This design comes from an exercise in tuning for small area, a short achievable clock period and few clock cycles per item on the open sky130 flow, not from production work.
Only simulation tests tie the RTL to the original design; equivalence was not proved.
The series may have gaps, and a smaller design here may also do less where the tests do not look.

<file path="run.sh">
#!/bin/bash
# synth_recipe.tcl (not shown) runs the flow's synth.tcl, then flattens the netlist and writes it again
# the make line also repeats each setting of config.mk as NAME=value (left out here)
make -C /OpenROAD-flow-scripts/flow DESIGN_CONFIG=/design/flow/config.mk WORK_HOME=/design/flow/orfs CLKGATE_MAP_FILE= SYNTH_SCRIPT=/design/flow/synth_recipe.tcl finish
</file>
<file path="config.mk">
export PLATFORM = sky130hd
export DESIGN_NAME = mdu_rv64
export DESIGN_NICKNAME = mdu_rv64
export VERILOG_FILES = /design/flow/design.v
export SDC_FILE = /design/flow/constraint.sdc
export NUM_CORES = 4
export LEC_CHECK = 0
export CAP_MARGIN = 20
export CORE_MARGIN = 2
export CORE_UTILIZATION = 35
export PLACE_DENSITY = 0.5
export SETUP_SLACK_MARGIN = 0.3
export SLEW_MARGIN = 20
</file>
<file path="constraint.sdc">
create_clock -name core_clock -period 11.0 [get_ports {clk}]
set_input_delay 2.2000 -clock core_clock [delete_from_list [all_inputs] [get_ports {clk}]]
set_output_delay 2.2000 -clock core_clock [all_outputs]
set_load 0.01 [all_outputs]
</file>
<file path="design.v">
`timescale 1ns/1ps
`default_nettype none
module mdu_rv64 #(
    parameter int XLEN = 64
)(
    input  wire                 clk,
    input  wire                 rst_n,
    input  wire                 req_valid,
    output logic                req_ready,
    input  wire [XLEN-1:0]      rs1_data,
    input  wire [XLEN-1:0]      rs2_data,
    input  wire [2:0]           funct3,
    input  wire                 is_word_op,
    output logic                resp_valid,
    output logic [XLEN-1:0]     result
);
    localparam logic [2:0] F3_MUL    = 3'b000;
    localparam logic [2:0] F3_MULH   = 3'b001;
    localparam logic [2:0] F3_MULHSU = 3'b010;
    localparam logic [2:0] F3_MULHU  = 3'b011;
    localparam logic [2:0] F3_DIV    = 3'b100;
    localparam logic [2:0] F3_DIVU   = 3'b101;
    localparam logic [2:0] F3_REM    = 3'b110;
    localparam logic [2:0] F3_REMU   = 3'b111;
    typedef enum logic [2:0] {
        S_IDLE,
        S_MUL_STAGE1,
        S_MUL_STAGE2,
        S_MUL_DONE,
        S_DIV_COMPUTE,
        S_DIV_DONE
    } state_t;
    state_t state, next_state;
    logic [XLEN-1:0]  op1_reg, op2_reg;
    logic [2:0]       funct3_reg;
    logic             is_word_reg;
    logic             op1_signed, op2_signed;
    logic             is_div_op;
    logic             result_negate;
    logic             remainder_negate;
    logic signed [XLEN:0]       mul_op1_signed;
    logic signed [XLEN:0]       mul_op2_signed;
    logic signed [2*XLEN+1:0]   mul_result_full;
    logic [2*XLEN-1:0]          mul_result_reg;
    logic [XLEN-1:0]  dividend_reg;
    logic [XLEN-1:0]  divisor_reg;
    logic [XLEN-1:0]  quotient_reg;
    logic [XLEN-1:0]  remainder_reg;
    logic [6:0]       div_counter;
    logic             div_by_zero;
    logic             div_overflow;
    wire [6:0] div_iterations = is_word_reg ? 7'd32 : 7'd64;
    wire [XLEN-1:0] op1_word = is_word_op ?
        (op1_signed ? {{32{rs1_data[31]}}, rs1_data[31:0]} : {32'b0, rs1_data[31:0]}) :
        rs1_data;
    wire [XLEN-1:0] op2_word = is_word_op ?
        (op2_signed ? {{32{rs2_data[31]}}, rs2_data[31:0]} : {32'b0, rs2_data[31:0]}) :
        rs2_data;
    logic [5:0]      bit_idx;
    logic [XLEN:0]   temp_remainder;
    logic [XLEN-1:0] div_q_final;
    logic [XLEN-1:0] div_r_final;
    always_comb begin
        bit_idx        = (is_word_reg ? 6'd31 : 6'd63) - div_counter[5:0];
        temp_remainder = {remainder_reg, dividend_reg[bit_idx]};
    end
    always_comb begin
        div_q_final = result_negate    ? -quotient_reg  : quotient_reg;
        div_r_final = remainder_negate ? -remainder_reg : remainder_reg;
    end
    always_comb begin
        op1_signed = 1'b0;
        op2_signed = 1'b0;
        is_div_op  = 1'b0;
        case (funct3)
            F3_MUL:    begin op1_signed = 1'b1; op2_signed = 1'b1; end
            F3_MULH:   begin op1_signed = 1'b1; op2_signed = 1'b1; end
            F3_MULHSU: begin op1_signed = 1'b1; op2_signed = 1'b0; end
            F3_MULHU:  begin op1_signed = 1'b0; op2_signed = 1'b0; end
            F3_DIV:    begin op1_signed = 1'b1; op2_signed = 1'b1; is_div_op = 1'b1; end
            F3_DIVU:   begin op1_signed = 1'b0; op2_signed = 1'b0; is_div_op = 1'b1; end
            F3_REM:    begin op1_signed = 1'b1; op2_signed = 1'b1; is_div_op = 1'b1; end
            F3_REMU:   begin op1_signed = 1'b0; op2_signed = 1'b0; is_div_op = 1'b1; end
            default: ;
        endcase
    end
    wire mul_op1_sgn_r = (funct3_reg == F3_MUL) || (funct3_reg == F3_MULH) ||
                         (funct3_reg == F3_MULHSU);
    wire mul_op2_sgn_r = (funct3_reg == F3_MUL) || (funct3_reg == F3_MULH);
    always_ff @(posedge clk) begin
        if (state == S_MUL_STAGE1) begin
            mul_op1_signed <= mul_op1_sgn_r ? $signed({op1_reg[XLEN-1], op1_reg}) :
                                              $signed({1'b0,            op1_reg});
            mul_op2_signed <= mul_op2_sgn_r ? $signed({op2_reg[XLEN-1], op2_reg}) :
                                              $signed({1'b0,            op2_reg});
        end
        if (state == S_MUL_STAGE2)
            mul_result_full <= mul_op1_signed * mul_op2_signed;
    end
    always_comb begin
        next_state = state;
        case (state)
            S_IDLE: begin
                if (req_valid && req_ready) begin
                    if (is_div_op)
                        next_state = S_DIV_COMPUTE;
                    else
                        next_state = S_MUL_STAGE1;
                end
            end
            S_MUL_STAGE1:  next_state = S_MUL_STAGE2;
            S_MUL_STAGE2:  next_state = S_MUL_DONE;
            S_MUL_DONE:    next_state = S_IDLE;
            S_DIV_COMPUTE: begin
                if (div_counter >= (div_iterations - 7'd1) || div_by_zero || div_overflow)
                    next_state = S_DIV_DONE;
            end
            S_DIV_DONE:    next_state = S_IDLE;
            default:       next_state = S_IDLE;
        endcase
    end
    always_ff @(posedge clk or negedge rst_n) begin
        if (!rst_n) begin
            state            <= S_IDLE;
            req_ready        <= 1'b1;
            resp_valid       <= 1'b0;
            result           <= '0;
            op1_reg          <= '0;
            op2_reg          <= '0;
            funct3_reg       <= '0;
            is_word_reg      <= 1'b0;
            mul_result_reg   <= '0;
            dividend_reg     <= '0;
            divisor_reg      <= '0;
            quotient_reg     <= '0;
            remainder_reg    <= '0;
            div_counter      <= '0;
            div_by_zero      <= 1'b0;
            div_overflow     <= 1'b0;
            result_negate    <= 1'b0;
            remainder_negate <= 1'b0;
        end else begin
            state <= next_state;
            case (state)
                S_IDLE: begin
                    resp_valid <= 1'b0;
                    if (req_valid && req_ready) begin
                        req_ready   <= 1'b0;
                        funct3_reg  <= funct3;
                        is_word_reg <= is_word_op;
                        op1_reg     <= op1_word;
                        op2_reg     <= op2_word;
                        if (is_div_op) begin
                            div_counter <= '0;
                            div_by_zero <= (op2_word == '0);
                            if (op1_signed && op2_signed) begin
                                if (is_word_op)
                                    div_overflow <= (rs1_data[31:0] == 32'h8000_0000) &&
                                                    (rs2_data[31:0] == 32'hFFFF_FFFF);
                                else
                                    div_overflow <= (rs1_data == 64'h8000_0000_0000_0000) &&
                                                    (rs2_data == 64'hFFFF_FFFF_FFFF_FFFF);
                            end else begin
                                div_overflow <= 1'b0;
                            end
                            if (funct3 == F3_DIV) begin
                                result_negate    <= (op1_word[XLEN-1] ^ op2_word[XLEN-1]) &&
                                                    op1_signed && (op2_word != '0);
                                remainder_negate <= op1_word[XLEN-1] && op1_signed;
                            end else if (funct3 == F3_REM) begin
                                result_negate    <= op1_word[XLEN-1] && op1_signed;
                                remainder_negate <= op1_word[XLEN-1] && op1_signed;
                            end else begin
                                result_negate    <= 1'b0;
                                remainder_negate <= 1'b0;
                            end
                            dividend_reg  <= (op1_signed && op1_word[XLEN-1]) ? -op1_word : op1_word;
                            divisor_reg   <= (op2_signed && op2_word[XLEN-1]) ? -op2_word : op2_word;
                            quotient_reg  <= '0;
                            remainder_reg <= '0;
                        end
                    end
                end
                S_MUL_STAGE1, S_MUL_STAGE2: ;
                S_MUL_DONE: begin
                    resp_valid <= 1'b1;
                    req_ready  <= 1'b1;
                    case (funct3_reg)
                        F3_MUL: begin
                            if (is_word_reg)
                                result <= {{32{mul_result_full[31]}}, mul_result_full[31:0]};
                            else
                                result <= mul_result_full[XLEN-1:0];
                        end
                        F3_MULH, F3_MULHSU, F3_MULHU:
                            result <= mul_result_full[2*XLEN-1:XLEN];
                        default:
                            result <= mul_result_full[XLEN-1:0];
                    endcase
                end
                S_DIV_COMPUTE: begin
                    if (!div_by_zero && !div_overflow) begin
                        if (temp_remainder >= {1'b0, divisor_reg}) begin
                            remainder_reg <= temp_remainder[XLEN-1:0] - divisor_reg;
                            quotient_reg  <= {quotient_reg[XLEN-2:0], 1'b1};
                        end else begin
                            remainder_reg <= temp_remainder[XLEN-1:0];
                            quotient_reg  <= {quotient_reg[XLEN-2:0], 1'b0};
                        end
                        div_counter <= div_counter + 1;
                    end
                end
                S_DIV_DONE: begin
                    resp_valid <= 1'b1;
                    req_ready  <= 1'b1;
                    if (div_by_zero) begin
                        case (funct3_reg)
                            F3_DIV, F3_DIVU: result <= '1;
                            F3_REM, F3_REMU: begin
                                if (is_word_reg)
                                    result <= {{32{op1_reg[31]}}, op1_reg[31:0]};
                                else
                                    result <= op1_reg;
                            end
                            default: result <= '0;
                        endcase
                    end else if (div_overflow) begin
                        case (funct3_reg)
                            F3_DIV: begin
                                if (is_word_reg)
                                    result <= {{32{1'b1}}, 32'h8000_0000};
                                else
                                    result <= 64'h8000_0000_0000_0000;
                            end
                            F3_REM: result <= '0;
                            default: result <= '0;
                        endcase
                    end else begin
                        case (funct3_reg)
                            F3_DIV, F3_DIVU: begin
                                if (is_word_reg)
                                    result <= {{32{div_q_final[31]}}, div_q_final[31:0]};
                                else
                                    result <= div_q_final;
                            end
                            F3_REM, F3_REMU: begin
                                if (is_word_reg)
                                    result <= {{32{div_r_final[31]}}, div_r_final[31:0]};
                                else
                                    result <= div_r_final;
                            end
                            default: result <= '0;
                        endcase
                    end
                end
                default: begin
                    req_ready  <= 1'b1;
                    resp_valid <= 1'b0;
                end
            endcase
        end
    end
endmodule
</file>
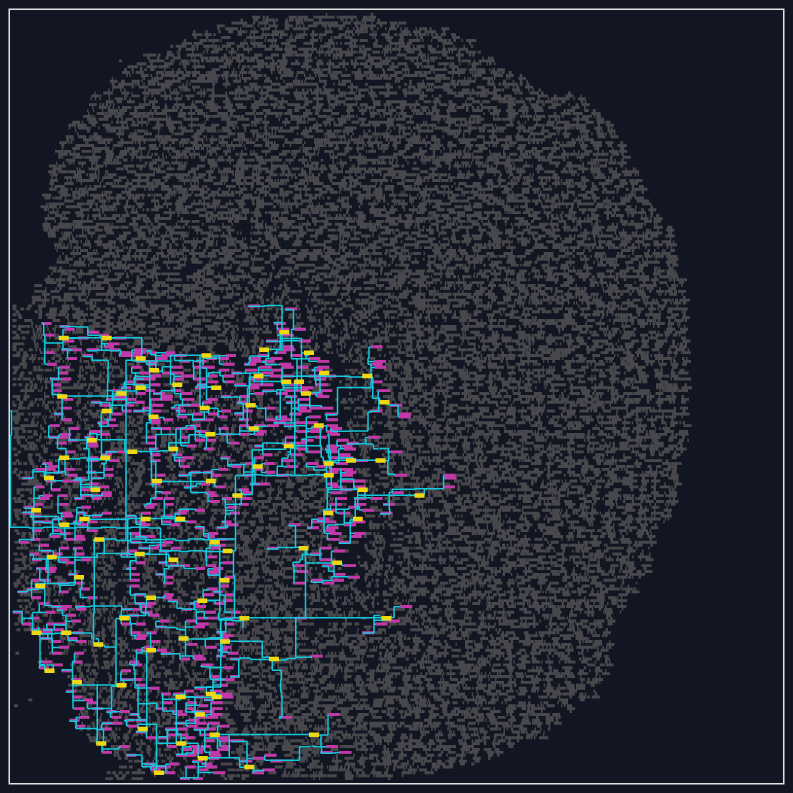
Run 1: clock distribution
[magenta] flip-flops | count: 726
[cyan] clock wires | length: 12,500 um
[yellow] cells driving clock nets | count: 90
routed clock nets	91
worst-skew pair later-pin latency: 0.74 ns
Max Clock Skew: 0.0463 ns

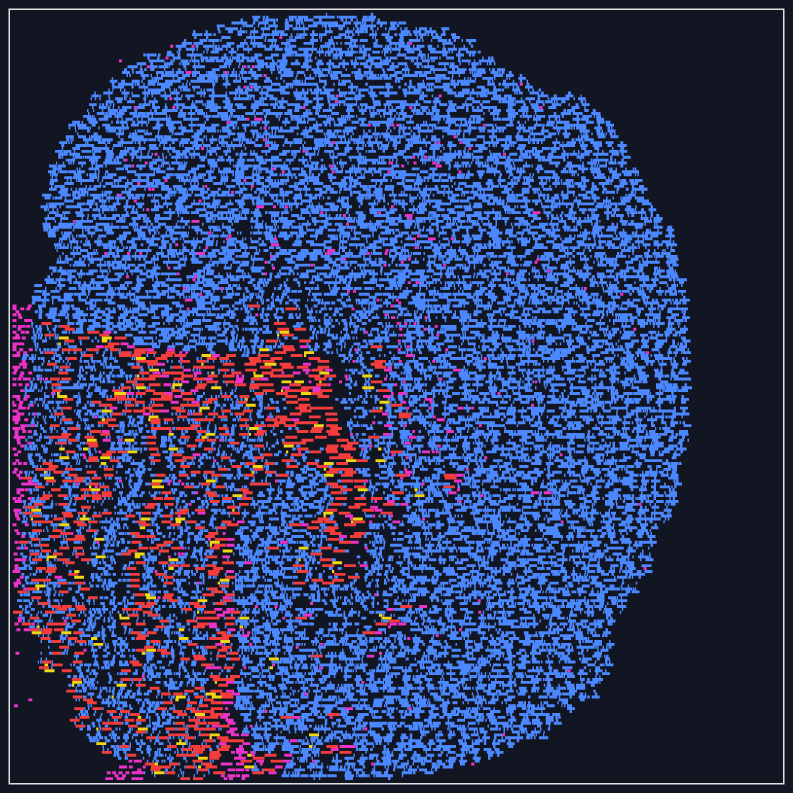
Run 1: placed cells, one color a class
color	class	cells	share of their area
magenta	other buffers and delay cells	644	3.8%
blue	all other logic	17,309	84%
yellow	clock drivers and dummy loads	165	1.6%
red	flip-flops	726	11%
site row count: 263
design area: 0.194 sq mm

==> results.py, run 1 <==
metrics = {
    "synth": {
        "yosysMostFrequentCell": "fa_1",
        "synthTopCellsByArea": "fa_1 50%, inv_1 8.8%, and2_1 7.3%",
        "synth.yosys.seq_area_share": 0.108,
        "ys_warn_count": 1,
        "syn_nets": 24374,
        "synth_top_cell_by_area": "fa_1",
        "syn_area_per_cell_sq_um": 9.34,
        "ys_ff_latch": 726,
        "synth_cells": 19254,
        "async_flop_share": 0.645,
        "synth_ff_type": "dfrtp_1",
        "yosysUniqueCellTypes": 95,
        "synth.cell_area_sq_mm": 0.180,
        "ys_top_cells_by_count": "4,469 x fa_1, 4,202 x inv_1, 2,953 x nand2_1, 2,086 x and2_1, 1,178 x clkbuf_1",
        "synth-edff-count": 258,
    },
    "placed_design": {
        "place_hpwl_mm": 506,
        "place_inst": 25407,
        "globalplace.congestion": 0.933,
    },
    "cts": {
        "clock_path_buffers": 3,
        "root_buffer": "clkbuf_16",
        "cts_sinks": 726,
        "numCtsBuffers": 90,
        "cts-htree-levels": 3,
        "clkTransAtPathRegs_ns": 0.06,
        "cts_tree": "built",
    },
    "floorplan": {
        "die_area_sq_mm": 0.519,
        "start_util": 0.351,
        "die_h_um": 721,
        "core_sq_mm": 0.512,
        "die_w_um": 721,
    },
    "sta": {
        "slew_violations": 0,
        "worst_pin_slew_ns": 1.13,
        "fin_tns_setup_ns": 0,
        "relSlewSlack": 0.244,
        "setup_violations": 0,
        "period_needed_ns": 10.44,
        "final-hold-violation-count": 0,
        "holdWs_ns": 0.445,
        "rsz0062_at_grt": "yes",
        "post-route-period-util": 0.949,
    },
    "final_layout": {
        "drive_gt1_frac": 0.0369,
        "top_regs": "mul_result_full: 128 flops, mul_op1_signed: 65 flops, mul_op2_signed: 65 flops",
        "largest_reg_flops": 128,
        "regMostFlops": "mul_result_full",
        "num-fill-cells": 51538,
        "regArea_sq_mm": 0.0195,
        "finalNonFillerCells": 25614,
        "area_delta_synth_final_pct": 7.76,
        "nets": 23891,
        "mostFrequentLayoutCell": "fa_1",
    },
    "min_path": {
        "min-delay-start": "op2_reg[42]$_DFFE_PN0P_",
        "min_to": "mul_op2_signed[42]$_DFFE_PP_",
        "holdCritPathClass": "reg2reg",
        "whs_path_depth": 0,
    },
    "drt": {
        "drcViolationCount": 0,
        "ant_nets": 0,
        "dr_total_vias": 128939,
        "dr.first_iter.drc_count": 9014,
        "viasPerCell": 5.03,
        "wirelength_mm": 611,
    },
    "critical_path": {
        "crit_type": "reg2reg",
        "crit_arrival_ns": 10.87,
        "reg2reg_to": "mul_result_full[98]$_DFFE_PP_",
        "cp_max_fo": 15,
        "cpMostUsedCell": "fa_1",
        "critPathBufInv": 4,
        "endpoint_kind": "flip-flop",
        "critPathRequiredTime_ns": 11.43,
        "rr_worst_depth": 26,
        "critPathLaunchType": "flip-flop",
        "reg2reg_from": "mul_op1_signed[51]$_DFFE_PP_",
    },
    "global_routing": {
        "grt_pass1_wl_mm": 932,
        "grt_antenna_before_repair": 37,
        "grt_max_degree": 160,
        "track_usage": 0.239,
        "grt_pass1_vias": 140640,
    },
    "job": {
        "cap_violations": 0,
    },
    "outcome": {
        "outcome": "no timing/DRC/antenna violations",
    },
}
Testbench counts for the RTL of run 1, summed over its fixed seeds: cycles 62,970, items 2,400.
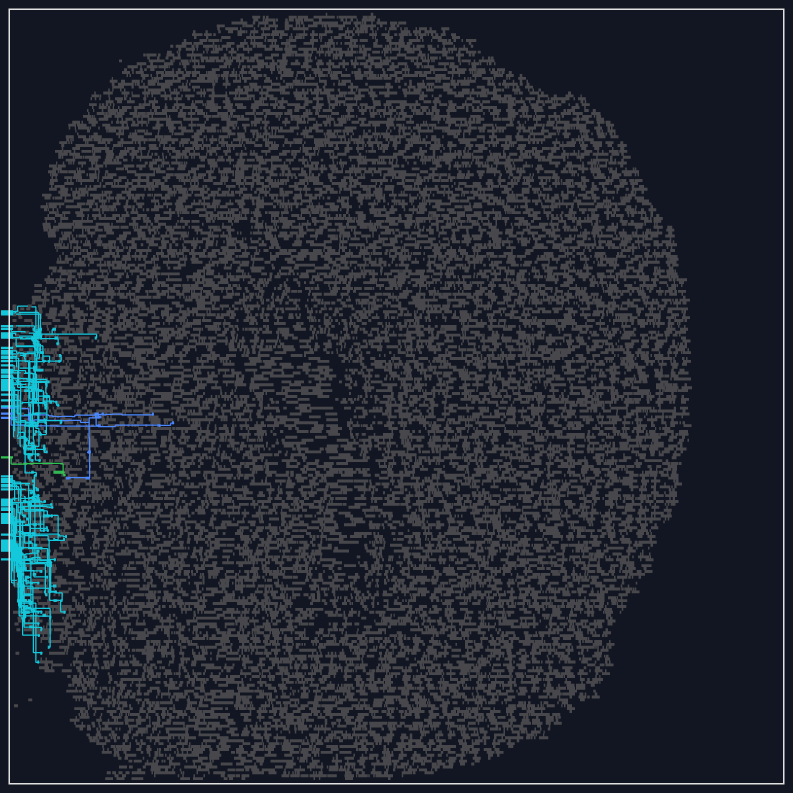
Run 1: I/O nets highlighted
color	port	direction	edge	end cells	buffers	wire
blue	funct3	input	left	12	3	517 um
green	resp_valid	output	left	1	1	76.2 um
cyan	rs1_data	input	left	185	64	5,460 um
# IOs: 201
Port Buf Inserts: 200

==> run 1: metal layers <==
metal  routed length (um)  GRT usage  up-vias
met5                  162          0        -
met4                16700     0.0572       22
met3                32500     0.0279      633
met2               293000      0.400     3541
met1               268000      0.332    69252
li1                     -          -    55491
==> run 1: worst max-delay path by stage <==
stage,cells after the start,end,from
floorplan,30,mul_result_full[127]$_DFFE_PP_,mul_op1_signed[64]$_SDFFCE_PN0P_
global placement,27,mul_result_full[114]$_DFFE_PP_,mul_op1_signed[50]$_DFFE_PP_
detailed placement,27,mul_result_full[114]$_DFFE_PP_,mul_op1_signed[55]$_DFFE_PP_
CTS,28,mul_result_full[114]$_DFFE_PP_,mul_op1_signed[53]$_DFFE_PP_
global route,30,mul_result_full[114]$_DFFE_PP_,mul_op1_signed[51]$_DFFE_PP_
finish,26,mul_result_full[98]$_DFFE_PP_,mul_op1_signed[51]$_DFFE_PP_
==> run 1: through the flow <==
stage	setup slack (ns)	utilization	area, sq um
floorplan	0.427	-	180000
global placement	0.269	0.372	190000
detailed placement	0.268	0.372	190000
CTS	0.306	0.377	193000
global route	0.247	0.378	194000
finish	0.557	0.378	194000
==> run 1: layout make-up <==
type | count | share of cell area
tap | 6757 | 0.0436
sequential | 726 | 0.100
clock buffer | 122 | 0.0131
timing repair buffer | 644 | 0.0363
inverter | 4202 | 0.0815
multi-input combinational | 13107 | 0.723
clock inverter | 43 | 0.00178
antenna | 13 | 0.000168
==> run 1: logic make-up (layout without fill, tap and decap cells) <==
kind of cell,Yosys count,after routing,synth area share
AND/OR/NAND/NOR,5908,5908,0.160
buffers and inverters,5421,5011,0.113
adder cells (fa/ha/maj),4985,4985,0.534
AO/OA/AOI/OAI,1696,1696,0.0574
flip-flops,726,726,0.108
XOR/XNOR,448,448,0.0218
multiplexers,70,70,0.00539
other,0,13,0
==> run 1: timing repair <==
item | 4_1_cts | 5_1_grt
setup buffers | 6 | 23
endpoints found under the hold margin | 0 | 0
endpoints found under the setup margin | 6 | 20
resized for setup | 0 | 9
pin swaps | 0 | 2
hold buffers | 0 | 0
## Run 2: files that changed since run 1, shown whole
==> design.v <==
`timescale 1ns/1ps
`default_nettype none
module mdu_rv64 #(
    parameter int XLEN = 64
)(
    input  wire                 clk,
    input  wire                 rst_n,
    input  wire                 req_valid,
    output logic                req_ready,
    input  wire [XLEN-1:0]      rs1_data,
    input  wire [XLEN-1:0]      rs2_data,
    input  wire [2:0]           funct3,
    input  wire                 is_word_op,
    output logic                resp_valid,
    output logic [XLEN-1:0]     result
);
    localparam logic [2:0] F3_MUL    = 3'b000;
    localparam logic [2:0] F3_MULH   = 3'b001;
    localparam logic [2:0] F3_MULHSU = 3'b010;
    localparam logic [2:0] F3_MULHU  = 3'b011;
    localparam logic [2:0] F3_DIV    = 3'b100;
    localparam logic [2:0] F3_DIVU   = 3'b101;
    localparam logic [2:0] F3_REM    = 3'b110;
    localparam logic [2:0] F3_REMU   = 3'b111;
    localparam int W = 70;    
    typedef enum logic [2:0] {
        S_IDLE  = 3'd0,
        S_MIT   = 3'd1,    
        S_MEXT  = 3'd2,    
        S_PRE   = 3'd3,    
        S_ALN   = 3'd4,    
        S_DIT   = 3'd5,    
        S_FIN   = 3'd6     
    } state_t;
    state_t state;
    logic [65:0] X;      
    logic [63:0] Y;      
    logic [65:0] Z;      
    logic        bm1;    
    logic [6:0]  cnt;
    logic [6:0]  clzd;   
    logic [2:0]  f_q;
    logic        w_q;
    logic        dvd_neg, dvs_neg;
    wire is_div = f_q[2];
    wire s1 = (f_q == F3_MUL) || (f_q == F3_MULH) || (f_q == F3_MULHSU) ||
              (f_q == F3_DIV) || (f_q == F3_REM);
    wire s2 = (f_q == F3_MUL) || (f_q == F3_MULH) ||
              (f_q == F3_DIV) || (f_q == F3_REM);
    wire [63:0] xe = w_q ? {{32{s2 & X[31]}}, X[31:0]} : X[63:0];
    wire [63:0] ye = w_q ? {{32{s1 & Y[31]}}, Y[31:0]} : Y;
    wire        xe_neg = s2 & xe[63];
    wire        ye_neg = s1 & ye[63];
    logic [65:0] A;
    logic [2:0]  blo, bhi;      
    logic        zsel_y, zinv, zzero;
    always_comb begin
        A   = (state == S_MIT || state == S_MEXT) ? {{2{xe_neg}}, xe} : X;
        blo = 3'b000;
        bhi = 3'b000;
        zsel_y = 1'b0;
        zinv   = 1'b0;
        zzero  = 1'b0;
        case (state)
            S_MIT: begin
                blo = {Y[1], Y[0], bm1};
                bhi = {Y[3], Y[2], Y[1]};
            end
            S_MEXT: blo = 3'b010;                           
            S_DIT:  blo = dvs_neg ? 3'b010 : 3'b110;        
            S_PRE: begin                                    
                zsel_y = 1'b1;
                zinv   = ye_neg;
            end
            S_FIN: begin                                    
                zsel_y = ~f_q[1];
                zinv   = 1'b1;
            end
            default: zzero = 1'b1;
        endcase
    end
    function automatic [W-1:0] booth_pp(input [65:0] a, input [2:0] t, input hi);
        reg one, two, neg;
        reg [W-1:0] m;
        begin
            one = t[1] ^ t[0];
            two = (t == 3'b011) || (t == 3'b100);
            neg = t[2] & ~(t[1] & t[0]);
            m   = one ? {{(W-66){a[65]}}, a} : two ? {{(W-67){a[65]}}, a, 1'b0} : {W{1'b0}};
            if (hi) m = {m[W-3:0], 2'b00};
            booth_pp = neg ? ~m : m;
        end
    endfunction
    wire nlo = blo[2] & ~(blo[1] & blo[0]);
    wire nhi = bhi[2] & ~(bhi[1] & bhi[0]);
    wire [W-1:0] pp0 = booth_pp(A, blo, 1'b0);
    wire [W-1:0] pp1 = booth_pp(A, bhi, 1'b1);
    wire [65:0]  zraw = zzero ? 66'd0 : (zsel_y ? {{2{ye[63] & s1}}, ye} : Z);
    wire [W-1:0] zop = {{(W-66){zraw[65]}}, zraw} ^ {W{zinv}};
    wire [W-1:0] cs_s = zop ^ pp0 ^ pp1;
    wire [W-1:0] cs_c = {((zop[W-2:0] & pp0[W-2:0]) | (zop[W-2:0] & pp1[W-2:0]) |
                          (pp0[W-2:0] & pp1[W-2:0])), nlo};
    wire         cin  = nhi | zinv;
    wire [W-1:0] S    = cs_s + cs_c + {{(W-1){1'b0}}, cin};
    function automatic [6:0] clz64(input [63:0] v);
        reg [31:0] v5;
        reg [15:0] v4;
        reg [7:0]  v3;
        reg [3:0]  v2;
        reg [1:0]  v1;
        reg [5:0]  n;
        begin
            n[5] = ~|v[63:32];  v5 = n[5] ? v[31:0]  : v[63:32];
            n[4] = ~|v5[31:16]; v4 = n[4] ? v5[15:0] : v5[31:16];
            n[3] = ~|v4[15:8];  v3 = n[3] ? v4[7:0]  : v4[15:8];
            n[2] = ~|v3[7:4];   v2 = n[2] ? v3[3:0]  : v3[7:4];
            n[1] = ~|v2[3:2];   v1 = n[1] ? v2[1:0]  : v2[3:2];
            n[0] = ~v1[1];
            clz64 = (v == 64'd0) ? 7'd64 : {1'b0, n};
        end
    endfunction
    wire [63:0] dvs_abs1 = xe_neg ? ~xe : xe;
    wire [6:0]  clz_dvs  = clz64(dvs_abs1);
    wire [65:0] dvs_norm = {{2{xe_neg}}, xe} << clz_dvs;
    wire        dvs_zero = (xe == 64'd0);
    wire [6:0]  clz_dvd  = clz64(Z[63:0]);
    wire [7:0]  nsteps   = {1'b0, clzd} - {1'b0, clz_dvd};    
    wire        qzero    = nsteps[7];
    wire         qbit  = ~S[W-1];
    wire [63:0]  y_mul = {S[3:0], Y[63:4]};
    wire [63:0]  y_div = {Y[62:0], qbit};
    wire [65:0]  z_div = qbit ? S[65:0] : Z;
    wire [63:0]  rem_dvd = w_q ? {{32{Y[31]}}, Y[31:0]} : Y;    
    wire         need_neg = f_q[1] ? (s1 & dvd_neg) : (s1 & (dvd_neg ^ dvs_neg));
    wire         mulh_ext = ~w_q && (f_q == F3_MULHU) && Y[3];
    wire         wsign = (xe_neg ^ ye_neg) && (xe != 64'd0) && (ye != 64'd0);
    function automatic [63:0] wfix(input [63:0] v, input w);
        wfix = w ? {{32{v[31]}}, v[31:0]} : v;
    endfunction
    wire acc = req_valid && req_ready;
    always_ff @(posedge clk or negedge rst_n) begin
        if (!rst_n) begin
            state      <= S_IDLE;
            req_ready  <= 1'b1;
            resp_valid <= 1'b0;
        end else begin
            resp_valid <= 1'b0;
            case (state)
                S_IDLE: begin
                    if (acc) begin
                        req_ready <= 1'b0;
                        if (funct3[2])                          state <= S_PRE;
                        else if (is_word_op && funct3 != F3_MUL) state <= S_PRE;
                        else                                    state <= S_MIT;
                    end
                end
                S_MIT: if (cnt == 7'd0) begin
                    if (mulh_ext) state <= S_MEXT;
                    else begin
                        state <= S_IDLE; req_ready <= 1'b1; resp_valid <= 1'b1;
                    end
                end
                S_MEXT: begin
                    state <= S_IDLE; req_ready <= 1'b1; resp_valid <= 1'b1;
                end
                S_PRE: begin
                    if (!is_div || dvs_zero) begin
                        state <= S_IDLE; req_ready <= 1'b1; resp_valid <= 1'b1;
                    end else
                        state <= S_ALN;
                end
                S_ALN: begin
                    if (qzero) begin
                        state <= S_IDLE; req_ready <= 1'b1; resp_valid <= 1'b1;
                    end else
                        state <= S_DIT;
                end
                S_DIT: if (cnt == 7'd0) begin
                    if (need_neg) state <= S_FIN;
                    else begin
                        state <= S_IDLE; req_ready <= 1'b1; resp_valid <= 1'b1;
                    end
                end
                S_FIN: begin
                    state <= S_IDLE; req_ready <= 1'b1; resp_valid <= 1'b1;
                end
                default: begin
                    state <= S_IDLE; req_ready <= 1'b1;
                end
            endcase
        end
    end
    always_ff @(posedge clk) begin
        case (state)
            S_IDLE: begin
                X   <= {2'b00, rs2_data};
                Y   <= rs1_data;
                Z   <= '0;
                bm1 <= 1'b0;
                f_q <= funct3;
                w_q <= is_word_op;
                cnt <= is_word_op ? 7'd7 : 7'd15;
            end
            S_MIT: begin
                Z   <= S[69:4];
                Y   <= y_mul;
                bm1 <= Y[3];
                cnt <= cnt - 7'd1;
                if (cnt == 7'd0)
                    result <= (f_q == F3_MUL) ? wfix(w_q ? y_mul[63:32] : y_mul, w_q)
                                              : S[67:4];
            end
            S_MEXT: result <= S[63:0];
            S_PRE: begin
                Z       <= S[65:0];
                X       <= dvs_norm;
                clzd    <= clz_dvs;
                dvd_neg <= ye_neg;
                dvs_neg <= xe_neg;
                if (!is_div)
                    result <= {64{wsign}};
                else
                    result <= f_q[1] ? rem_dvd : 64'hFFFF_FFFF_FFFF_FFFF;
            end
            S_ALN: begin
                X      <= $signed(X) >>> clz_dvd;
                Y      <= '0;
                cnt    <= nsteps[6:0];
                result <= f_q[1] ? rem_dvd : 64'd0;
            end
            S_DIT: begin
                Z   <= z_div;
                Y   <= y_div;
                X   <= $signed(X) >>> 1;
                cnt <= cnt - 7'd1;
                if (cnt == 7'd0)
                    result <= wfix(f_q[1] ? z_div[63:0] : y_div, w_q);
            end
            S_FIN: result <= wfix(S[63:0], w_q);
            default: ;
        endcase
    end
endmodule
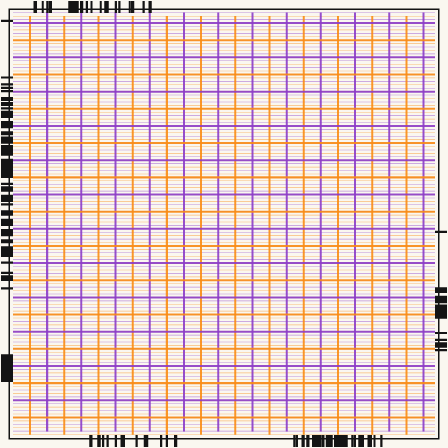
Run 2: power grid
Pins as bars on the die edge.
color	net
orange	VSS
purple	VDD
rows	123
met5 straps	24
Core Box Area: 0.112 sq mm
chip width: 339 um

==> run 2 against run 1 <==
Against the previous run: critical path depth rose by 3; non-clock buffer count fell by 263; global-route usage rose by 13 points; design area fell by 77%; worst setup slack improved by 1.3 ns; clock skew rose by 0.014 ns; sequential share of layout area rose by 9.3 points.
==> results.py, run 2 <==
metrics = {
    "drt": {
        "met3_length_mm": 24.3,
        "dr_total_vias": 44217,
        "wl_met2_mm": 94.3,
        "drcViolationCount": 0,
        "viasPerCell": 6.87,
        "dr.first_iter.drc_count": 6776,
        "dr.max_layer_used": "met5",
        "wl_met1_mm": 87.2,
        "drt-wirelength-per-cell_um": 34.7,
        "wirelength_mm": 223,
        "ant_nets": 0,
        "first_pass_iters": 9,
    },
    "global_routing": {
        "grt_pass1_wl_mm": 314,
        "top_usage_layer": "met2",
        "grt_use_met3": 0.0720,
        "grt_max_degree": 130,
        "grt_overflow": 0,
        "track_usage": 0.370,
        "grt_antenna_before_repair": 7,
        "use_met2": 0.553,
        "grtUsageMet1": 0.488,
        "grt_pass1_vias": 41628,
    },
    "critical_path": {
        "crit_arrival_ns": 9.43,
        "critical_path.top_delay_family": "compound AO/OA/AOI/OAI gates",
        "critPathLaunchType": "flip-flop",
        "slowest_delay_ns": 0.74,
        "critPathRequiredTime_ns": 11.29,
        "critical-path-slowest-cell": "nor2_1",
        "critPathBufInv": 6,
        "cp_max_fo": 48,
        "crit_type": "reg2reg",
        "endpoint_kind": "flip-flop",
    },
    "sta": {
        "fmax_mhz": 109,
        "worst_pin_slew_ns": 1.15,
        "relSlewSlack": 0.224,
        "final-hold-violation-count": 0,
        "fin_tns_setup_ns": 0,
        "setup_violations": 0,
        "setup_ws_ns": 1.86,
        "post-route-period-util": 0.831,
        "period_needed_ns": 9.14,
        "slew_violations": 0,
        "rsz0062_at_grt": "no",
    },
    "floorplan": {
        "die_area_sq_mm": 0.115,
        "row_count": 123,
        "start_util": 0.352,
        "ios": 201,
    },
    "cts": {
        "ctsResizeCount": 0,
        "cts_hold_buf": 0,
        "cts_tree": "built",
        "clock_path_buffers": 3,
        "post_cts_buffers": 0,
        "clkTransAtPathRegs_ns": 0.06,
        "root_buffer": "clkbuf_16",
        "cts-htree-levels": 2,
    },
    "final_layout": {
        "mostFrequentLayoutCells": "481 x nand2_1, 411 x a21oi_1, 392 x mux2i_1, 392 x o21ai_0, 292 x nor2_1",
        "drive_gt1_frac": 0.0862,
        "finalNonFillerCells": 6435,
        "top_regs": "X: 66 flops, Z: 66 flops",
        "num-fill-cells": 11710,
        "final_util": 0.395,
        "mostFrequentLayoutCell": "nand2_1",
        "area_delta_synth_final_pct": 12.2,
        "nets": 5194,
    },
    "synth": {
        "async_flop_share": 0.0175,
        "synth-edff-count": 281,
        "synth_cells": 4979,
        "synth_top_area_share": 0.214,
        "syn_nets": 5272,
        "yosysUniqueCellTypes": 111,
        "syn_area_per_cell_sq_um": 7.91,
        "synth.cell_area_sq_mm": 0.0394,
        "synth.yosys.seq_area_share": 0.217,
        "synth_ff_type": "edfxtp_1",
        "yosysMostFrequentCell": "nand2_1",
        "ys_top_cells_by_count": "486 x nand2_1, 412 x a21oi_1, 395 x o21ai_0, 392 x mux2i_1, 364 x clkbuf_1",
        "ys_ff_latch": 286,
        "synth_top_cell_by_area": "edfxtp_1",
        "synthTopCellsByArea": "edfxtp_1 21%, mux2i_1 10%, a21oi_1 5.2%",
        "ys_warn_count": 1,
    },
    "placed_design": {
        "place_inst": 6359,
        "port_buffers": 200,
        "place_ws_ns": 2.14,
        "place_hpwl_mm": 161,
        "globalplace.congestion": 1.06,
    },
    "job": {
        "cap_violations": 0,
    },
    "outcome": {
        "outcome": "no timing/DRC/antenna violations",
    },
    "min_path": {
        "holdCritPathClass": "reg2reg",
    },
}
Testbench counts for the RTL of run 2, summed over its fixed seeds: cycles 25,156, items 2,400.
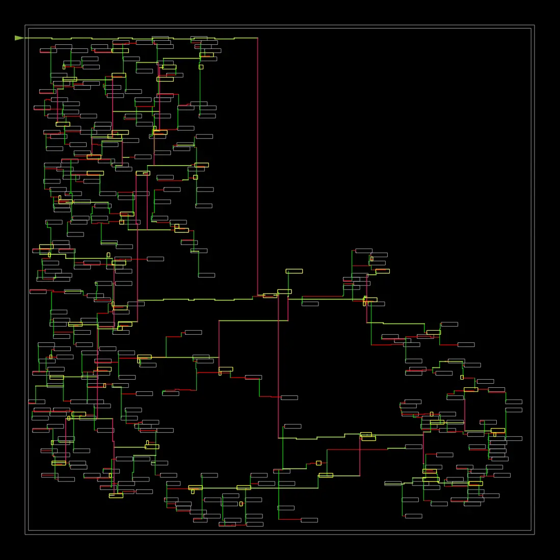
Run 2: clock nets
clkbuf count: 50
Max Clock Skew: 0.0599 ns
TritonCTS Buffers: 40
total clock sinks: 286
worst-skew pair later-pin latency: 0.64 ns

## run 2: cell count changes in the layout (fill, tap and decap cells not counted), moves of 222 or more
cell	change
and2_1	-2067
dfrtp_1	-462
fa_1	-4395
ha_1	-433
inv_1	-4111
mux2i_1	+347
nand2_1	-2471
o21ai_0	-222
## run 2: area by class of cell
type | count | area, sq um | share of cell area
tap | 1500 | 1880 | 0.0425
clock inverter | 24 | 297 | 0.00671
sequential | 286 | 8570 | 0.194
multi-input combinational | 4093 | 28600 | 0.647
inverter | 99 | 374 | 0.00846
antenna | 2 | 5.00 | 0.000113
timing repair buffer | 381 | 3420 | 0.0774
clock buffer | 50 | 1040 | 0.0235
## run 2: final timing paths
path,from,depth (start not counted),to,slack [ns]
min,req_ready$_DFFE_PN1P_,2,req_ready$_DFFE_PN1P_,0.57
max,state[1]$_DFFE_PN0P_,29,Z[65]$_DFFE_PP_,1.86
max reg2reg,state[1]$_DFFE_PN0P_,29,Z[65]$_DFFE_PP_,1.86
min in group asynchronous,rst_n,1,state[2]$_DFFE_PN0P_,1.80
max in group asynchronous,rst_n,1,req_ready$_DFFE_PN1P_,8.94
min reg2reg,req_ready$_DFFE_PN1P_,2,req_ready$_DFFE_PN1P_,0.57
## run 2: metrics by stage
stage / hold WS [ns] / cell area [sq um]
after global routing: 0.599 / 44200
final: 0.571 / 44200
after detailed placement: 0.552 / 42900
after floorplan: 0.527 / 39400
after CTS: 0.568 / 44200
after global placement: 0.528 / 42900
## run 2: logic make-up (layout without fill, tap and decap cells)
| logic type | count (synthesis) | count (layout) | share of synthesized area |
|---|---|---|---|
| DFF | 286 | 286 | 0.217 |
| xor gates and xnor gates | 283 | 283 | 0.0629 |
| AOI/OAI and AO/OA | 1861 | 1861 | 0.310 |
| and+or+nand+nor | 1316 | 1316 | 0.155 |
| other | 0 | 2 | 0 |
| adders and majority gates | 158 | 158 | 0.0639 |
| buffers and inverters | 600 | 554 | 0.0614 |
| muxes | 475 | 475 | 0.130 |
## Run 3: files that changed since run 2, shown whole
==> design.v <==
`timescale 1ns/1ps
`default_nettype none
module mdu_rv64 #(
    parameter int XLEN = 64
)(
    input  wire                 clk,
    input  wire                 rst_n,
    input  wire                 req_valid,
    output logic                req_ready,
    input  wire [XLEN-1:0]      rs1_data,
    input  wire [XLEN-1:0]      rs2_data,
    input  wire [2:0]           funct3,
    input  wire                 is_word_op,
    output logic                resp_valid,
    output logic [XLEN-1:0]     result
);
    localparam logic [2:0] F3_MUL    = 3'b000;
    localparam logic [2:0] F3_MULH   = 3'b001;
    localparam logic [2:0] F3_MULHSU = 3'b010;
    localparam logic [2:0] F3_MULHU  = 3'b011;
    localparam logic [2:0] F3_DIV    = 3'b100;
    localparam logic [2:0] F3_DIVU   = 3'b101;
    localparam logic [2:0] F3_REM    = 3'b110;
    localparam logic [2:0] F3_REMU   = 3'b111;
    localparam int W = 70;    
    logic st_idle, st_mit, st_mext, st_pre, st_dit, st_fin;
    logic [65:0] X;      
    logic [63:0] Y;      
    logic [65:0] Z;      
    logic [6:0]  cnt;
    logic [2:0]  f_q;
    logic        w_q;
    logic        dvd_neg, dvs_neg;
    logic        one_lo, two_lo, neg_lo, one_hi, two_hi, neg_hi;
    logic        zsel_y, zinv;
    assign result = Z[63:0];
    wire is_div = f_q[2];
    wire s1 = (f_q == F3_MUL) || (f_q == F3_MULH) || (f_q == F3_MULHSU) ||
              (f_q == F3_DIV) || (f_q == F3_REM);
    wire s2 = (f_q == F3_MUL) || (f_q == F3_MULH) ||
              (f_q == F3_DIV) || (f_q == F3_REM);
    wire [63:0] xe = X[63:0];
    wire [63:0] ye = Y;
    wire        xe_neg = X[65];
    logic       ye_neg;
    wire [65:0]  A   = X;
    wire [W-1:0] Ae  = {{(W-66){A[65]}}, A};
    wire [W-1:0] A2  = {Ae[W-2:0], 1'b0};
    wire [W-1:0] m0  = ({W{one_lo}} & Ae) | ({W{two_lo}} & A2);
    wire [W-1:0] m1  = ({W{one_hi}} & Ae) | ({W{two_hi}} & A2);
    wire [W-1:0] pp0 = m0 ^ {W{neg_lo}};
    wire [W-1:0] pp1 = {m1[W-3:0], 2'b00} ^ {W{neg_hi}};
    wire [65:0]  zraw = zsel_y ? {{2{ye_neg}}, ye} : Z;
    wire [W-1:0] zop  = {{(W-66){zraw[65]}}, zraw} ^ {W{zinv}};
    wire [W-1:0] cs_s = zop ^ pp0 ^ pp1;
    wire [W-1:0] cs_c = {((zop[W-2:0] & pp0[W-2:0]) | (zop[W-2:0] & pp1[W-2:0]) |
                          (pp0[W-2:0] & pp1[W-2:0])), neg_lo};
    wire         cin  = neg_hi | zinv;
    function automatic [W-1:0] ks_add(input [W-1:0] a, input [W-1:0] b, input ci);
        reg [W-1:0] g, p, gn, pn, p0;
        integer d, i;
        begin
            p0 = a ^ b;
            g  = a & b;
            p  = p0;
            g[0] = g[0] | (p0[0] & ci);
            for (d = 1; d < W; d = d * 2) begin
                gn = g;
                pn = p;
                for (i = d; i < W; i = i + 1) begin
                    gn[i] = g[i] | (p[i] & g[i-d]);
                    pn[i] = p[i] & p[i-d];
                end
                g = gn;
                p = pn;
            end
            ks_add = p0 ^ {g[W-2:0], ci};
        end
    endfunction
    wire [W-1:0] S = ks_add(cs_s, cs_c, cin);
    function automatic [6:0] clz64(input [63:0] v);
        reg [31:0] v5;
        reg [15:0] v4;
        reg [7:0]  v3;
        reg [3:0]  v2;
        reg [1:0]  v1;
        reg [5:0]  n;
        begin
            n[5] = ~|v[63:32];  v5 = n[5] ? v[31:0]  : v[63:32];
            n[4] = ~|v5[31:16]; v4 = n[4] ? v5[15:0] : v5[31:16];
            n[3] = ~|v4[15:8];  v3 = n[3] ? v4[7:0]  : v4[15:8];
            n[2] = ~|v3[7:4];   v2 = n[2] ? v3[3:0]  : v3[7:4];
            n[1] = ~|v2[3:2];   v1 = n[1] ? v2[1:0]  : v2[3:2];
            n[0] = ~v1[1];
            clz64 = (v == 64'd0) ? 7'd64 : {1'b0, n};
        end
    endfunction
    logic [6:0] cd;      
    logic [6:0] cz;      
    logic       dvs_zero;
    wire [7:0]  sh     = {1'b0, cd} + {7'd0, ye_neg} - {1'b0, cz};    
    wire        qzero  = sh[7];
    wire [65:0] dvs_al = $signed(X) <<< sh[6:0];
    wire         qbit  = ~S[W-1];
    wire [63:0]  y_mul = {S[3:0], Y[63:4]};
    wire [63:0]  y_div = {Y[62:0], qbit};
    wire [65:0]  z_div = qbit ? S[65:0] : Z;
    wire [63:0]  rem_dvd = w_q ? {{32{Y[31]}}, Y[31:0]} : Y;    
    wire         need_neg = f_q[1] ? (s1 & dvd_neg) : (s1 & (dvd_neg ^ dvs_neg));
    wire         mulh_ext = ~w_q && (f_q == F3_MULHU) && Y[3];
    wire         wsign = (xe_neg ^ ye_neg) && (xe != 64'd0) && (ye != 64'd0);
    wire         last  = (cnt == 7'd0);
    function automatic [63:0] wfix(input [63:0] v, input w);
        wfix = w ? {{32{v[31]}}, v[31:0]} : v;
    endfunction
    wire in_pre  = funct3[2] | (is_word_op & (funct3 != F3_MUL));
    wire in_s1   = (funct3 == F3_MUL) || (funct3 == F3_MULH) || (funct3 == F3_MULHSU) ||
                   (funct3 == F3_DIV) || (funct3 == F3_REM);
    wire in_s2   = (funct3 == F3_MUL) || (funct3 == F3_MULH) ||
                   (funct3 == F3_DIV) || (funct3 == F3_REM);
    wire [63:0] in_a = is_word_op ? {{32{in_s1 & rs1_data[31]}}, rs1_data[31:0]} : rs1_data;
    wire [63:0] in_b = is_word_op ? {{32{in_s2 & rs2_data[31]}}, rs2_data[31:0]} : rs2_data;
    wire        in_yneg = in_s1 & in_a[63];
    wire        in_xneg = in_s2 & in_b[63];
    wire pre_done = ~is_div | dvs_zero | qzero;
    always_ff @(posedge clk or negedge rst_n) begin
        if (!rst_n) begin
            st_idle    <= 1'b1;
            st_mit     <= 1'b0;
            st_mext    <= 1'b0;
            st_pre     <= 1'b0;
            st_dit     <= 1'b0;
            st_fin     <= 1'b0;
            req_ready  <= 1'b1;
            resp_valid <= 1'b0;
        end else begin
            resp_valid <= 1'b0;
            if (st_idle) begin
                if (req_valid) begin
                    st_idle   <= 1'b0;
                    req_ready <= 1'b0;
                    st_pre    <= in_pre;
                    st_mit    <= ~in_pre;
                end
            end
            if (st_mit && last) begin
                st_mit <= 1'b0;
                if (mulh_ext) st_mext <= 1'b1;
                else begin
                    st_idle <= 1'b1; req_ready <= 1'b1; resp_valid <= 1'b1;
                end
            end
            if (st_mext) begin
                st_mext <= 1'b0;
                st_idle <= 1'b1; req_ready <= 1'b1; resp_valid <= 1'b1;
            end
            if (st_pre) begin
                st_pre <= 1'b0;
                if (pre_done) begin
                    st_idle <= 1'b1; req_ready <= 1'b1; resp_valid <= 1'b1;
                end else
                    st_dit <= 1'b1;
            end
            if (st_dit && last) begin
                st_dit <= 1'b0;
                if (need_neg) st_fin <= 1'b1;
                else begin
                    st_idle <= 1'b1; req_ready <= 1'b1; resp_valid <= 1'b1;
                end
            end
            if (st_fin) begin
                st_fin  <= 1'b0;
                st_idle <= 1'b1; req_ready <= 1'b1; resp_valid <= 1'b1;
            end
        end
    end
    logic [65:0] z_nx;
    logic [63:0] y_nx;
    wire  [63:0] mul_lo = wfix(w_q ? {32'd0, y_mul[63:32]} : y_mul, w_q);
    always_comb begin
        if (st_idle)
            z_nx = '0;
        else if (st_mit)
            z_nx = (last && !mulh_ext && f_q == F3_MUL) ? {2'b00, mul_lo} : S[69:4];
        else if (st_pre)
            z_nx = !is_div ? {66{wsign}} :
                   dvs_zero ? {2'b00, f_q[1] ? rem_dvd : 64'hFFFF_FFFF_FFFF_FFFF} :
                   qzero ? {2'b00, f_q[1] ? rem_dvd : 64'd0} : S[65:0];
        else if (st_dit)
            z_nx = (!last || need_neg) ? z_div
                                       : {2'b00, wfix(f_q[1] ? z_div[63:0] : y_div, w_q)};
        else if (st_mext)
            z_nx = {2'b00, S[63:0]};
        else
            z_nx = {2'b00, wfix(S[63:0], w_q)};
        if (st_idle)     y_nx = in_a;
        else if (st_mit) y_nx = y_mul;
        else if (st_pre) y_nx = '0;
        else             y_nx = y_div;
    end
    always_ff @(posedge clk) begin
        Z <= z_nx;
        Y <= y_nx;
        one_lo <= 1'b0; two_lo <= 1'b0; neg_lo <= 1'b0;
        one_hi <= 1'b0; two_hi <= 1'b0; neg_hi <= 1'b0;
        zsel_y <= 1'b0; zinv <= 1'b0;
        if (st_idle) begin
            X   <= {{2{in_xneg}}, in_b};
            ye_neg   <= in_yneg;
            cd       <= clz64(in_b ^ {64{in_xneg}});
            cz       <= clz64(in_a ^ {64{in_yneg}});
            dvs_zero <= (in_b == 64'd0);
            f_q <= funct3;
            w_q <= is_word_op;
            cnt <= is_word_op ? 7'd7 : 7'd15;
            one_lo <= rs1_data[0];
            two_lo <= rs1_data[1] & ~rs1_data[0];
            neg_lo <= rs1_data[1];
            one_hi <= rs1_data[2] ^ rs1_data[1];
            two_hi <= (rs1_data[3] & ~rs1_data[2] & ~rs1_data[1]) |
                      (~rs1_data[3] & rs1_data[2] & rs1_data[1]);
            neg_hi <= rs1_data[3] & ~(rs1_data[2] & rs1_data[1]);
            if (in_pre) begin
                one_lo <= 1'b0; two_lo <= 1'b0; neg_lo <= 1'b0;
                one_hi <= 1'b0; two_hi <= 1'b0; neg_hi <= 1'b0;
                zsel_y <= 1'b1;
                zinv   <= in_yneg;
            end
        end
        if (st_mit) begin
            cnt <= cnt - 7'd1;
            if (!last) begin
                one_lo <= Y[4] ^ Y[3];
                two_lo <= (Y[5] & ~Y[4] & ~Y[3]) | (~Y[5] & Y[4] & Y[3]);
                neg_lo <= Y[5] & ~(Y[4] & Y[3]);
                one_hi <= Y[6] ^ Y[5];
                two_hi <= (Y[7] & ~Y[6] & ~Y[5]) | (~Y[7] & Y[6] & Y[5]);
                neg_hi <= Y[7] & ~(Y[6] & Y[5]);
            end else if (mulh_ext) begin
                one_lo <= 1'b1;                           
            end
        end
        if (st_pre) begin
            dvd_neg <= ye_neg;
            dvs_neg <= xe_neg;
            X       <= dvs_al;
            cnt     <= sh[6:0];
            one_lo  <= 1'b1;
            neg_lo  <= ~xe_neg;                           
        end
        if (st_dit) begin
            X    <= $signed(X) >>> 1;
            cnt  <= cnt - 7'd1;
            if (!last) begin
                one_lo <= 1'b1;
                neg_lo <= ~dvs_neg;
            end else if (need_neg) begin
                zsel_y <= ~f_q[1];
                zinv   <= 1'b1;
            end
        end
    end
endmodule
==> config.mk <==
export PLATFORM = sky130hd
export DESIGN_NAME = mdu_rv64
export DESIGN_NICKNAME = mdu_rv64
export VERILOG_FILES = /design/flow/design.v
export SDC_FILE = /design/flow/constraint.sdc
export NUM_CORES = 4
export LEC_CHECK = 0
export CAP_MARGIN = 20
export CORE_MARGIN = 2
export CORE_UTILIZATION = 35
export PLACE_DENSITY = 0.5
export SETUP_SLACK_MARGIN = 5
export SLEW_MARGIN = 20
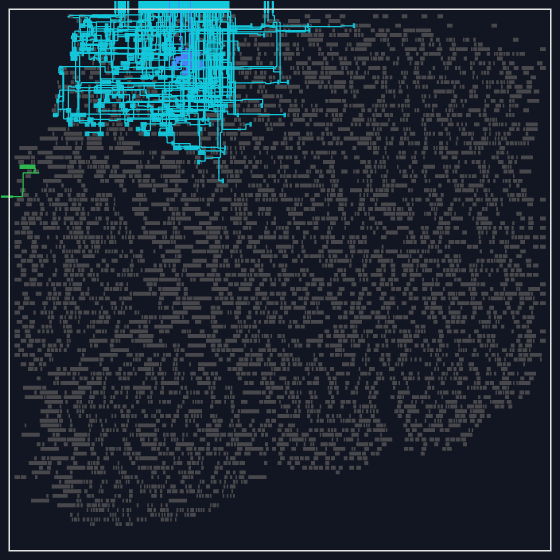
Run 3: I/O nets highlighted
color	port	direction	edge	end cells	buffers	wire
blue	funct3	input	top	10	3	157 um
cyan	rs1_data	input	top	208	65	7,210 um
green	resp_valid	output	left	1	1	32.7 um

==> run 3 against run 2 <==
Against the previous run: clock-buffer cell count decreased by 3; utilization rose by 0.53 points; die area decreased by 15%; final cell count shrank 10%; critical path depth shrank 13; maximum frequency increased by 55%; largest cell class unchanged.
==> results.py, run 3 <==
metrics = {
    "outcome": {
        "outcome": "no timing/DRC/antenna violations",
    },
    "final_layout": {
        "final_util": 0.400,
        "num-fill-cells": 9928,
        "mostFrequentLayoutCell": "nand2_1",
        "mostFrequentLayoutCells": "454 x nand2_1, 416 x a21oi_1, 362 x o21ai_0",
        "final_area_sq_mm": 0.0378,
        "drive_gt1_frac": 0.0818,
        "top_regs": "X: 66 flops, Z: 66 flops, Y: 64 flops",
        "finalNonFillerCells": 5788,
        "nets": 4784,
        "area_delta_synth_final_pct": 13.7,
    },
    "floorplan": {
        "die_h_um": 312,
        "die_area_sq_mm": 0.0976,
        "die_w_um": 312,
        "start_util": 0.352,
        "ios": 201,
        "core_sq_mm": 0.0946,
        "row_count": 113,
    },
    "sta": {
        "post-route-period-util": 0.537,
        "worst_pin_slew_ns": 1.25,
        "relSlewSlack": 0.161,
        "holdWs_ns": 0.427,
        "setup_violations": 0,
        "final.setup_skew_ns": 0.0377,
        "fin_tns_setup_ns": 0,
        "setup_ws_ns": 5.09,
        "rsz0062_at_grt": "yes",
        "final-hold-violation-count": 0,
        "slew_violations": 0,
        "fmax_mhz": 169,
        "period_needed_ns": 5.91,
    },
    "synth": {
        "synth-compound-area-share": 0.321,
        "yosysUniqueCellTypes": 88,
        "synth.cell_area_sq_mm": 0.0333,
        "synthSimpleGateAreaFrac": 0.193,
        "synth-edff-count": 95,
        "syn_area_per_cell_sq_um": 7.18,
        "synth.area.mux_share": 0.0717,
        "synth_top_area_share": 0.0857,
        "synth_ff_type": "dfxtp_1",
        "ys_top_cells_by_count": "457 x nand2_1, 419 x a21oi_1, 378 x o21ai_0, 366 x clkbuf_1, 348 x nor2_1",
        "synth_top_cell_by_area": "edfxtp_1",
        "yosysMostFrequentCell": "nand2_1",
        "ys_ff_latch": 241,
        "synthTopCellsByArea": "edfxtp_1 8.6%, dfxtp_1 8.3%, a21oi_1 6.3%",
        "synth_fa_ha_area_frac": 0.0757,
        "synth_top_family_by_area": "compound AO/OA/AOI/OAI gates",
        "synth_cells": 4634,
        "synth.yosys.seq_area_share": 0.175,
        "synth_xor_area_frac": 0.0761,
        "async_flop_share": 0.0332,
        "syn_nets": 4927,
        "ys_warn_count": 1,
    },
    "critical_path": {
        "critPathLaunchType": "primary input",
        "critical-path-slowest-cell": "or4_4",
        "critical_path.top_delay_family": "compound AO/OA/AOI/OAI gates",
        "crit_arrival_ns": 6.29,
        "cp_max_fo": 29,
        "critPathBufInv": 4,
        "slowest_delay_ns": 0.58,
        "reg2reg_from": "zsel_y$_DFF_P_",
        "cpMostUsedCell": "buf_12",
        "crit_path_start": "is_word_op",
        "endpoint_kind": "flip-flop",
        "critPathRequiredTime_ns": 11.38,
        "crit_type": "in2reg",
        "crit_chain": "buf_12 > buf_12 > nand2b_4 > a21oi_2 > buf_8 > or4_4 > a211oi_4 > nand2_2 > buf_12 > mux2i_2 > xnor2_2 > or4_4 > a32o_2 > o211a_1 > a2111o_1 > a311oi_1",
    },
    "global_routing": {
        "track_usage": 0.345,
        "top_usage_layer": "met2",
        "grt_pass1_wl_mm": 252,
        "grt_antenna_before_repair": 6,
        "use_met2": 0.514,
        "grt_overflow": 0,
        "grt_pass1_vias": 35356,
        "grt_max_degree": 85,
        "grt_use_met3": 0.0764,
        "grtUsageMet1": 0.462,
    },
    "placed_design": {
        "placed_area_sq_mm": 0.0357,
        "place_ws_ns": 2.59,
        "globalplace.congestion": 1.01,
        "port_buffers": 200,
        "place_hpwl_mm": 130,
        "place_inst": 5684,
    },
    "cts": {
        "clkTransAtPathRegs_ns": 0.06,
        "clock_path_buffers": 3,
        "cts_sinks": 241,
        "cts_tree": "built",
        "cts-htree-levels": 2,
        "cts_hold_buf": 0,
        "root_buffer": "clkbuf_16",
    },
    "drt": {
        "first_pass_iters": 7,
        "drt-wirelength-per-cell_um": 30.7,
        "dr_total_vias": 38175,
        "dr.first_iter.drc_count": 5610,
        "ant_nets": 0,
        "drcViolationCount": 0,
        "viasPerCell": 6.60,
        "wirelength_mm": 177,
    },
    "job": {
        "cap_violations": 0,
    },
    "min_path": {
        "min-delay-start": "st_fin$_DFF_PN0_",
        "holdCritPathClass": "reg2reg",
    },
}
Testbench counts for the RTL of run 3, summed over its fixed seeds: cycles 24,156, items 2,400.
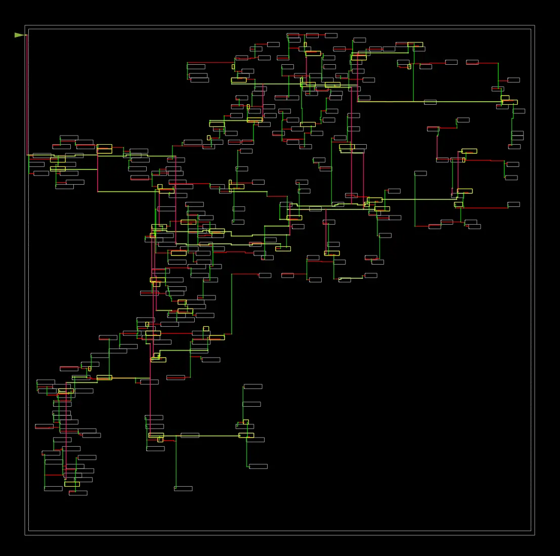
Run 3: clock nets
worst-skew pair later-pin latency: 0.58 ns
TritonCTS Buffers: 35

-- run 3: changes by cell type after synthesis, sizes merged, moves of 57 or more --
cell	change
mux2i	-213
edfxtp	-186
xor2	+141
dfxtp	+138
xnor2	-135
o22ai	-117
inv	+87
nand3	-57
-- run 3: cell families (layout without fill, tap and decap cells) --
kind of cell / count (synthesis) / count (layout)
buffers and inverters: 708 / 587
adders and majority gates: 158 / 158
muxes: 223 / 223
AOI/OAI and AO/OA: 1646 / 1646
other: 0 / 10
and+or+nand+nor: 1369 / 1369
DFF: 241 / 241
xor gates and xnor gates: 289 / 289
-- run 3: routing by layer --
layer,share of wire,vias to the layer above
met1,0.40,18385
met5,0.00026,-
met2,0.42,2548
met4,0.065,6
li1,-,16707
met3,0.11,529
-- run 3: layout make-up --
cell class / count / area [sq um] / share of cell area
diodes: 10 / 25.0 / 0.000662
clock buffers: 47 / 1010 / 0.0268
clock inverters: 12 / 90.1 / 0.00238
inverters: 188 / 721 / 0.0191
multi-input cells: 3685 / 25200 / 0.666
flip-flops and latches: 241 / 5850 / 0.155
well taps: 1265 / 1580 / 0.0419
repair buffers: 339 / 3330 / 0.0880
repair inverters: 1 / 8.76 / 0.000232
-- run 3: repair_timing --
action	CTS	global route
pin swaps	3	18
setup endpoints to repair	78	67
cloned	0	3
gates resized for setup	89	94
buffers inserted	12	20
-- run 3: worst paths after layout --
| kind | cells past startpoint | slack (ns) | to |
|---|---|---|---|
| setup / recovery | 16 | 5.09 | cd[0]$_SDFFCE_PP0P_ |
| hold / removal | 1 | 0.43 | st_fin$_DFF_PN0_ |
| setup reg to reg | 19 | 5.16 | Z[51]$_SDFF_PP0_ |
| hold reg to reg | 1 | 0.43 | st_fin$_DFF_PN0_ |
| max in group asynchronous | 1 | 8.69 | req_ready$_DFF_PN1_ |
| min in group asynchronous | 1 | 1.94 | st_dit$_DFFE_PN0P_ |
--- run 4 (changed files replaced; the others as in run 3) ---
==> design.v <==
`timescale 1ns/1ps
`default_nettype none
module mdu_rv64 #(
    parameter int XLEN = 64
)(
    input  wire                 clk,
    input  wire                 rst_n,
    input  wire                 req_valid,
    output logic                req_ready,
    input  wire [XLEN-1:0]      rs1_data,
    input  wire [XLEN-1:0]      rs2_data,
    input  wire [2:0]           funct3,
    input  wire                 is_word_op,
    output logic                resp_valid,
    output logic [XLEN-1:0]     result
);
    localparam logic [2:0] F3_MUL    = 3'b000;
    localparam logic [2:0] F3_MULH   = 3'b001;
    localparam logic [2:0] F3_MULHSU = 3'b010;
    localparam logic [2:0] F3_MULHU  = 3'b011;
    localparam logic [2:0] F3_DIV    = 3'b100;
    localparam logic [2:0] F3_DIVU   = 3'b101;
    localparam logic [2:0] F3_REM    = 3'b110;
    localparam logic [2:0] F3_REMU   = 3'b111;
    localparam int W = 70;    
    logic st_idle, st_mit, st_mext, st_pre, st_dit, st_fin;
    logic [65:0] X;      
    logic [63:0] Y;      
    logic [65:0] Z;      
    logic [6:0]  cnt;
    logic [2:0]  f_q;
    logic        w_q;
    logic        dvd_neg, dvs_neg;
    logic        one_lo, two_lo, neg_lo, one_hi, two_hi, neg_hi;
    logic        zsel_y, zsel_z, zinv;
    logic        rdy_q;
    assign result = Z[63:0];
    wire is_div = f_q[2];
    wire s1 = (f_q == F3_MUL) || (f_q == F3_MULH) || (f_q == F3_MULHSU) ||
              (f_q == F3_DIV) || (f_q == F3_REM);
    wire s2 = (f_q == F3_MUL) || (f_q == F3_MULH) ||
              (f_q == F3_DIV) || (f_q == F3_REM);
    wire [63:0] xe = X[63:0];
    wire [63:0] ye = Y;
    wire        xe_neg = X[65];
    logic       ye_neg;
    wire [65:0]  A   = X;
    wire [W-1:0] Ae  = {{(W-66){A[65]}}, A};
    wire [W-1:0] A2  = {Ae[W-2:0], 1'b0};
    wire [W-1:0] m0  = ({W{one_lo}} & Ae) | ({W{two_lo}} & A2);
    wire [W-1:0] m1  = ({W{one_hi}} & Ae) | ({W{two_hi}} & A2);
    wire [W-1:0] pp0 = m0 ^ {W{neg_lo}};
    wire [W-1:0] pp1 = {m1[W-3:0], 2'b00} ^ {W{neg_hi}};
    wire [65:0]  zraw = ({66{zsel_y}} & {{2{ye_neg}}, ye}) | ({66{zsel_z}} & Z);
    wire [W-1:0] zop  = {{(W-66){zraw[65]}}, zraw} ^ {W{zinv}};
    wire [W-1:0] cs_s = zop ^ pp0 ^ pp1;
    wire [W-1:0] cs_c = {((zop[W-2:0] & pp0[W-2:0]) | (zop[W-2:0] & pp1[W-2:0]) |
                          (pp0[W-2:0] & pp1[W-2:0])), neg_lo};
    wire         cin  = neg_hi | zinv;
    function automatic [W-1:0] ks_add(input [W-1:0] a, input [W-1:0] b, input ci);
        reg [W-1:0] g, p, gn, pn, p0;
        integer d, i;
        begin
            p0 = a ^ b;
            g  = a & b;
            p  = p0;
            g[0] = g[0] | (p0[0] & ci);
            for (d = 1; d < W; d = d * 2) begin
                gn = g;
                pn = p;
                for (i = d; i < W; i = i + 1) begin
                    gn[i] = g[i] | (p[i] & g[i-d]);
                    pn[i] = p[i] & p[i-d];
                end
                g = gn;
                p = pn;
            end
            ks_add = p0 ^ {g[W-2:0], ci};
        end
    endfunction
    wire [W-1:0] S = ks_add(cs_s, cs_c, cin);
    function automatic [6:0] clz64(input [63:0] v);
        reg [31:0] z1, c1;
        reg [15:0] z2; reg [31:0] c2;
        reg [7:0]  z3; reg [23:0] c3;
        reg [3:0]  z4; reg [15:0] c4;
        reg [1:0]  z5; reg [9:0]  c5;
        reg        z6; reg [5:0]  c6;
        integer i;
        begin
            for (i = 0; i < 32; i = i + 1) begin
                z1[i] = ~(v[2*i+1] | v[2*i]);
                c1[i] = ~v[2*i+1];
            end
            for (i = 0; i < 16; i = i + 1) begin
                z2[i] = z1[2*i+1] & z1[2*i];
                c2[2*i +: 2] = z1[2*i+1] ? {1'b1, c1[2*i]} : {1'b0, c1[2*i+1]};
            end
            for (i = 0; i < 8; i = i + 1) begin
                z3[i] = z2[2*i+1] & z2[2*i];
                c3[3*i +: 3] = z2[2*i+1] ? {1'b1, c2[4*i +: 2]} : {1'b0, c2[4*i+2 +: 2]};
            end
            for (i = 0; i < 4; i = i + 1) begin
                z4[i] = z3[2*i+1] & z3[2*i];
                c4[4*i +: 4] = z3[2*i+1] ? {1'b1, c3[6*i +: 3]} : {1'b0, c3[6*i+3 +: 3]};
            end
            for (i = 0; i < 2; i = i + 1) begin
                z5[i] = z4[2*i+1] & z4[2*i];
                c5[5*i +: 5] = z4[2*i+1] ? {1'b1, c4[8*i +: 4]} : {1'b0, c4[8*i+4 +: 4]};
            end
            z6 = z5[1] & z5[0];
            c6 = z5[1] ? {1'b1, c5[4:0]} : {1'b0, c5[9:5]};
            clz64 = {z6, c6 & {6{~z6}}};
        end
    endfunction
    logic [6:0] cd;      
    logic [6:0] cz;      
    logic       dvs_zero;
    wire [7:0]  sh     = {1'b0, cd} + {7'd0, ye_neg} - {1'b0, cz};    
    wire        qzero  = sh[7];
    wire [65:0] dvs_al = $signed(X) <<< sh[6:0];
    wire         qbit  = ~S[W-1];
    wire [63:0]  y_mul = {S[3:0], Y[63:4]};
    wire [63:0]  y_div = {Y[62:0], qbit};
    wire [65:0]  z_div = qbit ? S[65:0] : Z;
    wire [63:0]  rem_dvd = w_q ? {{32{Y[31]}}, Y[31:0]} : Y;    
    wire         need_neg = f_q[1] ? (s1 & dvd_neg) : (s1 & (dvd_neg ^ dvs_neg));
    wire         mulh_ext = ~w_q && (f_q == F3_MULHU) && Y[3];
    wire         wsign = (xe_neg ^ ye_neg) && (xe != 64'd0) && (ye != 64'd0);
    wire         last  = (cnt == 7'd0);
    function automatic [63:0] wfix(input [63:0] v, input w);
        wfix = w ? {{32{v[31]}}, v[31:0]} : v;
    endfunction
    wire in_pre  = funct3[2] | (is_word_op & (funct3 != F3_MUL));
    wire in_s1   = (funct3 == F3_MUL) || (funct3 == F3_MULH) || (funct3 == F3_MULHSU) ||
                   (funct3 == F3_DIV) || (funct3 == F3_REM);
    wire in_s2   = (funct3 == F3_MUL) || (funct3 == F3_MULH) ||
                   (funct3 == F3_DIV) || (funct3 == F3_REM);
    wire [63:0] in_a = is_word_op ? {{32{in_s1 & rs1_data[31]}}, rs1_data[31:0]} : rs1_data;
    wire [63:0] in_b = is_word_op ? {{32{in_s2 & rs2_data[31]}}, rs2_data[31:0]} : rs2_data;
    wire        in_yneg = in_s1 & in_a[63];
    wire        in_xneg = in_s2 & in_b[63];
    wire in_dvs_zero = (in_b == 64'd0);
    wire pre_done = ~is_div | dvs_zero | qzero;
    wire done = (st_mit & last & ~mulh_ext) | st_mext | (st_pre & pre_done) |
                (st_dit & last & ~need_neg) | st_fin;
    assign req_ready = rdy_q | (st_pre & qzero);
    wire acc = req_ready & req_valid;
    always_ff @(posedge clk or negedge rst_n) begin
        if (!rst_n) begin
            st_idle    <= 1'b1;
            st_mit     <= 1'b0;
            st_mext    <= 1'b0;
            st_pre     <= 1'b0;
            st_dit     <= 1'b0;
            st_fin     <= 1'b0;
            rdy_q      <= 1'b1;
            resp_valid <= 1'b0;
        end else begin
            resp_valid <= done;
            if (req_ready) begin
                st_idle <= ~req_valid;
                st_pre  <= req_valid & in_pre;
                st_mit  <= req_valid & ~in_pre;
                st_mext <= 1'b0;
                st_dit  <= 1'b0;
                st_fin  <= 1'b0;
                rdy_q   <= ~req_valid | (in_pre & (~funct3[2] | in_dvs_zero));
            end else begin
                if (st_mit && last) begin
                    st_mit  <= 1'b0;
                    st_mext <= 1'b1;
                end
                if (st_pre) begin
                    st_pre <= 1'b0;
                    st_dit <= 1'b1;
                end
                if (st_dit && last) begin
                    st_dit <= 1'b0;
                    st_fin <= 1'b1;
                end
                rdy_q <= (st_mit & (cnt == 7'd1) & ~(~w_q & (f_q == F3_MULHU) & Y[7])) |
                         (st_mit & last) |
                         (st_pre & (sh[6:0] == 7'd0) &
                          ~(f_q[1] ? (s1 & ye_neg) : (s1 & (ye_neg ^ xe_neg)))) |
                         (st_dit & (cnt == 7'd1) & ~need_neg) |
                         (st_dit & last);
            end
        end
    end
    logic [65:0] z_nx;
    logic [63:0] y_nx;
    wire  [63:0] mul_lo = wfix(w_q ? {32'd0, y_mul[63:32]} : y_mul, w_q);
    always_comb begin
        if (st_mit || st_idle)
            z_nx = (last && !mulh_ext && f_q == F3_MUL) ? {2'b00, mul_lo} : S[69:4];
        else if (st_pre)
            z_nx = !is_div ? {66{wsign}} :
                   dvs_zero ? {2'b00, f_q[1] ? rem_dvd : 64'hFFFF_FFFF_FFFF_FFFF} :
                   qzero ? {2'b00, f_q[1] ? rem_dvd : 64'd0} : S[65:0];
        else if (st_dit)
            z_nx = (!last || need_neg) ? z_div
                                       : {2'b00, wfix(f_q[1] ? z_div[63:0] : y_div, w_q)};
        else if (st_mext)
            z_nx = {2'b00, S[63:0]};
        else
            z_nx = {2'b00, wfix(S[63:0], w_q)};
        if (req_ready)   y_nx = in_a;
        else if (st_mit) y_nx = y_mul;
        else if (st_pre) y_nx = '0;
        else             y_nx = y_div;
    end
    always_ff @(posedge clk) begin
        Z <= z_nx;
        Y <= y_nx;
        one_lo <= 1'b0; two_lo <= 1'b0; neg_lo <= 1'b0;
        one_hi <= 1'b0; two_hi <= 1'b0; neg_hi <= 1'b0;
        zsel_y <= 1'b0; zsel_z <= 1'b1; zinv <= 1'b0;
        if (req_ready) begin
            X        <= {{2{in_xneg}}, in_b};
            ye_neg   <= in_yneg;
            cd       <= clz64(in_b ^ {64{in_xneg}});
            cz       <= clz64(in_a ^ {64{in_yneg}});
            dvs_zero <= in_dvs_zero;
            f_q      <= funct3;
            w_q      <= is_word_op;
            cnt      <= is_word_op ? 7'd7 : 7'd15;
            if (in_pre) begin
                zsel_y <= 1'b1;
                zsel_z <= 1'b0;
                zinv   <= in_yneg;
            end else begin
                zsel_z <= 1'b0;
                one_lo <= rs1_data[0];
                two_lo <= rs1_data[1] & ~rs1_data[0];
                neg_lo <= rs1_data[1];
                one_hi <= rs1_data[2] ^ rs1_data[1];
                two_hi <= (rs1_data[3] & ~rs1_data[2] & ~rs1_data[1]) |
                          (~rs1_data[3] & rs1_data[2] & rs1_data[1]);
                neg_hi <= rs1_data[3] & ~(rs1_data[2] & rs1_data[1]);
            end
        end else begin
            if (st_mit) begin
                cnt <= cnt - 7'd1;
                if (!last) begin
                    one_lo <= Y[4] ^ Y[3];
                    two_lo <= (Y[5] & ~Y[4] & ~Y[3]) | (~Y[5] & Y[4] & Y[3]);
                    neg_lo <= Y[5] & ~(Y[4] & Y[3]);
                    one_hi <= Y[6] ^ Y[5];
                    two_hi <= (Y[7] & ~Y[6] & ~Y[5]) | (~Y[7] & Y[6] & Y[5]);
                    neg_hi <= Y[7] & ~(Y[6] & Y[5]);
                end else begin
                    one_lo <= 1'b1;                       
                end
            end
            if (st_pre) begin
                dvd_neg <= ye_neg;
                dvs_neg <= xe_neg;
                X       <= dvs_al;
                cnt     <= sh[6:0];
                one_lo  <= 1'b1;
                neg_lo  <= ~xe_neg;                       
            end
            if (st_dit) begin
                X   <= $signed(X) >>> 1;
                cnt <= cnt - 7'd1;
                if (!last) begin
                    one_lo <= 1'b1;
                    neg_lo <= ~dvs_neg;
                end else begin
                    zsel_y <= ~f_q[1];
                    zsel_z <= f_q[1];
                    zinv   <= 1'b1;
                end
            end
        end
    end
endmodule
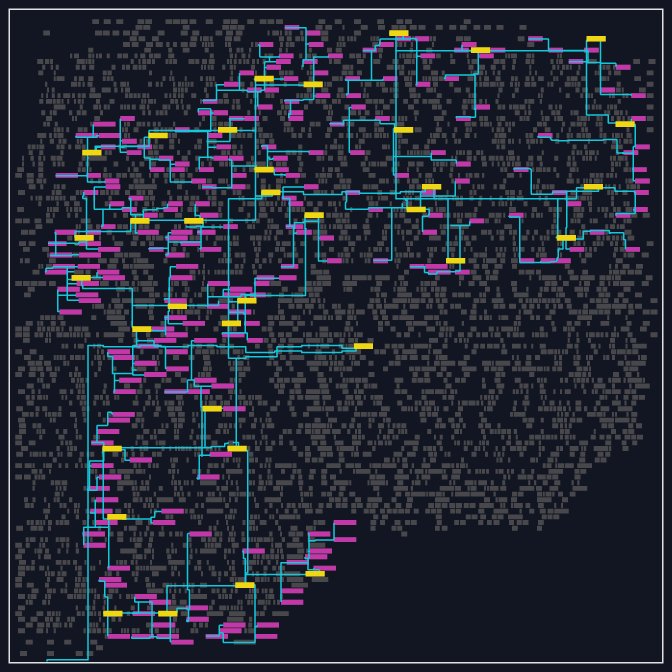
Run 4: clock distribution
[yellow] cells driving clock nets | count: 35
[cyan] clock wires | length: 4,590 um
[magenta] flip-flops | count: 242
routed clock nets	36
flops lie	widely spread
Max Clock Skew: 0.0512 ns
worst-skew pair later-pin latency: 0.59 ns

==> run 4 against run 3 <==
Against the previous run: first-iteration DRC count fell by 12%; still clean on timing, DRC and antenna; via count fell by 0.78%; critical path type is now reg2reg; maximum frequency grew 2.4%; synthesized area fell by 0.49%; die area decreased by 0.48%; hold slack improved by 0.081 ns.
==> results.py, run 4 <==
metrics = {
    "final_layout": {
        "final_util": 0.395,
        "num-fill-cells": 10059,
        "top_regs": "X: 66 flops, Z: 66 flops, Y: 64 flops",
        "area_delta_synth_final_pct": 11.6,
        "nets": 4770,
        "drive_gt1_frac": 0.0731,
        "mostFrequentLayoutCells": "523 x nand2_1, 467 x a21oi_1, 369 x o21ai_0",
        "finalNonFillerCells": 5762,
        "mostFrequentLayoutCell": "nand2_1",
    },
    "sta": {
        "final-hold-violation-count": 0,
        "fmax_mhz": 173,
        "period_needed_ns": 5.78,
        "setup_ws_ns": 5.22,
        "setup_violations": 0,
        "worst_pin_slew_ns": 1.12,
        "post-route-period-util": 0.525,
        "fin_tns_setup_ns": 0,
        "slew_violations": 0,
        "relSlewSlack": 0.251,
        "rsz0062_at_grt": "no",
    },
    "synth": {
        "synth.cell_area_sq_mm": 0.0331,
        "synth_xor_area_frac": 0.0746,
        "synth_top_area_share": 0.0880,
        "ys_ff_latch": 242,
        "synth_fa_ha_area_frac": 0.0764,
        "synth_ff_type": "dfxtp_1",
        "synthTopCellsByArea": "edfxtp_1 8.8%, dfxtp_1 8.3%, a21oi_1 7.1%",
        "synth_top_cell_by_area": "edfxtp_1",
        "ys_top_cells_by_count": "524 x nand2_1, 469 x a21oi_1, 369 x o21ai_0, 354 x clkbuf_1, 335 x nor2_1",
        "yosysUniqueCellTypes": 100,
        "syn_nets": 4929,
        "synth-compound-area-share": 0.337,
        "syn_area_per_cell_sq_um": 7.14,
        "yosysMostFrequentCell": "nand2_1",
        "synth_top_family_by_area": "compound AO/OA/AOI/OAI gates",
        "ys_warn_count": 1,
        "synthSimpleGateAreaFrac": 0.192,
        "synth.area.mux_share": 0.0523,
        "synth.yosys.seq_area_share": 0.177,
        "synth_cells": 4635,
        "async_flop_share": 0.0331,
        "synth-edff-count": 97,
    },
    "placed_design": {
        "globalplace.congestion": 1.01,
        "place_ws_ns": 4.36,
        "place_inst": 5676,
        "port_buffers": 200,
        "place_hpwl_mm": 126,
    },
    "drt": {
        "drcViolationCount": 0,
        "ant_nets": 0,
        "viasPerCell": 6.57,
        "drt-wirelength-per-cell_um": 29.6,
        "dr_total_vias": 37879,
        "first_pass_iters": 6,
        "dr.first_iter.drc_count": 4949,
        "wirelength_mm": 171,
    },
    "critical_path": {
        "critPathRequiredTime_ns": 11.50,
        "critPathBufInv": 2,
        "cp_max_fo": 40,
        "critical-path-slowest-cell": "dfxtp_4",
        "crit_type": "reg2reg",
        "critPathLaunchType": "flip-flop",
        "endpoint_kind": "flip-flop",
        "slowest_delay_ns": 0.73,
        "crit_arrival_ns": 6.28,
        "critical_path.top_delay_family": "compound AO/OA/AOI/OAI gates",
        "crit_chain": "buf_6 > xor2_1 > fa_1 > inv_1 > ha_1 > and4_1 > nand2_1 > a2111o_1 > o21ai_0 > a311oi_1 > a21oi_1 > xor2_1 > nand2_1 > a32oi_1 > a21oi_1 > o22ai_1",
    },
    "cts": {
        "cts_sinks": 242,
        "clkTransAtPathRegs_ns": 0.06,
        "cts_hold_buf": 0,
        "cts_tree": "built",
        "numCtsBuffers": 35,
        "cts-htree-levels": 2,
        "clock_path_buffers": 3,
        "root_buffer": "clkbuf_16",
    },
    "global_routing": {
        "grt_antenna_before_repair": 16,
        "grt_overflow": 0,
        "grt_pass1_vias": 34986,
        "grt_max_degree": 107,
        "track_usage": 0.336,
        "grt_pass1_wl_mm": 245,
    },
    "outcome": {
        "outcome": "no timing/DRC/antenna violations",
    },
    "job": {
        "cap_violations": 0,
    },
    "floorplan": {
        "row_count": 112,
        "ios": 201,
        "die_area_sq_mm": 0.0971,
        "start_util": 0.354,
    },
    "min_path": {
        "holdCritPathClass": "reg2reg",
    },
}
Testbench counts for the RTL of run 4, summed over its fixed seeds: cycles 21,764, items 2,400.
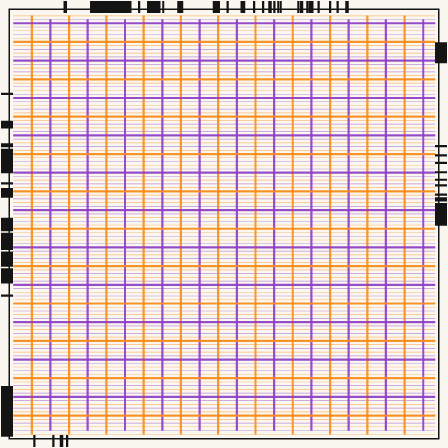
Run 4: power grid
Pins as bars on the die edge.
color	net
orange	VSS
purple	VDD
met4 straps	22
met5 straps	22
met1 rails	113
signal pins	201
Core Box Area: 0.0936 sq mm
chip width: 312 um

## run 4: cell types whose count changed after synthesis, moves of 40 or more
cell	previous run	this run
a21o_1	76	36
nand2_1	457	524
nor3b_1	7	58
a211oi_1	128	71
mux2i_1	181	93
nor3_1	111	70
and3_1	88	26
a21oi_1	419	469
## run 4: stage by stage
step | area [sq um] | hold slack (ns)
6_report | 37000 | 0.508
3_3_place_gp | 35400 | 0.478
4_1_cts | 36700 | 0.511
2_1_floorplan | 33100 | 0.424
5_1_grt | 36900 | 0.532
3_5_place_dp | 35400 | 0.499
## run 4: tightest hold or removal path: stages (launching register included)
cell	delay [ns]
dfrtp_1	0.34
a21oi_1	0.05
nor2_1	0.08
## run 4: final timing paths
path / cells after the start / startpoint / slack [ns] / to
setup / recovery: 16 / neg_hi$_DFF_P_ / 5.22 / Z[41]$_DFF_P_
hold / removal: 2 / st_fin$_DFFE_PN0N_ / 0.51 / st_fin$_DFFE_PN0N_
setup reg to reg: 16 / neg_hi$_DFF_P_ / 5.22 / Z[41]$_DFF_P_
hold reg to reg: 2 / st_fin$_DFFE_PN0N_ / 0.51 / st_fin$_DFFE_PN0N_
max in group asynchronous: 1 / rst_n / 8.70 / st_dit$_DFFE_PN0P_
min in group asynchronous: 1 / rst_n / 1.95 / st_pre$_DFF_PN0_
## run 4: cell type report
class / instances / area, sq um / area share
antenna: 6 / 15.0 / 0.000406
tap: 1254 / 1570 / 0.0424
clock buffer: 51 / 1090 / 0.0295
multi-input combinational: 3678 / 24500 / 0.663
inverter: 187 / 729 / 0.0197
timing repair inverter: 2 / 17.5 / 0.000474
timing repair buffer: 330 / 3030 / 0.0820
clock inverter: 12 / 131 / 0.00355
sequential: 242 / 5890 / 0.159
## run 4: what timing repair did
item	in CTS	in global routing
cloned	2	1
pin swaps	1	5
buffers inserted	1	13
endpoints found under the setup margin	27	54
gates resized for setup	12	23
## run 4: layer usage
layer	vias up	GRT usage	routed length [um]
li1	16718	-	-
met2	2412	0.488	70100
met1	18233	0.444	68900
met4	10	0.200	12200
met5	-	0	82
met3	506	0.0897	19500
--- run 5 (diff from run 4) ---
--- a/design.v
+++ b/design.v
@@ -130,2 +130,12 @@
     wire         last  = (cnt == 7'd0);
+    wire [4:0]   mdig  = 5'((7'd68 - {1'b0, cz}) >> 2);           
+    wire [4:0]   mpos  = w_q ? 5'd8 : 5'd16;
+    wire [4:0]   mz    = (mdig > mpos) ? 5'd0 : mpos - mdig;
+    wire         mfast = ({2'b00, cnt[4:0]} < {2'b00, mz}) && (cnt[4:0] >= 5'd3);
+    wire         mlast = mfast ? (cnt[4:0] == 5'd3) : last;
+    wire [4:0]   mcnt_nx = cnt[4:0] - (mfast ? 5'd4 : 5'd1);
+    wire         mfast_nx = (mcnt_nx < mz) && (mcnt_nx >= 5'd3);
+    wire         mlast_nx = mfast_nx ? (mcnt_nx == 5'd3) : (mcnt_nx == 5'd0);
+    wire [63:0]  y_fast = {Z[15:0], Y[63:16]};
+    wire [65:0]  z_fast = {{16{Z[65]}}, Z[65:16]};
     function automatic [63:0] wfix(input [63:0] v, input w);
@@ -144,3 +154,3 @@
     wire pre_done = ~is_div | dvs_zero | qzero;
-    wire done = (st_mit & last & ~mulh_ext) | st_mext | (st_pre & pre_done) |
+    wire done = (st_mit & mlast & ~mulh_ext) | st_mext | (st_pre & pre_done) |
                 (st_dit & last & ~need_neg) | st_fin;
@@ -169,3 +179,3 @@
             end else begin
-                if (st_mit && last) begin
+                if (st_mit && mlast) begin
                     st_mit  <= 1'b0;
@@ -181,4 +191,4 @@
                 end
-                rdy_q <= (st_mit & (cnt == 7'd1) & ~(~w_q & (f_q == F3_MULHU) & Y[7])) |
-                         (st_mit & last) |
+                rdy_q <= (st_mit & ~mlast & mlast_nx & ~(mz == 5'd0 & ~w_q & (f_q == F3_MULHU) & Y[7])) |
+                         (st_mit & mlast) |
                          (st_pre & (sh[6:0] == 7'd0) &
@@ -192,6 +202,8 @@
     logic [63:0] y_nx;
-    wire  [63:0] mul_lo = wfix(w_q ? {32'd0, y_mul[63:32]} : y_mul, w_q);
+    wire  [63:0] y_mit  = mfast ? y_fast : y_mul;
+    wire  [63:0] mul_lo = wfix(w_q ? {32'd0, y_mit[63:32]} : y_mit, w_q);
     always_comb begin
         if (st_mit || st_idle)
-            z_nx = (last && !mulh_ext && f_q == F3_MUL) ? {2'b00, mul_lo} : S[69:4];
+            z_nx = (mlast && !mulh_ext && f_q == F3_MUL) ? {2'b00, mul_lo} :
+                   mfast ? z_fast : S[69:4];
         else if (st_pre)
@@ -208,3 +220,3 @@
         if (req_ready)   y_nx = in_a;
-        else if (st_mit) y_nx = y_mul;
+        else if (st_mit) y_nx = y_mit;
         else if (st_pre) y_nx = '0;
@@ -243,4 +255,5 @@
             if (st_mit) begin
-                cnt <= cnt - 7'd1;
-                if (!last) begin
+                cnt <= {2'b00, mcnt_nx};
+                if (mfast) begin
+                end else if (!last) begin
                     one_lo <= Y[4] ^ Y[3];
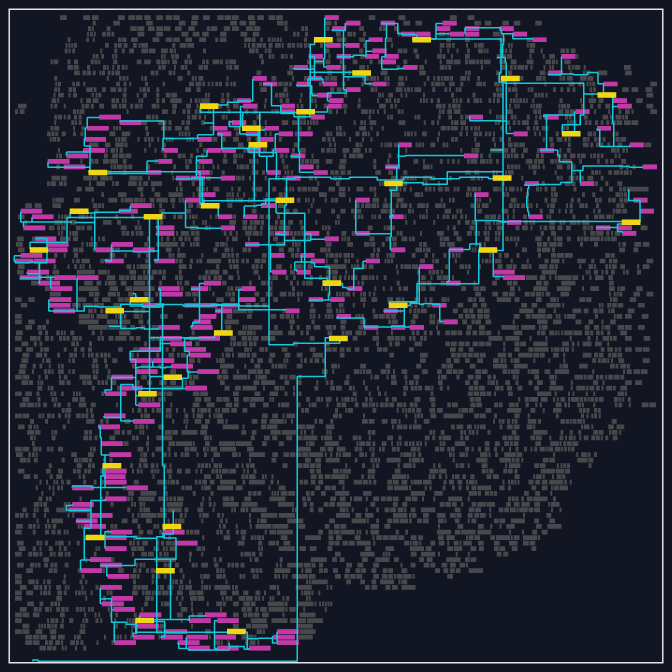
Run 5: clock distribution
[yellow] cells driving clock nets | count: 34
[cyan] clock wires | length: 4,990 um
[magenta] flip-flops | count: 242
flops lie	widely spread
worst-skew pair later-pin latency: 0.64 ns

==> run 5 against run 4 <==
Against the previous run: register-to-register slack lost 0.06 ns; hold slack worse by 0.012 ns; sequential cell count unchanged; critical path depth rose by 2; synthesized cell count is 7.6% higher; die area rose by 5.9%; non-clock buffer count decreased by 13; first-iteration DRC count rose by 38%; final cell count grew 6.8%.
==> results.py, run 5 <==
metrics = {
    "global_routing": {
        "grt_pass1_vias": 38185,
        "grt_overflow": 0,
        "grt_antenna_before_repair": 10,
        "grt_max_degree": 81,
        "track_usage": 0.368,
        "grt_pass1_wl_mm": 279,
    },
    "sta": {
        "final.setup_skew_ns": 0.0683,
        "fmax_mhz": 171,
        "holdWs_ns": 0.496,
        "setup_violations": 0,
        "period_needed_ns": 5.84,
        "relSlewSlack": 0.165,
        "fin_tns_setup_ns": 0,
        "post-route-period-util": 0.531,
        "rsz0062_at_grt": "yes",
        "worst_pin_slew_ns": 1.24,
        "slew_violations": 0,
        "final-hold-violation-count": 0,
    },
    "placed_design": {
        "port_buffers": 200,
        "place_hpwl_mm": 148,
        "globalplace.congestion": 1.04,
    },
    "floorplan": {
        "start_util": 0.352,
        "die_w_um": 321,
        "ios": 201,
        "die_area_sq_mm": 0.103,
        "die_h_um": 321,
    },
    "critical_path": {
        "crit_type": "reg2reg",
        "critical-path-slowest-cell": "a22oi_1",
        "cpMostUsedCell": "buf_6",
        "slowest_delay_ns": 0.60,
        "critPathLaunchType": "flip-flop",
        "crit_arrival_ns": 6.37,
        "reg2reg_from": "zsel_y$_DFF_P_",
        "crit_chain": "buf_6 > a22oi_1 > xor2_1 > fa_1 > inv_1 > ha_1 > and4_1 > nand2_1 > a2bb2oi_1 > a21boi_1 > o21ai_2 > a31oi_2 > o21a_1 > o311a_1 > or2_1 > buf_6 > a21o_1 > a41o_1",
        "crit_path_start": "zsel_y$_DFF_P_",
        "endpoint_kind": "flip-flop",
        "cp_max_fo": 35,
        "critPathRequiredTime_ns": 11.53,
    },
    "synth": {
        "syn_nets": 5296,
        "ys_top_cells_by_count": "599 x nand2_1, 512 x a21oi_1, 419 x o21ai_0, 416 x nor2_1, 340 x clkbuf_1",
        "yosysMostFrequentCell": "nand2_1",
        "synth_ff_type": "dfxtp_1",
        "synth-compound-area-share": 0.335,
        "synth.yosys.seq_area_share": 0.167,
        "syn_area_per_cell_sq_um": 7.04,
        "synth_xor_area_frac": 0.0716,
        "synth_top_cell_by_area": "edfxtp_1",
        "ys_ff_latch": 242,
        "synth-edff-count": 97,
        "yosysUniqueCellTypes": 90,
        "async_flop_share": 0.0331,
        "synth_fa_ha_area_frac": 0.0774,
        "synth_top_area_share": 0.0830,
        "synth_top_family_by_area": "compound AO/OA/AOI/OAI gates",
        "ys_warn_count": 1,
        "synth.cell_area_sq_mm": 0.0351,
        "synthSimpleGateAreaFrac": 0.191,
        "synthTopCellsByArea": "edfxtp_1 8.3%, dfxtp_1 7.8%, a21oi_1 7.3%",
        "synth.area.mux_share": 0.0673,
        "synth_cells": 4987,
    },
    "drt": {
        "dr_total_vias": 41599,
        "viasPerCell": 6.76,
        "wirelength_mm": 197,
        "first_pass_iters": 9,
        "drt-wirelength-per-cell_um": 32.1,
        "drcViolationCount": 0,
        "ant_nets": 0,
        "dr.first_iter.drc_count": 6823,
    },
    "cts": {
        "cts-htree-levels": 2,
        "cts_hold_buf": 0,
        "cts_tree": "built",
        "clkTransAtPathRegs_ns": 0.06,
        "root_buffer": "clkbuf_16",
        "numCtsBuffers": 34,
        "clock_path_buffers": 3,
        "cts_sinks": 242,
    },
    "final_layout": {
        "multiInputGateArea_sq_mm": 0.0265,
        "mostFrequentLayoutCell": "nand2_1",
        "regArea_sq_mm": 0.00590,
        "num-fill-cells": 10619,
        "nets": 5132,
        "mostFrequentLayoutCells": "597 x nand2_1, 506 x a21oi_1, 415 x o21ai_0",
        "drive_gt1_frac": 0.0705,
        "top_regs": "X: 66 flops, Z: 66 flops, Y: 64 flops",
        "area_delta_synth_final_pct": 11.7,
    },
    "min_path": {
        "min-delay-start": "st_fin$_DFFE_PN0N_",
        "holdCritPathClass": "reg2reg",
    },
    "job": {
        "cap_violations": 0,
    },
    "outcome": {
        "outcome": "no timing/DRC/antenna violations",
    },
}
Testbench counts for the RTL of run 5, summed over its fixed seeds: cycles 19,835, items 2,400.
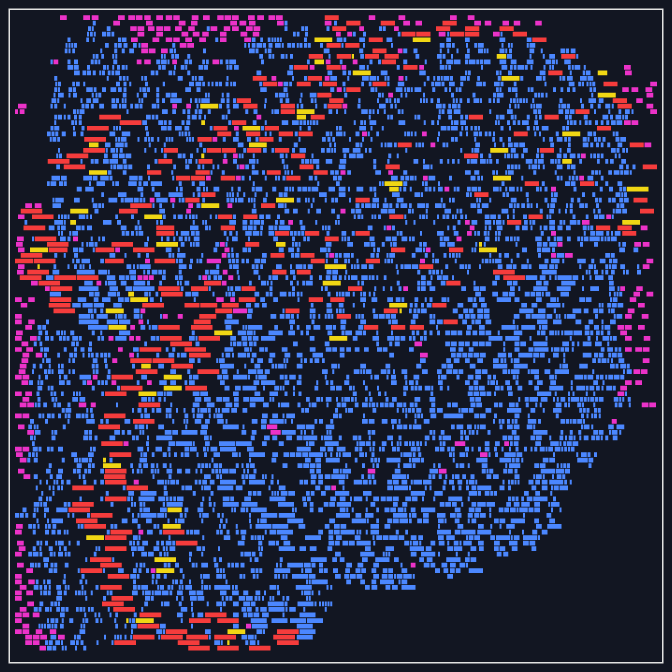
Run 5: placed cells, one color a class
color	class	cells	share of their area
magenta	other buffers and delay cells	317	7.9%
blue	all other logic	4,228	73%
yellow	clock drivers and dummy loads	62	3.3%
red	flip-flops	242	16%
Core Box Area: 0.0997 sq mm
final core utilization: 0.393
site row count: 116
design area: 0.0392 sq mm
sequential share of cell area: 0.150

-- run 5: cells by family (layout without fill, tap and decap cells) --
family	after synthesis	in the layout
flops	242	242
buf+inv	766	625
fa+ha+maj	174	174
simple gates	1510	1513
mux	176	176
xor+xnor	287	287
compound gates	1832	1832
other cells	0	9
-- run 5: worst paths after layout --
kind | end | slack, ns | cells past startpoint
worst max-delay path | Z[36]$_DFF_P_ | 5.16 | 18
worst min-delay path | st_fin$_DFFE_PN0N_ | 0.50 | 2
worst max register to register | Z[36]$_DFF_P_ | 5.16 | 18
worst min register to register | st_fin$_DFFE_PN0N_ | 0.50 | 2
max in group asynchronous | st_dit$_DFFE_PN0P_ | 8.70 | 1
min in group asynchronous | st_pre$_DFF_PN0_ | 1.94 | 1
-- run 5: worst max-delay path: cells and delay by family (launching register included) --
family / cells / cell delay (ns)
adders and majority gates: 2 / 0.91
buffers and inverters: 3 / 0.53
AOI/OAI and AO/OA: 9 / 2.81
DFF: 1 / 0.46
and+or+nand+nor: 3 / 0.88
xor gates and xnor gates: 1 / 0.17
-- run 5: timing repair --
action	4_1_cts	5_1_grt
pin swaps	3	7
endpoints found under the setup margin	102	85
gates cloned	3	2
gates resized for setup	30	35
buffers inserted	3	9
-- run 5: metal layers --
metal | up-vias | track usage | routed length (um)
li1 | 17969 | - | -
met1 | 19983 | 0.494 | 79900
met2 | 3048 | 0.534 | 81200
met3 | 593 | 0.100 | 23400
met4 | 6 | 0.195 | 13000
met5 | - | 0 | 35
-- run 5: per-stage QoR --
stage          setup slack, ns  instances  cell area (sq um)
3_3_place_gp              3.94       6066              37400
3_5_place_dp              3.86       6067              37500
5_1_grt                   4.90       6147              39200
6_report                  5.16       6156              39200
4_1_cts                   4.85       6135              38900
2_1_floorplan             5.04       4987              35100
-- run 5: final cells by class --
class / count / share of cell area
antenna: 9 / 0.000575
clock buffer: 50 / 0.0272
clock inverter: 12 / 0.00466
inverter: 244 / 0.0242
multi-input combinational: 3982 / 0.676
sequential: 242 / 0.150
tap: 1298 / 0.0414
timing repair buffer: 317 / 0.0755
timing repair inverter: 2 / 0.000447
--- run 6 (diff from run 5) ---
--- a/design.v
+++ b/design.v
@@ -118,5 +118,6 @@
     logic       dvs_zero;
-    wire [7:0]  sh     = {1'b0, cd} + {7'd0, ye_neg} - {1'b0, cz};    
+    wire [7:0]  sh     = {1'b0, cd} - {1'b0, cz};    
     wire        qzero  = sh[7];
-    wire [65:0] dvs_al = $signed(X) <<< sh[6:0];
+    wire [5:0]  sh6    = sh[6] ? 6'd63 : sh[5:0];
+    wire [65:0] dvs_al = $signed(X) <<< sh6;
     wire         qbit  = ~S[W-1];
@@ -127,13 +128,16 @@
     wire         need_neg = f_q[1] ? (s1 & dvd_neg) : (s1 & (dvd_neg ^ dvs_neg));
-    wire         mulh_ext = ~w_q && (f_q == F3_MULHU) && Y[3];
     wire         wsign = (xe_neg ^ ye_neg) && (xe != 64'd0) && (ye != 64'd0);
     wire         last  = (cnt == 7'd0);
-    wire [4:0]   mdig  = 5'((7'd68 - {1'b0, cz}) >> 2);           
+    logic        mfirst, mext_q;
+    logic [4:0]  mcl;                                              
+    logic [1:0]  mq;                                               
+    wire [6:0]   czm   = 7'd68 - cz - {6'd0, ye_neg};
+    wire [4:0]   mdig  = czm[6:2];                                 
     wire [4:0]   mpos  = w_q ? 5'd8 : 5'd16;
-    wire [4:0]   mz    = (mdig > mpos) ? 5'd0 : mpos - mdig;
-    wire         mfast = ({2'b00, cnt[4:0]} < {2'b00, mz}) && (cnt[4:0] >= 5'd3);
-    wire         mlast = mfast ? (cnt[4:0] == 5'd3) : last;
-    wire [4:0]   mcnt_nx = cnt[4:0] - (mfast ? 5'd4 : 5'd1);
-    wire         mfast_nx = (mcnt_nx < mz) && (mcnt_nx >= 5'd3);
-    wire         mlast_nx = mfast_nx ? (mcnt_nx == 5'd3) : (mcnt_nx == 5'd0);
+    wire [4:0]   md    = (mdig > mpos) ? mpos : mdig;
+    wire [4:0]   mz    = mpos - md;
+    wire [4:0]   mtot  = md + {3'd0, mz[1:0]} + {3'd0, mz[3:2]};
+    wire         mfast = ~mfirst & ({3'd0, mq} >= mcl);
+    wire         mlast = ~mfirst & (mcl == 5'd1);
+    wire         mulh_ext = mext_q;
     wire [63:0]  y_fast = {Z[15:0], Y[63:16]};
@@ -191,5 +195,5 @@
                 end
-                rdy_q <= (st_mit & ~mlast & mlast_nx & ~(mz == 5'd0 & ~w_q & (f_q == F3_MULHU) & Y[7])) |
+                rdy_q <= (st_mit & ~mfirst & (mcl == 5'd2) & ~mext_q) |
                          (st_mit & mlast) |
-                         (st_pre & (sh[6:0] == 7'd0) &
+                         (st_pre & (sh6 == 6'd0) &
                           ~(f_q[1] ? (s1 & ye_neg) : (s1 & (ye_neg ^ xe_neg)))) |
@@ -234,3 +238,3 @@
             cd       <= clz64(in_b ^ {64{in_xneg}});
-            cz       <= clz64(in_a ^ {64{in_yneg}});
+            cz       <= clz64(in_yneg ? {~in_a[62:0], 1'b1} : in_a);
             dvs_zero <= in_dvs_zero;
@@ -238,3 +242,3 @@
             w_q      <= is_word_op;
-            cnt      <= is_word_op ? 7'd7 : 7'd15;
+            mfirst   <= 1'b1;
             if (in_pre) begin
@@ -255,5 +259,11 @@
             if (st_mit) begin
-                cnt <= {2'b00, mcnt_nx};
+                mfirst <= 1'b0;
+                mcl    <= mcl - 5'd1;
+                if (mfirst) begin
+                    mcl    <= mtot - 5'd1;
+                    mq     <= mz[3:2];
+                    mext_q <= ~w_q & (f_q == F3_MULHU) & (mdig > 5'd16);
+                end
                 if (mfast) begin
-                end else if (!last) begin
+                end else if (!mlast) begin
                     one_lo <= Y[4] ^ Y[3];
@@ -272,3 +282,3 @@
                 X       <= dvs_al;
-                cnt     <= sh[6:0];
+                cnt     <= {1'b0, sh6};
                 one_lo  <= 1'b1;
--- a/config.mk
+++ b/config.mk
@@ -9,4 +9,4 @@
 export CORE_MARGIN = 2
-export CORE_UTILIZATION = 35
-export PLACE_DENSITY = 0.5
+export CORE_UTILIZATION = 55
+export PLACE_DENSITY = 0.75
 export SETUP_SLACK_MARGIN = 5
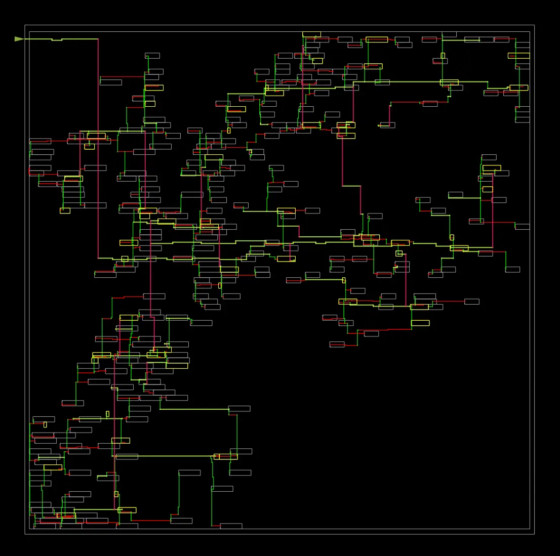
Run 6: clock nets
Max Clock Skew: 0.0177 ns
worst-skew pair later-pin latency: 0.57 ns
total clock sinks: 251
flip-flop and latch count: 251

==> run 6 against run 5 <==
Against the previous run: sequential share of layout area increased by 0.84 points; utilization increased by 21 points; sequential cell count increased by 9; still clean on timing, DRC and antenna.
==> results.py, run 6 <==
metrics = {
    "min_path": {
        "holdCritPathClass": "reg2reg",
        "min-delay-start": "st_fin$_DFFE_PN0N_",
    },
    "floorplan": {
        "die_area_sq_mm": 0.0671,
        "ios": 201,
        "row_count": 93,
        "start_util": 0.556,
    },
    "critical_path": {
        "crit_arrival_ns": 6.43,
        "crit_type": "reg2reg",
        "worstSetupEndpoint": "Z[41]$_DFF_P_",
        "rr_worst_depth": 18,
        "critPathLaunchType": "flip-flop",
        "reg2reg_from": "zsel_y$_DFF_P_",
        "cp_max_fo": 66,
        "r2r_slack_ns": 5.07,
        "critPathRequiredTime_ns": 11.50,
        "endpoint_kind": "flip-flop",
        "crit_path_start": "zsel_y$_DFF_P_",
        "reg2reg_to": "Z[41]$_DFF_P_",
    },
    "outcome": {
        "outcome": "no timing/DRC/antenna violations",
    },
    "synth": {
        "syn_nets": 5297,
        "yosysUniqueCellTypes": 110,
        "ys_top_cells_by_count": "554 x nand2_1, 471 x a21oi_1, 418 x nor2_1, 330 x o21ai_0, 306 x clkbuf_1",
        "synth-compound-area-share": 0.326,
        "synth_top_cell_by_area": "edfxtp_1",
        "ys_ff_latch": 251,
        "synth_ff_type": "dfxtp_1",
        "synth_top_family_by_area": "compound AO/OA/AOI/OAI gates",
        "synth-edff-count": 105,
        "synthTopCellsByArea": "edfxtp_1 8.8%, dfxtp_1 7.7%, mux2i_1 6.8%",
        "syn_area_per_cell_sq_um": 7.17,
        "synth_top_area_share": 0.0881,
        "synth.area.mux_share": 0.0759,
        "synthSimpleGateAreaFrac": 0.191,
        "synth.cell_area_sq_mm": 0.0358,
        "synth.yosys.seq_area_share": 0.171,
        "synth_xor_area_frac": 0.0702,
        "ys_warn_count": 1,
        "synth_cells": 4990,
        "synth_fa_ha_area_frac": 0.0755,
        "yosysMostFrequentCell": "nand2_1",
        "async_flop_share": 0.0319,
    },
    "drt": {
        "dr_total_vias": 42976,
        "drcViolationCount": 0,
        "wirelength_mm": 185,
        "first_pass_iters": 12,
        "viasPerCell": 7.56,
        "drt-wirelength-per-cell_um": 32.6,
        "ant_nets": 0,
        "dr.first_iter.drc_count": 9183,
    },
    "sta": {
        "relSlewSlack": 0.118,
        "rsz0062_at_grt": "yes",
        "slew_violations": 0,
        "period_needed_ns": 5.93,
        "worst_pin_slew_ns": 1.32,
        "holdWs_ns": 0.540,
        "setup_ws_ns": 5.07,
        "post-route-period-util": 0.539,
        "fmax_mhz": 169,
        "fin_tns_setup_ns": 0,
        "setup_violations": 0,
        "final-hold-violation-count": 0,
    },
    "global_routing": {
        "grt_overflow": 0,
        "grt_max_degree": 93,
        "grt_pass1_vias": 39246,
        "track_usage": 0.537,
        "grt_pass1_wl_mm": 269,
        "grt_antenna_before_repair": 16,
    },
    "placed_design": {
        "globalplace.congestion": 1.14,
        "placed_area_sq_mm": 0.0373,
        "place_hpwl_mm": 134,
        "place_ws_ns": 4.79,
        "port_buffers": 200,
    },
    "final_layout": {
        "final_area_sq_mm": 0.0387,
        "mostFrequentLayoutCells": "554 x nand2_1, 466 x a21oi_1, 414 x nor2_1",
        "final_util": 0.601,
        "nets": 5099,
        "top_regs": "X: 66 flops, Z: 66 flops, Y: 64 flops",
        "drive_gt1_frac": 0.0627,
        "area_delta_synth_final_pct": 8.10,
        "mostFrequentLayoutCell": "nand2_1",
    },
    "cts": {
        "cts_tree": "built",
        "numCtsBuffers": 34,
        "clock_path_buffers": 3,
        "cts-htree-levels": 2,
        "root_buffer": "clkbuf_16",
        "cts_hold_buf": 0,
        "clkTransAtPathRegs_ns": 0.06,
    },
    "job": {
        "cap_violations": 0,
    },
}
Testbench counts for the RTL of run 6, summed over its fixed seeds: cycles 19,835, items 2,400.
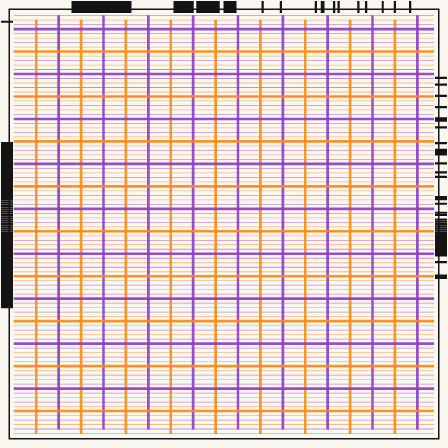
Run 6: power grid
Pins as bars on the die edge.
color	net
purple	VDD
orange	VSS
rows	93
signal pins	201
met1 rails	94
met5 straps	18
met4 straps	18
Core Box Area: 0.0643 sq mm
Die Height: 259 um
chip width: 259 um

run 6: worst min-delay path by stage:
stage	depth (start not counted)	slack, ns	to
final	2	0.54	st_fin$_DFFE_PN0N_
after global routing	2	0.57	st_idle$_DFFE_PN1N_
after CTS	2	0.53	st_fin$_DFFE_PN0N_
after floorplan	0	0.42	dvs_neg$_DFFE_PP_
after detailed placement	2	0.52	st_fin$_DFFE_PN0N_
after global placement	2	0.48	st_fin$_DFFE_PN0N_
run 6: logic make-up after synthesis:
kind of cell / after synthesis
compound gates: 1780
simple gates: 1490
buf+inv: 744
xor+xnor: 287
mux: 266
flops: 251
fa+ha+maj: 172
run 6: layout make-up:
cell class	count	area, sq um
inverter	198	749
clock inverter	12	146
antenna	12	30.0
clock buffer	47	1010
timing repair inverter	1	5.00
sequential	251	6140
fill	6022	25700
timing repair buffer	311	2880
multi-input combinational	3995	26700
tap	855	1070
run 6: per-layer routing:
metal | track usage | wire, um | vias to the layer above
li1 | - | - | 17900
met1 | 0.657 | 65500 | 19852
met2 | 0.726 | 71900 | 4046
met3 | 0.241 | 28900 | 1162
met4 | 0.417 | 18800 | 16
met5 | 0.0135 | 141 | -
run 6: what timing repair did:
item,in CTS,in global routing
hold endpoints to repair,0,0
buffers inserted,0,1
endpoints found under the setup margin,0,70
resized for setup,0,19
run 6: per-stage QoR:
| step | cells |
|---|---|
| after global placement | 5601 |
| after CTS | 5661 |
| final | 5682 |
| after global routing | 5670 |
| after floorplan | 4990 |
| after detailed placement | 5602 |
run 6: critical path: stages (launching register included):
cell      delay (ns)
dfxtp_2         0.31
clkbuf_8        0.27
a22oi_1         0.63
clkbuf_4        0.36
xor2_1          0.10
fa_1            0.49
inv_1           0.04
ha_1            0.43
nand2_1         0.15
nor2_1          0.23
nand2_1         0.17
nor3_1          0.42
a21oi_1         0.24
o21bai_1        0.20
xor2_1          0.95
mux2i_1         0.23
a211oi_1        0.31
o211ai_1        0.11
nand3_1         0.09
--- run 7 (diff from run 6) ---
--- a/design.v
+++ b/design.v
@@ -128,3 +128,3 @@
     wire         need_neg = f_q[1] ? (s1 & dvd_neg) : (s1 & (dvd_neg ^ dvs_neg));
-    wire         wsign = (xe_neg ^ ye_neg) && (xe != 64'd0) && (ye != 64'd0);
+    wire         wsign = (xe_neg ^ ye_neg) & ~dvs_zero & (cz != 7'd64);    
     wire         last  = (cnt == 7'd0);
--- a/config.mk
+++ b/config.mk
@@ -9,4 +9,5 @@
 export CORE_MARGIN = 2
-export CORE_UTILIZATION = 55
-export PLACE_DENSITY = 0.75
+export CORE_UTILIZATION = 35
+export CTS_BUF_LIST = sky130_fd_sc_hd__clkbuf_4
+export PLACE_DENSITY = 0.5
 export SETUP_SLACK_MARGIN = 5
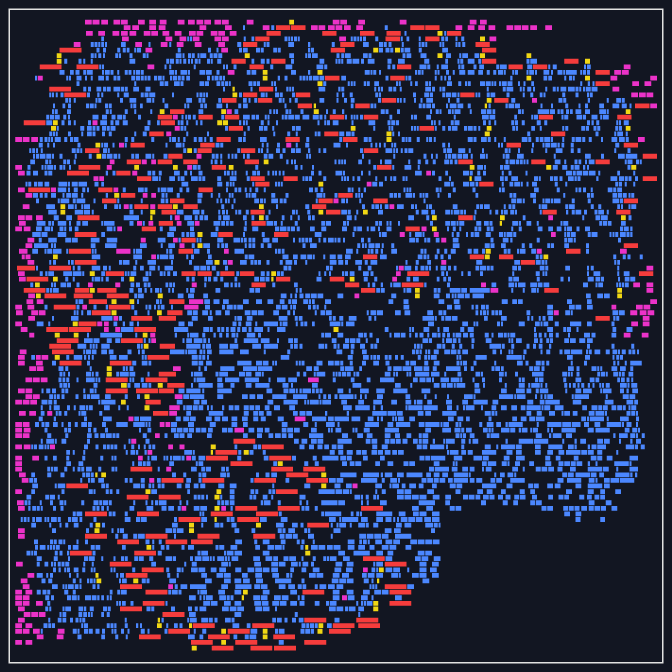
Run 7: placed cells, one color a class
color	class	cells	share of their area
red	flip-flops	251	17%
yellow	clock drivers and dummy loads	143	2.8%
magenta	other buffers and delay cells	300	7.8%
blue	all other logic	4,043	73%
sequential share of cell area: 0.162
final core utilization: 0.391
design area: 0.0380 sq mm

==> run 7 against run 6 <==
Against the previous run: still clean; worst setup slack gained 0.21 ns; utilization is 21 points lower; sequential cell count unchanged; via count is 6.9% lower; highest routed layer unchanged.
==> results.py, run 7 <==
metrics = {
    "sta": {
        "post-route-period-util": 0.520,
        "fin_tns_setup_ns": 0,
        "slew_violations": 0,
        "final-hold-violation-count": 0,
        "setup_violations": 0,
        "relSlewSlack": 0.161,
        "period_needed_ns": 5.72,
        "setup_ws_ns": 5.28,
        "final.setup_skew_ns": 0.160,
        "fmax_mhz": 175,
    },
    "final_layout": {
        "nets": 4989,
        "num-fill-cells": 10410,
        "area_delta_synth_final_pct": 10.5,
        "multiInputGateArea_sq_mm": 0.0256,
        "top_regs": "X: 66 flops, Z: 66 flops, Y: 64 flops",
        "drive_gt1_frac": 0.0741,
        "finalNonFillerCells": 6018,
        "regArea_sq_mm": 0.00614,
        "mostFrequentLayoutCells": "552 x nand2_1, 480 x a21oi_1, 393 x nor2_1",
    },
    "critical_path": {
        "endpoint_kind": "flip-flop",
        "rr_worst_depth": 15,
        "reg2reg_from": "cz[0]$_DFFE_PN_",
        "r2r_slack_ns": 5.28,
        "worstSetupEndpoint": "X[63]$_DFFE_PN_",
        "crit_arrival_ns": 6.50,
        "crit_path_start": "cz[0]$_DFFE_PN_",
        "critPathLaunchType": "flip-flop",
        "slowest_delay_ns": 0.65,
        "crit_type": "reg2reg",
        "reg2reg_to": "X[63]$_DFFE_PN_",
        "critical-path-slowest-cell": "nand3_1",
        "cp_max_fo": 27,
        "crit_chain": "ha_1 > fa_1 > nor2b_1 > o21ai_1 > a21boi_1 > o21a_1 > o21a_1 > nor2_1 > nor2_1 > nand3_1 > nor2_4 > buf_4 > nand2_1 > o22a_1 > o211ai_1",
        "critPathRequiredTime_ns": 11.78,
    },
    "floorplan": {
        "start_util": 0.354,
        "row_count": 114,
        "ios": 201,
        "core_sq_mm": 0.0970,
        "die_area_sq_mm": 0.101,
    },
    "synth": {
        "ys_warn_count": 1,
        "ys_top_cells_by_count": "552 x nand2_1, 485 x a21oi_1, 404 x nor2_1, 298 x clkbuf_1, 268 x o21ai_0",
        "ys_ff_latch": 251,
        "synthTopCellsByArea": "edfxtp_1 9.2%, dfxtp_1 8.0%, a21oi_1 7.1%",
        "syn_nets": 5077,
        "synth_ff_type": "dfxtp_1",
        "syn_area_per_cell_sq_um": 7.20,
        "synth_cells": 4770,
        "async_flop_share": 0.0319,
        "synth.cell_area_sq_mm": 0.0344,
        "synth.yosys.seq_area_share": 0.178,
        "synth-edff-count": 105,
        "synth_top_cell_by_area": "edfxtp_1",
        "yosysUniqueCellTypes": 102,
    },
    "global_routing": {
        "grt_pass1_wl_mm": 272,
        "grt_overflow": 0,
        "track_usage": 0.370,
        "grt_antenna_before_repair": 14,
    },
    "drt": {
        "viasPerCell": 6.65,
        "drt-wirelength-per-cell_um": 31.9,
        "drcViolationCount": 0,
        "ant_nets": 0,
        "first_pass_iters": 7,
        "wirelength_mm": 192,
        "dr_total_vias": 40001,
    },
    "outcome": {
        "outcome": "no timing/DRC/antenna violations",
    },
    "cts": {
        "numCtsBuffers": 86,
        "clkTransAtPathRegs_ns": 0.07,
        "clock_path_buffers": 3,
        "cts_sinks": 251,
        "cts_tree": "built",
        "clock_latency_ns": 1.02,
        "cts_hold_buf": 0,
        "cts-htree-levels": 3,
        "root_buffer": "clkbuf_4",
    },
    "job": {
        "cap_violations": 0,
    },
    "min_path": {
        "holdCritPathClass": "reg2reg",
        "whs_path_depth": 2,
        "min-delay-start": "st_fin$_DFFE_PN0N_",
        "min_to": "st_fin$_DFFE_PN0N_",
    },
    "placed_design": {
        "port_buffers": 200,
        "globalplace.congestion": 1.05,
        "place_inst": 5865,
        "place_hpwl_mm": 144,
    },
}
Testbench counts for the RTL of run 7, summed over its fixed seeds: cycles 19,835, items 2,400.
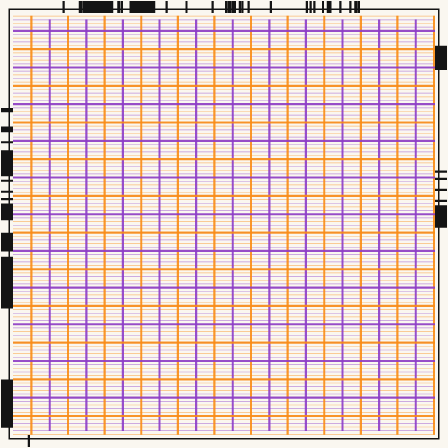
Run 7: power grid
Pins as bars on the die edge.
color	net
purple	VDD
orange	VSS
signal pins	201
rows	114
chip width: 317 um

## run 7: changes by cell type after synthesis, moves of 15 or more
cell,delta
buf_2,-38
and3_1,+39
a31oi_1,-22
o21ai_0,-62
nor2b_1,-18
nor3_1,+18
xnor2_1,+15
clkbuf_2,-26
nor4_1,-32
o21ai_1,+37
## run 7: cell families (layout without fill, tap and decap cells)
kind of cell               count (synthesis)  count (layout)  share of synthesized area
AOI/OAI and AO/OA                       1668            1668                      0.314
xor gates and xnor gates                 301             301                     0.0775
adders and majority gates                172             172                     0.0786
buffers and inverters                    678             645                     0.0843
DFF                                      251             251                      0.178
muxes                                    254             254                     0.0801
other                                      0               5                          0
and+or+nand+nor                         1446            1446                      0.188
## run 7: area by class of cell
cell class | count | share of cell area
inverters | 200 | 0.0205
diodes | 5 | 0.000330
well taps | 1276 | 0.0421
repair inverters | 2 | 0.000461
flip-flops and latches | 251 | 0.162
repair buffers | 300 | 0.0746
multi-input cells | 3841 | 0.673
clock inverters | 18 | 0.00211
clock buffers | 125 | 0.0247
## run 7: worst max-delay path: cells and delay by family, from the launching register on
kind,cells,cell delay [ns]
simple gates,6,2.43
compound gates,6,1.40
fa+ha+maj,2,0.72
flops,1,0.53
buf+inv,1,0.41
## run 7: metrics by stage
stage	area (sq um)	util	hold WS, ns
floorplan	34400	-	0.424
global placement	36700	0.379	0.536
detailed placement	36700	0.379	0.535
CTS	37900	0.390	0.545
global route	38000	0.391	0.571
finish	38000	0.391	0.544
## run 7: what timing repair did
action / CTS / global route
resized for setup: 15 / 26
pin swaps: 2 / 2
gates cloned: 2 / 0
setup endpoints to repair: 39 / 55
buffers inserted: 3 / 0
endpoints found under the hold margin: 0 / 0
## run 7: layer usage
metal / vias up / part of all wire / track usage
met5: - / 0.00027 / 0
met4: 8 / 0.060 / 0.192
met3: 539 / 0.13 / 0.117
met2: 2814 / 0.41 / 0.534
met1: 19321 / 0.40 / 0.491
li1: 17319 / - / -
--- run 8 (diff from run 7) ---
--- a/config.mk
+++ b/config.mk
@@ -9,5 +9,5 @@
 export CORE_MARGIN = 2
-export CORE_UTILIZATION = 35
+export CORE_UTILIZATION = 45
 export CTS_BUF_LIST = sky130_fd_sc_hd__clkbuf_4
-export PLACE_DENSITY = 0.5
+export PLACE_DENSITY = 0.6
 export SETUP_SLACK_MARGIN = 5
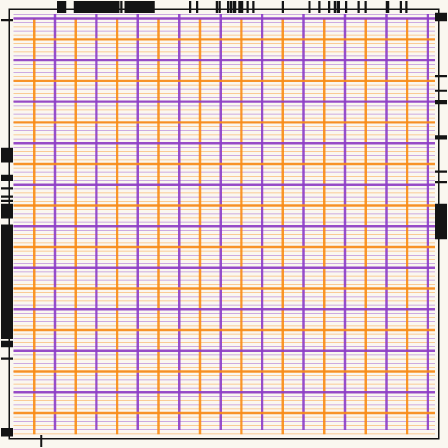
Run 8: power grid
Pins as bars on the die edge.
color	net
orange	VSS
purple	VDD
rows	101
met4 straps	20
met5 straps	20
Die Height: 280 um
chip width: 280 um

==> run 8 against run 7 <==
Against the previous run: highest routed layer unchanged; critical path type unchanged; still clean on timing, DRC and antenna; register-to-register slack worse by 0.12 ns; sequential share of layout area about the same; critical path depth increased by 3; synthesized area did not move.
==> results.py, run 8 <==
metrics = {
    "outcome": {
        "outcome": "no timing/DRC/antenna violations",
    },
    "sta": {
        "relSlewSlack": 0.148,
        "fmax_mhz": 171,
        "post-route-period-util": 0.531,
        "fin_tns_setup_ns": 0,
        "final.setup_skew_ns": 0.159,
        "final-hold-violation-count": 0,
        "period_needed_ns": 5.84,
        "worst_pin_slew_ns": 1.28,
        "slew_violations": 0,
        "rsz0062_at_grt": "no",
        "setup_violations": 0,
    },
    "cts": {
        "cts-htree-levels": 3,
        "clock_path_buffers": 3,
        "clkTransAtPathRegs_ns": 0.07,
        "numCtsBuffers": 86,
        "root_buffer": "clkbuf_4",
        "cts_tree": "built",
        "clock_latency_ns": 0.96,
        "cts_sinks": 251,
    },
    "drt": {
        "ant_nets": 0,
        "drcViolationCount": 0,
        "viasPerCell": 7.06,
        "dr_total_vias": 40571,
        "dr.first_iter.drc_count": 6913,
        "drt-wirelength-per-cell_um": 32.3,
        "first_pass_iters": 9,
        "wirelength_mm": 186,
    },
    "floorplan": {
        "row_count": 101,
        "ios": 201,
        "start_util": 0.453,
        "core_sq_mm": 0.0758,
        "die_area_sq_mm": 0.0786,
    },
    "placed_design": {
        "place_hpwl_mm": 136,
        "port_buffers": 200,
        "globalplace.congestion": 1.08,
        "place_inst": 5567,
    },
    "synth": {
        "yosysUniqueCellTypes": 102,
        "syn_nets": 5077,
        "synth.yosys.seq_area_share": 0.178,
        "synth.cell_area_sq_mm": 0.0344,
        "synth_top_area_share": 0.0917,
        "ys_top_cells_by_count": "552 x nand2_1, 485 x a21oi_1, 404 x nor2_1, 298 x clkbuf_1, 268 x o21ai_0",
        "synth_ff_type": "dfxtp_1",
        "yosysMostFrequentCell": "nand2_1",
        "ys_ff_latch": 251,
        "synth-edff-count": 105,
        "synth_cells": 4770,
        "synthTopCellsByArea": "edfxtp_1 9.2%, dfxtp_1 8.0%, a21oi_1 7.1%",
        "synth_top_cell_by_area": "edfxtp_1",
        "syn_area_per_cell_sq_um": 7.20,
        "ys_warn_count": 1,
        "async_flop_share": 0.0319,
    },
    "critical_path": {
        "critical_path.top_delay_family": "compound AO/OA/AOI/OAI gates",
        "cp_max_fo": 20,
        "critPathRequiredTime_ns": 11.87,
        "crit_arrival_ns": 6.71,
        "slowest_delay_ns": 0.64,
        "crit_type": "reg2reg",
        "endpoint_kind": "flip-flop",
        "critPathBufInv": 2,
        "critPathLaunchType": "flip-flop",
        "critical-path-slowest-cell": "a22oi_2",
        "crit_chain": "a22oi_2 > xor2_1 > fa_1 > inv_1 > ha_1 > nand4_1 > or4_4 > or3_1 > o22ai_2 > o21ai_1 > nand2b_1 > xor2_2 > a21o_4 > buf_4 > a21oi_1 > o21ai_0 > nor3_1 > a211oi_1",
    },
    "job": {
        "cap_violations": 0,
    },
    "global_routing": {
        "grt_max_degree": 89,
        "grt_overflow": 0,
        "track_usage": 0.460,
        "grt_antenna_before_repair": 19,
        "grt_pass1_vias": 37168,
        "grt_pass1_wl_mm": 264,
    },
    "min_path": {
        "holdCritPathClass": "reg2reg",
    },
    "final_layout": {
        "nets": 4997,
        "finalNonFillerCells": 5747,
        "drive_gt1_frac": 0.0778,
        "mostFrequentLayoutCell": "nand2_1",
        "mostFrequentLayoutCells": "552 x nand2_1, 481 x a21oi_1, 395 x nor2_1",
        "final_util": 0.499,
        "num-fill-cells": 7718,
        "top_regs": "X: 66 flops, Z: 66 flops, Y: 64 flops",
        "area_delta_synth_final_pct": 10.2,
    },
}
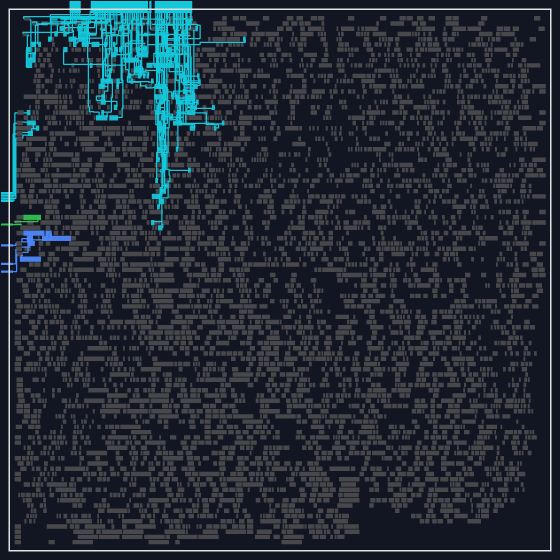
Run 8: I/O nets highlighted
color	port	direction	edge	end cells	buffers	wire
cyan	rs1_data	input	60 top, 4 left	164	64	3,860 um
green	resp_valid	output	left	1	1	20.5 um
blue	funct3	input	left	9	3	90.3 um

run 8: final timing paths:
path / startpoint / endpoint / depth (start not counted) / slack (ns)
min in group asynchronous: rst_n / st_fin$_DFFE_PN0N_ / 1 / 1.61
max: Y[24]$_DFF_P_ / Z[35]$_DFF_P_ / 18 / 5.16
max in group asynchronous: rst_n / st_idle$_DFFE_PN1N_ / 1 / 9.00
min reg2reg: st_fin$_DFFE_PN0N_ / st_fin$_DFFE_PN0N_ / 2 / 0.55
max reg2reg: Y[24]$_DFF_P_ / Z[35]$_DFF_P_ / 18 / 5.16
min: st_fin$_DFFE_PN0N_ / st_fin$_DFFE_PN0N_ / 2 / 0.55
run 8: layer usage:
layer,track usage,share of wire,vias up
li1,-,-,17347
met1,0.574,0.37,19129
met2,0.634,0.40,3281
met3,0.203,0.15,796
met4,0.305,0.081,18
met5,0,0.00059,-
run 8: kinds of logic (layout without fill, tap and decap cells):
| kind of cell | Yosys count | count (layout) | share of synthesized area |
|---|---|---|---|
| other cells | 0 | 15 | 0 |
| compound gates | 1668 | 1668 | 0.314 |
| xor+xnor | 301 | 301 | 0.0775 |
| fa+ha+maj | 172 | 172 | 0.0786 |
| buf+inv | 678 | 661 | 0.0843 |
| simple gates | 1446 | 1447 | 0.188 |
| mux | 254 | 254 | 0.0801 |
| flops | 251 | 251 | 0.178 |
run 8: area by class of cell:
type,count,area (sq um),area share
repair inverters,2,17.5,0.000463
clock buffers,119,893,0.0236
well taps,978,1220,0.0323
inverters,200,777,0.0205
clock inverters,33,151,0.00400
repair buffers,307,2920,0.0770
flip-flops and latches,251,6140,0.162
multi-input cells,3842,25700,0.679
diodes,15,37.5,0.000992
run 8: stage by stage:
stage                     instance area [sq um]  worst slack, ns  hold slack [ns]
after floorplan                           34400             5.23            0.424
after global placement                    36300             4.36            0.509
after detailed placement                  36300             4.36            0.539
after CTS                                 37500             5.03            0.550
after global routing                      37800             5.00            0.577
final                                     37900             5.16            0.555
run 8: repair_timing:
action                     4_1_cts  5_1_grt
setup endpoints to repair       42       66
setup buffers                    4        1
resized for setup               21       35
hold buffers                     0        0
pin swaps                        3        4
cloned                           2        1
--- run 9 (diff from run 8) ---
--- a/design.v
+++ b/design.v
@@ -117,5 +117,5 @@
     logic [6:0] cz;      
-    logic       dvs_zero;
     wire [7:0]  sh     = {1'b0, cd} - {1'b0, cz};    
     wire        qzero  = sh[7];
+    wire        dvs_zero = (cd == 7'd64) & ~xe_neg;    
     wire [5:0]  sh6    = sh[6] ? 6'd63 : sh[5:0];
@@ -156,3 +156,2 @@
     wire        in_xneg = in_s2 & in_b[63];
-    wire in_dvs_zero = (in_b == 64'd0);
     wire pre_done = ~is_div | dvs_zero | qzero;
@@ -160,3 +159,3 @@
                 (st_dit & last & ~need_neg) | st_fin;
-    assign req_ready = rdy_q | (st_pre & qzero);
+    assign req_ready = rdy_q | (st_pre & (qzero | dvs_zero));
     wire acc = req_ready & req_valid;
@@ -181,3 +180,3 @@
                 st_fin  <= 1'b0;
-                rdy_q   <= ~req_valid | (in_pre & (~funct3[2] | in_dvs_zero));
+                rdy_q   <= ~req_valid | (in_pre & ~funct3[2]);
             end else begin
@@ -239,3 +238,2 @@
             cz       <= clz64(in_yneg ? {~in_a[62:0], 1'b1} : in_a);
-            dvs_zero <= in_dvs_zero;
             f_q      <= funct3;
--- a/config.mk
+++ b/config.mk
@@ -9,5 +9,5 @@
 export CORE_MARGIN = 2
-export CORE_UTILIZATION = 45
+export CORE_UTILIZATION = 35
 export CTS_BUF_LIST = sky130_fd_sc_hd__clkbuf_4
-export PLACE_DENSITY = 0.6
+export PLACE_DENSITY = 0.5
 export SETUP_SLACK_MARGIN = 5
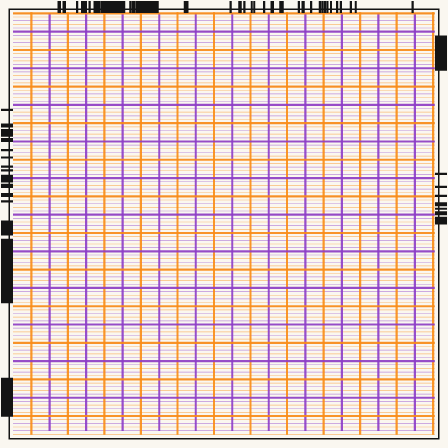
Run 9: power grid
Pins as bars on the die edge.
color	net
orange	VSS
purple	VDD
met5 straps	23
signal pins	201
met1 rails	116
rows	115
met4 straps	23
Core Box Area: 0.0980 sq mm
chip width: 318 um

==> run 9 against run 8 <==
Against the previous run: still clean; final cell count increased by 5.3%; via count decreased by 0.54%; register-to-register slack worse by 0.096 ns; sequential share of layout area is 0.30 points lower; sequential cell count fell by 1; routed wire length rose by 6.0%; die area is 29% higher.
==> results.py, run 9 <==
metrics = {
    "critical_path": {
        "r2r_slack_ns": 5.06,
        "endpoint_kind": "output port",
        "critPathLaunchType": "flip-flop",
        "cp_max_fo": 22,
    },
    "global_routing": {
        "grt_antenna_before_repair": 14,
        "track_usage": 0.373,
        "grt_pass1_vias": 37558,
    },
    "synth": {
        "yosysMostFrequentCell": "nand2_1",
        "synth_ff_type": "dfxtp_1",
        "synthSimpleGateAreaFrac": 0.186,
        "synth-edff-count": 104,
        "synth.cell_area_sq_mm": 0.0345,
        "synth_top_family_by_area": "compound AO/OA/AOI/OAI gates",
        "syn_area_per_cell_sq_um": 7.25,
        "synthTopCellsByArea": "edfxtp_1 9.0%, dfxtp_1 8.0%, mux2i_1 7.9%",
        "yosysUniqueCellTypes": 99,
        "async_flop_share": 0.0320,
        "syn_nets": 5064,
    },
    "placed_design": {
        "globalplace.congestion": 1.07,
        "port_buffers": 200,
        "place_hpwl_mm": 145,
    },
    "sta": {
        "fmax_mhz": 166,
        "post-route-period-util": 0.547,
        "rsz0062_at_grt": "yes",
    },
    "floorplan": {
        "die_area_sq_mm": 0.101,
    },
    "final_layout": {
        "num-fill-cells": 10452,
        "top_regs": "X: 66 flops, Z: 66 flops, Y: 64 flops",
    },
    "drt": {
        "viasPerCell": 6.67,
        "wl_met2_mm": 78.6,
        "ant_nets": 0,
        "wl_met1_mm": 79.1,
    },
    "outcome": {
        "outcome": "no timing/DRC/antenna violations",
    },
    "cts": {
        "clkTransAtPathRegs_ns": 0.06,
        "clock_path_buffers": 3,
        "clock_latency_ns": 1.01,
        "root_buffer": "clkbuf_4",
    },
}
Testbench counts for the RTL of run 9, summed over its fixed seeds: cycles 19,835, items 2,400.
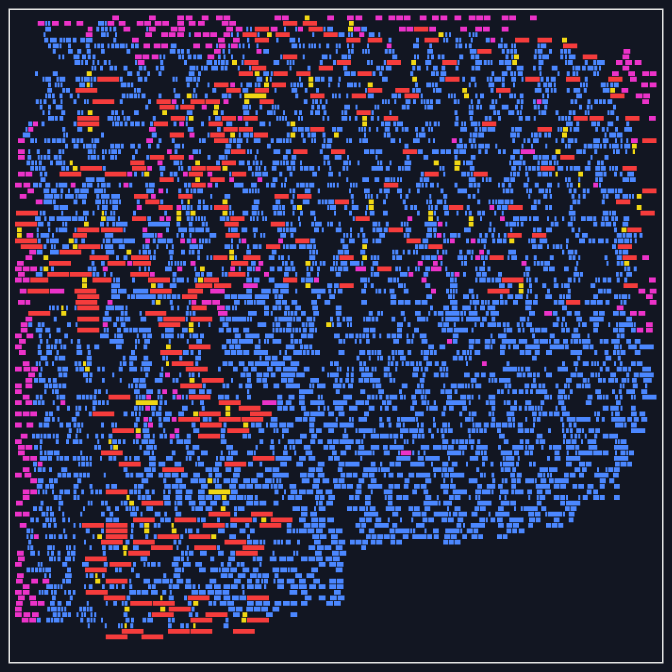
Run 9: placed cells, one color a class
color	class	cells	share of their area
red	flip-flops	250	17%
blue	all other logic	4,060	73%
magenta	other buffers and delay cells	304	7.9%
yellow	clock drivers and dummy loads	139	2.9%
sequential share of cell area: 0.159
final core utilization: 0.392
site row count: 115

## run 9: logic make-up (layout without fill, tap and decap cells)
kind of cell	Yosys count	count (layout)
AOI/OAI and AO/OA	1668	1668
buffers and inverters	651	646
DFF	250	250
adders and majority gates	172	172
other	0	10
muxes	307	307
and+or+nand+nor	1425	1426
xor gates and xnor gates	284	284
## run 9: final timing paths
path	cells after the start	endpoint
setup / recovery	10	req_ready
hold / removal	2	st_fin$_DFFE_PN0N_
setup reg to reg	16	Z[46]$_DFF_P_
hold reg to reg	2	st_fin$_DFFE_PN0N_
max in group asynchronous	1	st_dit$_DFFE_PN0P_
min in group asynchronous	1	st_pre$_DFF_PN0_
## run 9: layer usage
| layer | vias to the layer above | GRT usage |
|---|---|---|
| met5 | - | 0.00898 |
| met2 | 2892 | 0.524 |
| met3 | 692 | 0.119 |
| met4 | 8 | 0.234 |
| li1 | 17396 | - |
| met1 | 19362 | 0.489 |
## run 9: stage by stage
step	setup slack [ns]	cells	instance area [sq um]	hold slack, ns
after CTS	4.79	6036	38200	0.508
after detailed placement	4.45	5893	37000	0.493
after global routing	4.79	6045	38400	0.582
final	4.98	6050	38400	0.508
after global placement	4.44	5893	37000	0.486
after floorplan	5.55	4757	34500	0.424
## run 9: timing repair
| action | in CTS | in global routing |
|---|---|---|
| setup endpoints to repair | 59 | 45 |
| hold buffers | 0 | 0 |
| resized for setup | 24 | 20 |
| cloned | 1 | 2 |
| setup buffers | 3 | 2 |
| pin swaps | 1 | 2 |
## run 9: layout make-up
class                           instances  share of cell area
Tap cell                             1287              0.0419
Inverter                              201              0.0203
Sequential cell                       250               0.159
Clock buffer                          116              0.0227
Timing Repair Buffer                  304              0.0753
Multi-Input combinational cell       3857               0.675
Clock inverter                         23             0.00466
Timing Repair inverter                  2            0.000456
Antenna cell                           10            0.000651
## run 9: critical path: stages (launching register included)
cell             delay [ns]
edfxtp_1               0.48
inv_1                  0.10
ha_1                   0.22
nor2b_1                0.12
o21ai_0                0.19
a21oi_1                0.18
o41a_4                 0.51
nand2_1                0.17
a21oi_4                0.09
bufinv_16              0.28
clkdlybuf4s50_1        0.56

## re-timing with driven ports
No port has a modelled driver above. Below, the same layouts with a new extraction and two added sets of constraints.
Step 1 sets driving cells, clkbuf_16 on the clock port and buf_2 on the other inputs (assumed; they add their load-dependent delay and slew).
Step 2 times the ports against the registers' clock, not the clock port: input delays grow and output delays shrink by t, the midpoint of the rising clock arrivals with the driver on.
Three values: no drivers, after step 1, after step 2; two values: the first two.
run | t, ns | setup slack, ns | clock arrival spread, ns | worst register clock-pin slew, ns | worst data-port slew with drivers (ns)
run 1 | 0.790 | 0.557 / 0.557 / 0.557 | 0.047 / 0.048 | 0.07 / 0.07 | 0.08
run 2 | 0.686 | 1.864 / 1.864 / 1.864 | 0.059 / 0.060 | 0.08 / 0.08 | 0.07
run 3 | 0.631 | 5.088 / 5.092 / 4.461 | 0.038 / 0.038 | 0.07 / 0.07 | 0.06
run 4 | 0.645 | 5.224 / 5.224 / 4.662 | 0.051 / 0.051 | 0.06 / 0.06 | 0.06
run 5 | 0.677 | 5.160 / 5.160 / 4.587 | 0.068 / 0.068 | 0.07 / 0.07 | 0.06
run 6 | 0.632 | 5.068 / 5.068 / 4.835 | 0.018 / 0.018 | 0.07 / 0.07 | 0.08
run 7 | 1.013 | 5.276 / 5.276 / 4.657 | 0.160 / 0.159 | 0.07 / 0.07 | 0.06
run 8 | 0.945 | 5.156 / 5.125 / 4.445 | 0.159 / 0.158 | 0.08 / 0.08 | 0.06
run 9 | 1.006 | 4.982 / 4.907 / 4.422 | 0.151 / 0.151 | 0.08 / 0.08 | 0.08
After both steps setup and hold are still met in every run listed. For run 8, which loses most, drivers alone change the setup slack by -0.031 ns; drivers and shift together by -0.711 ns.
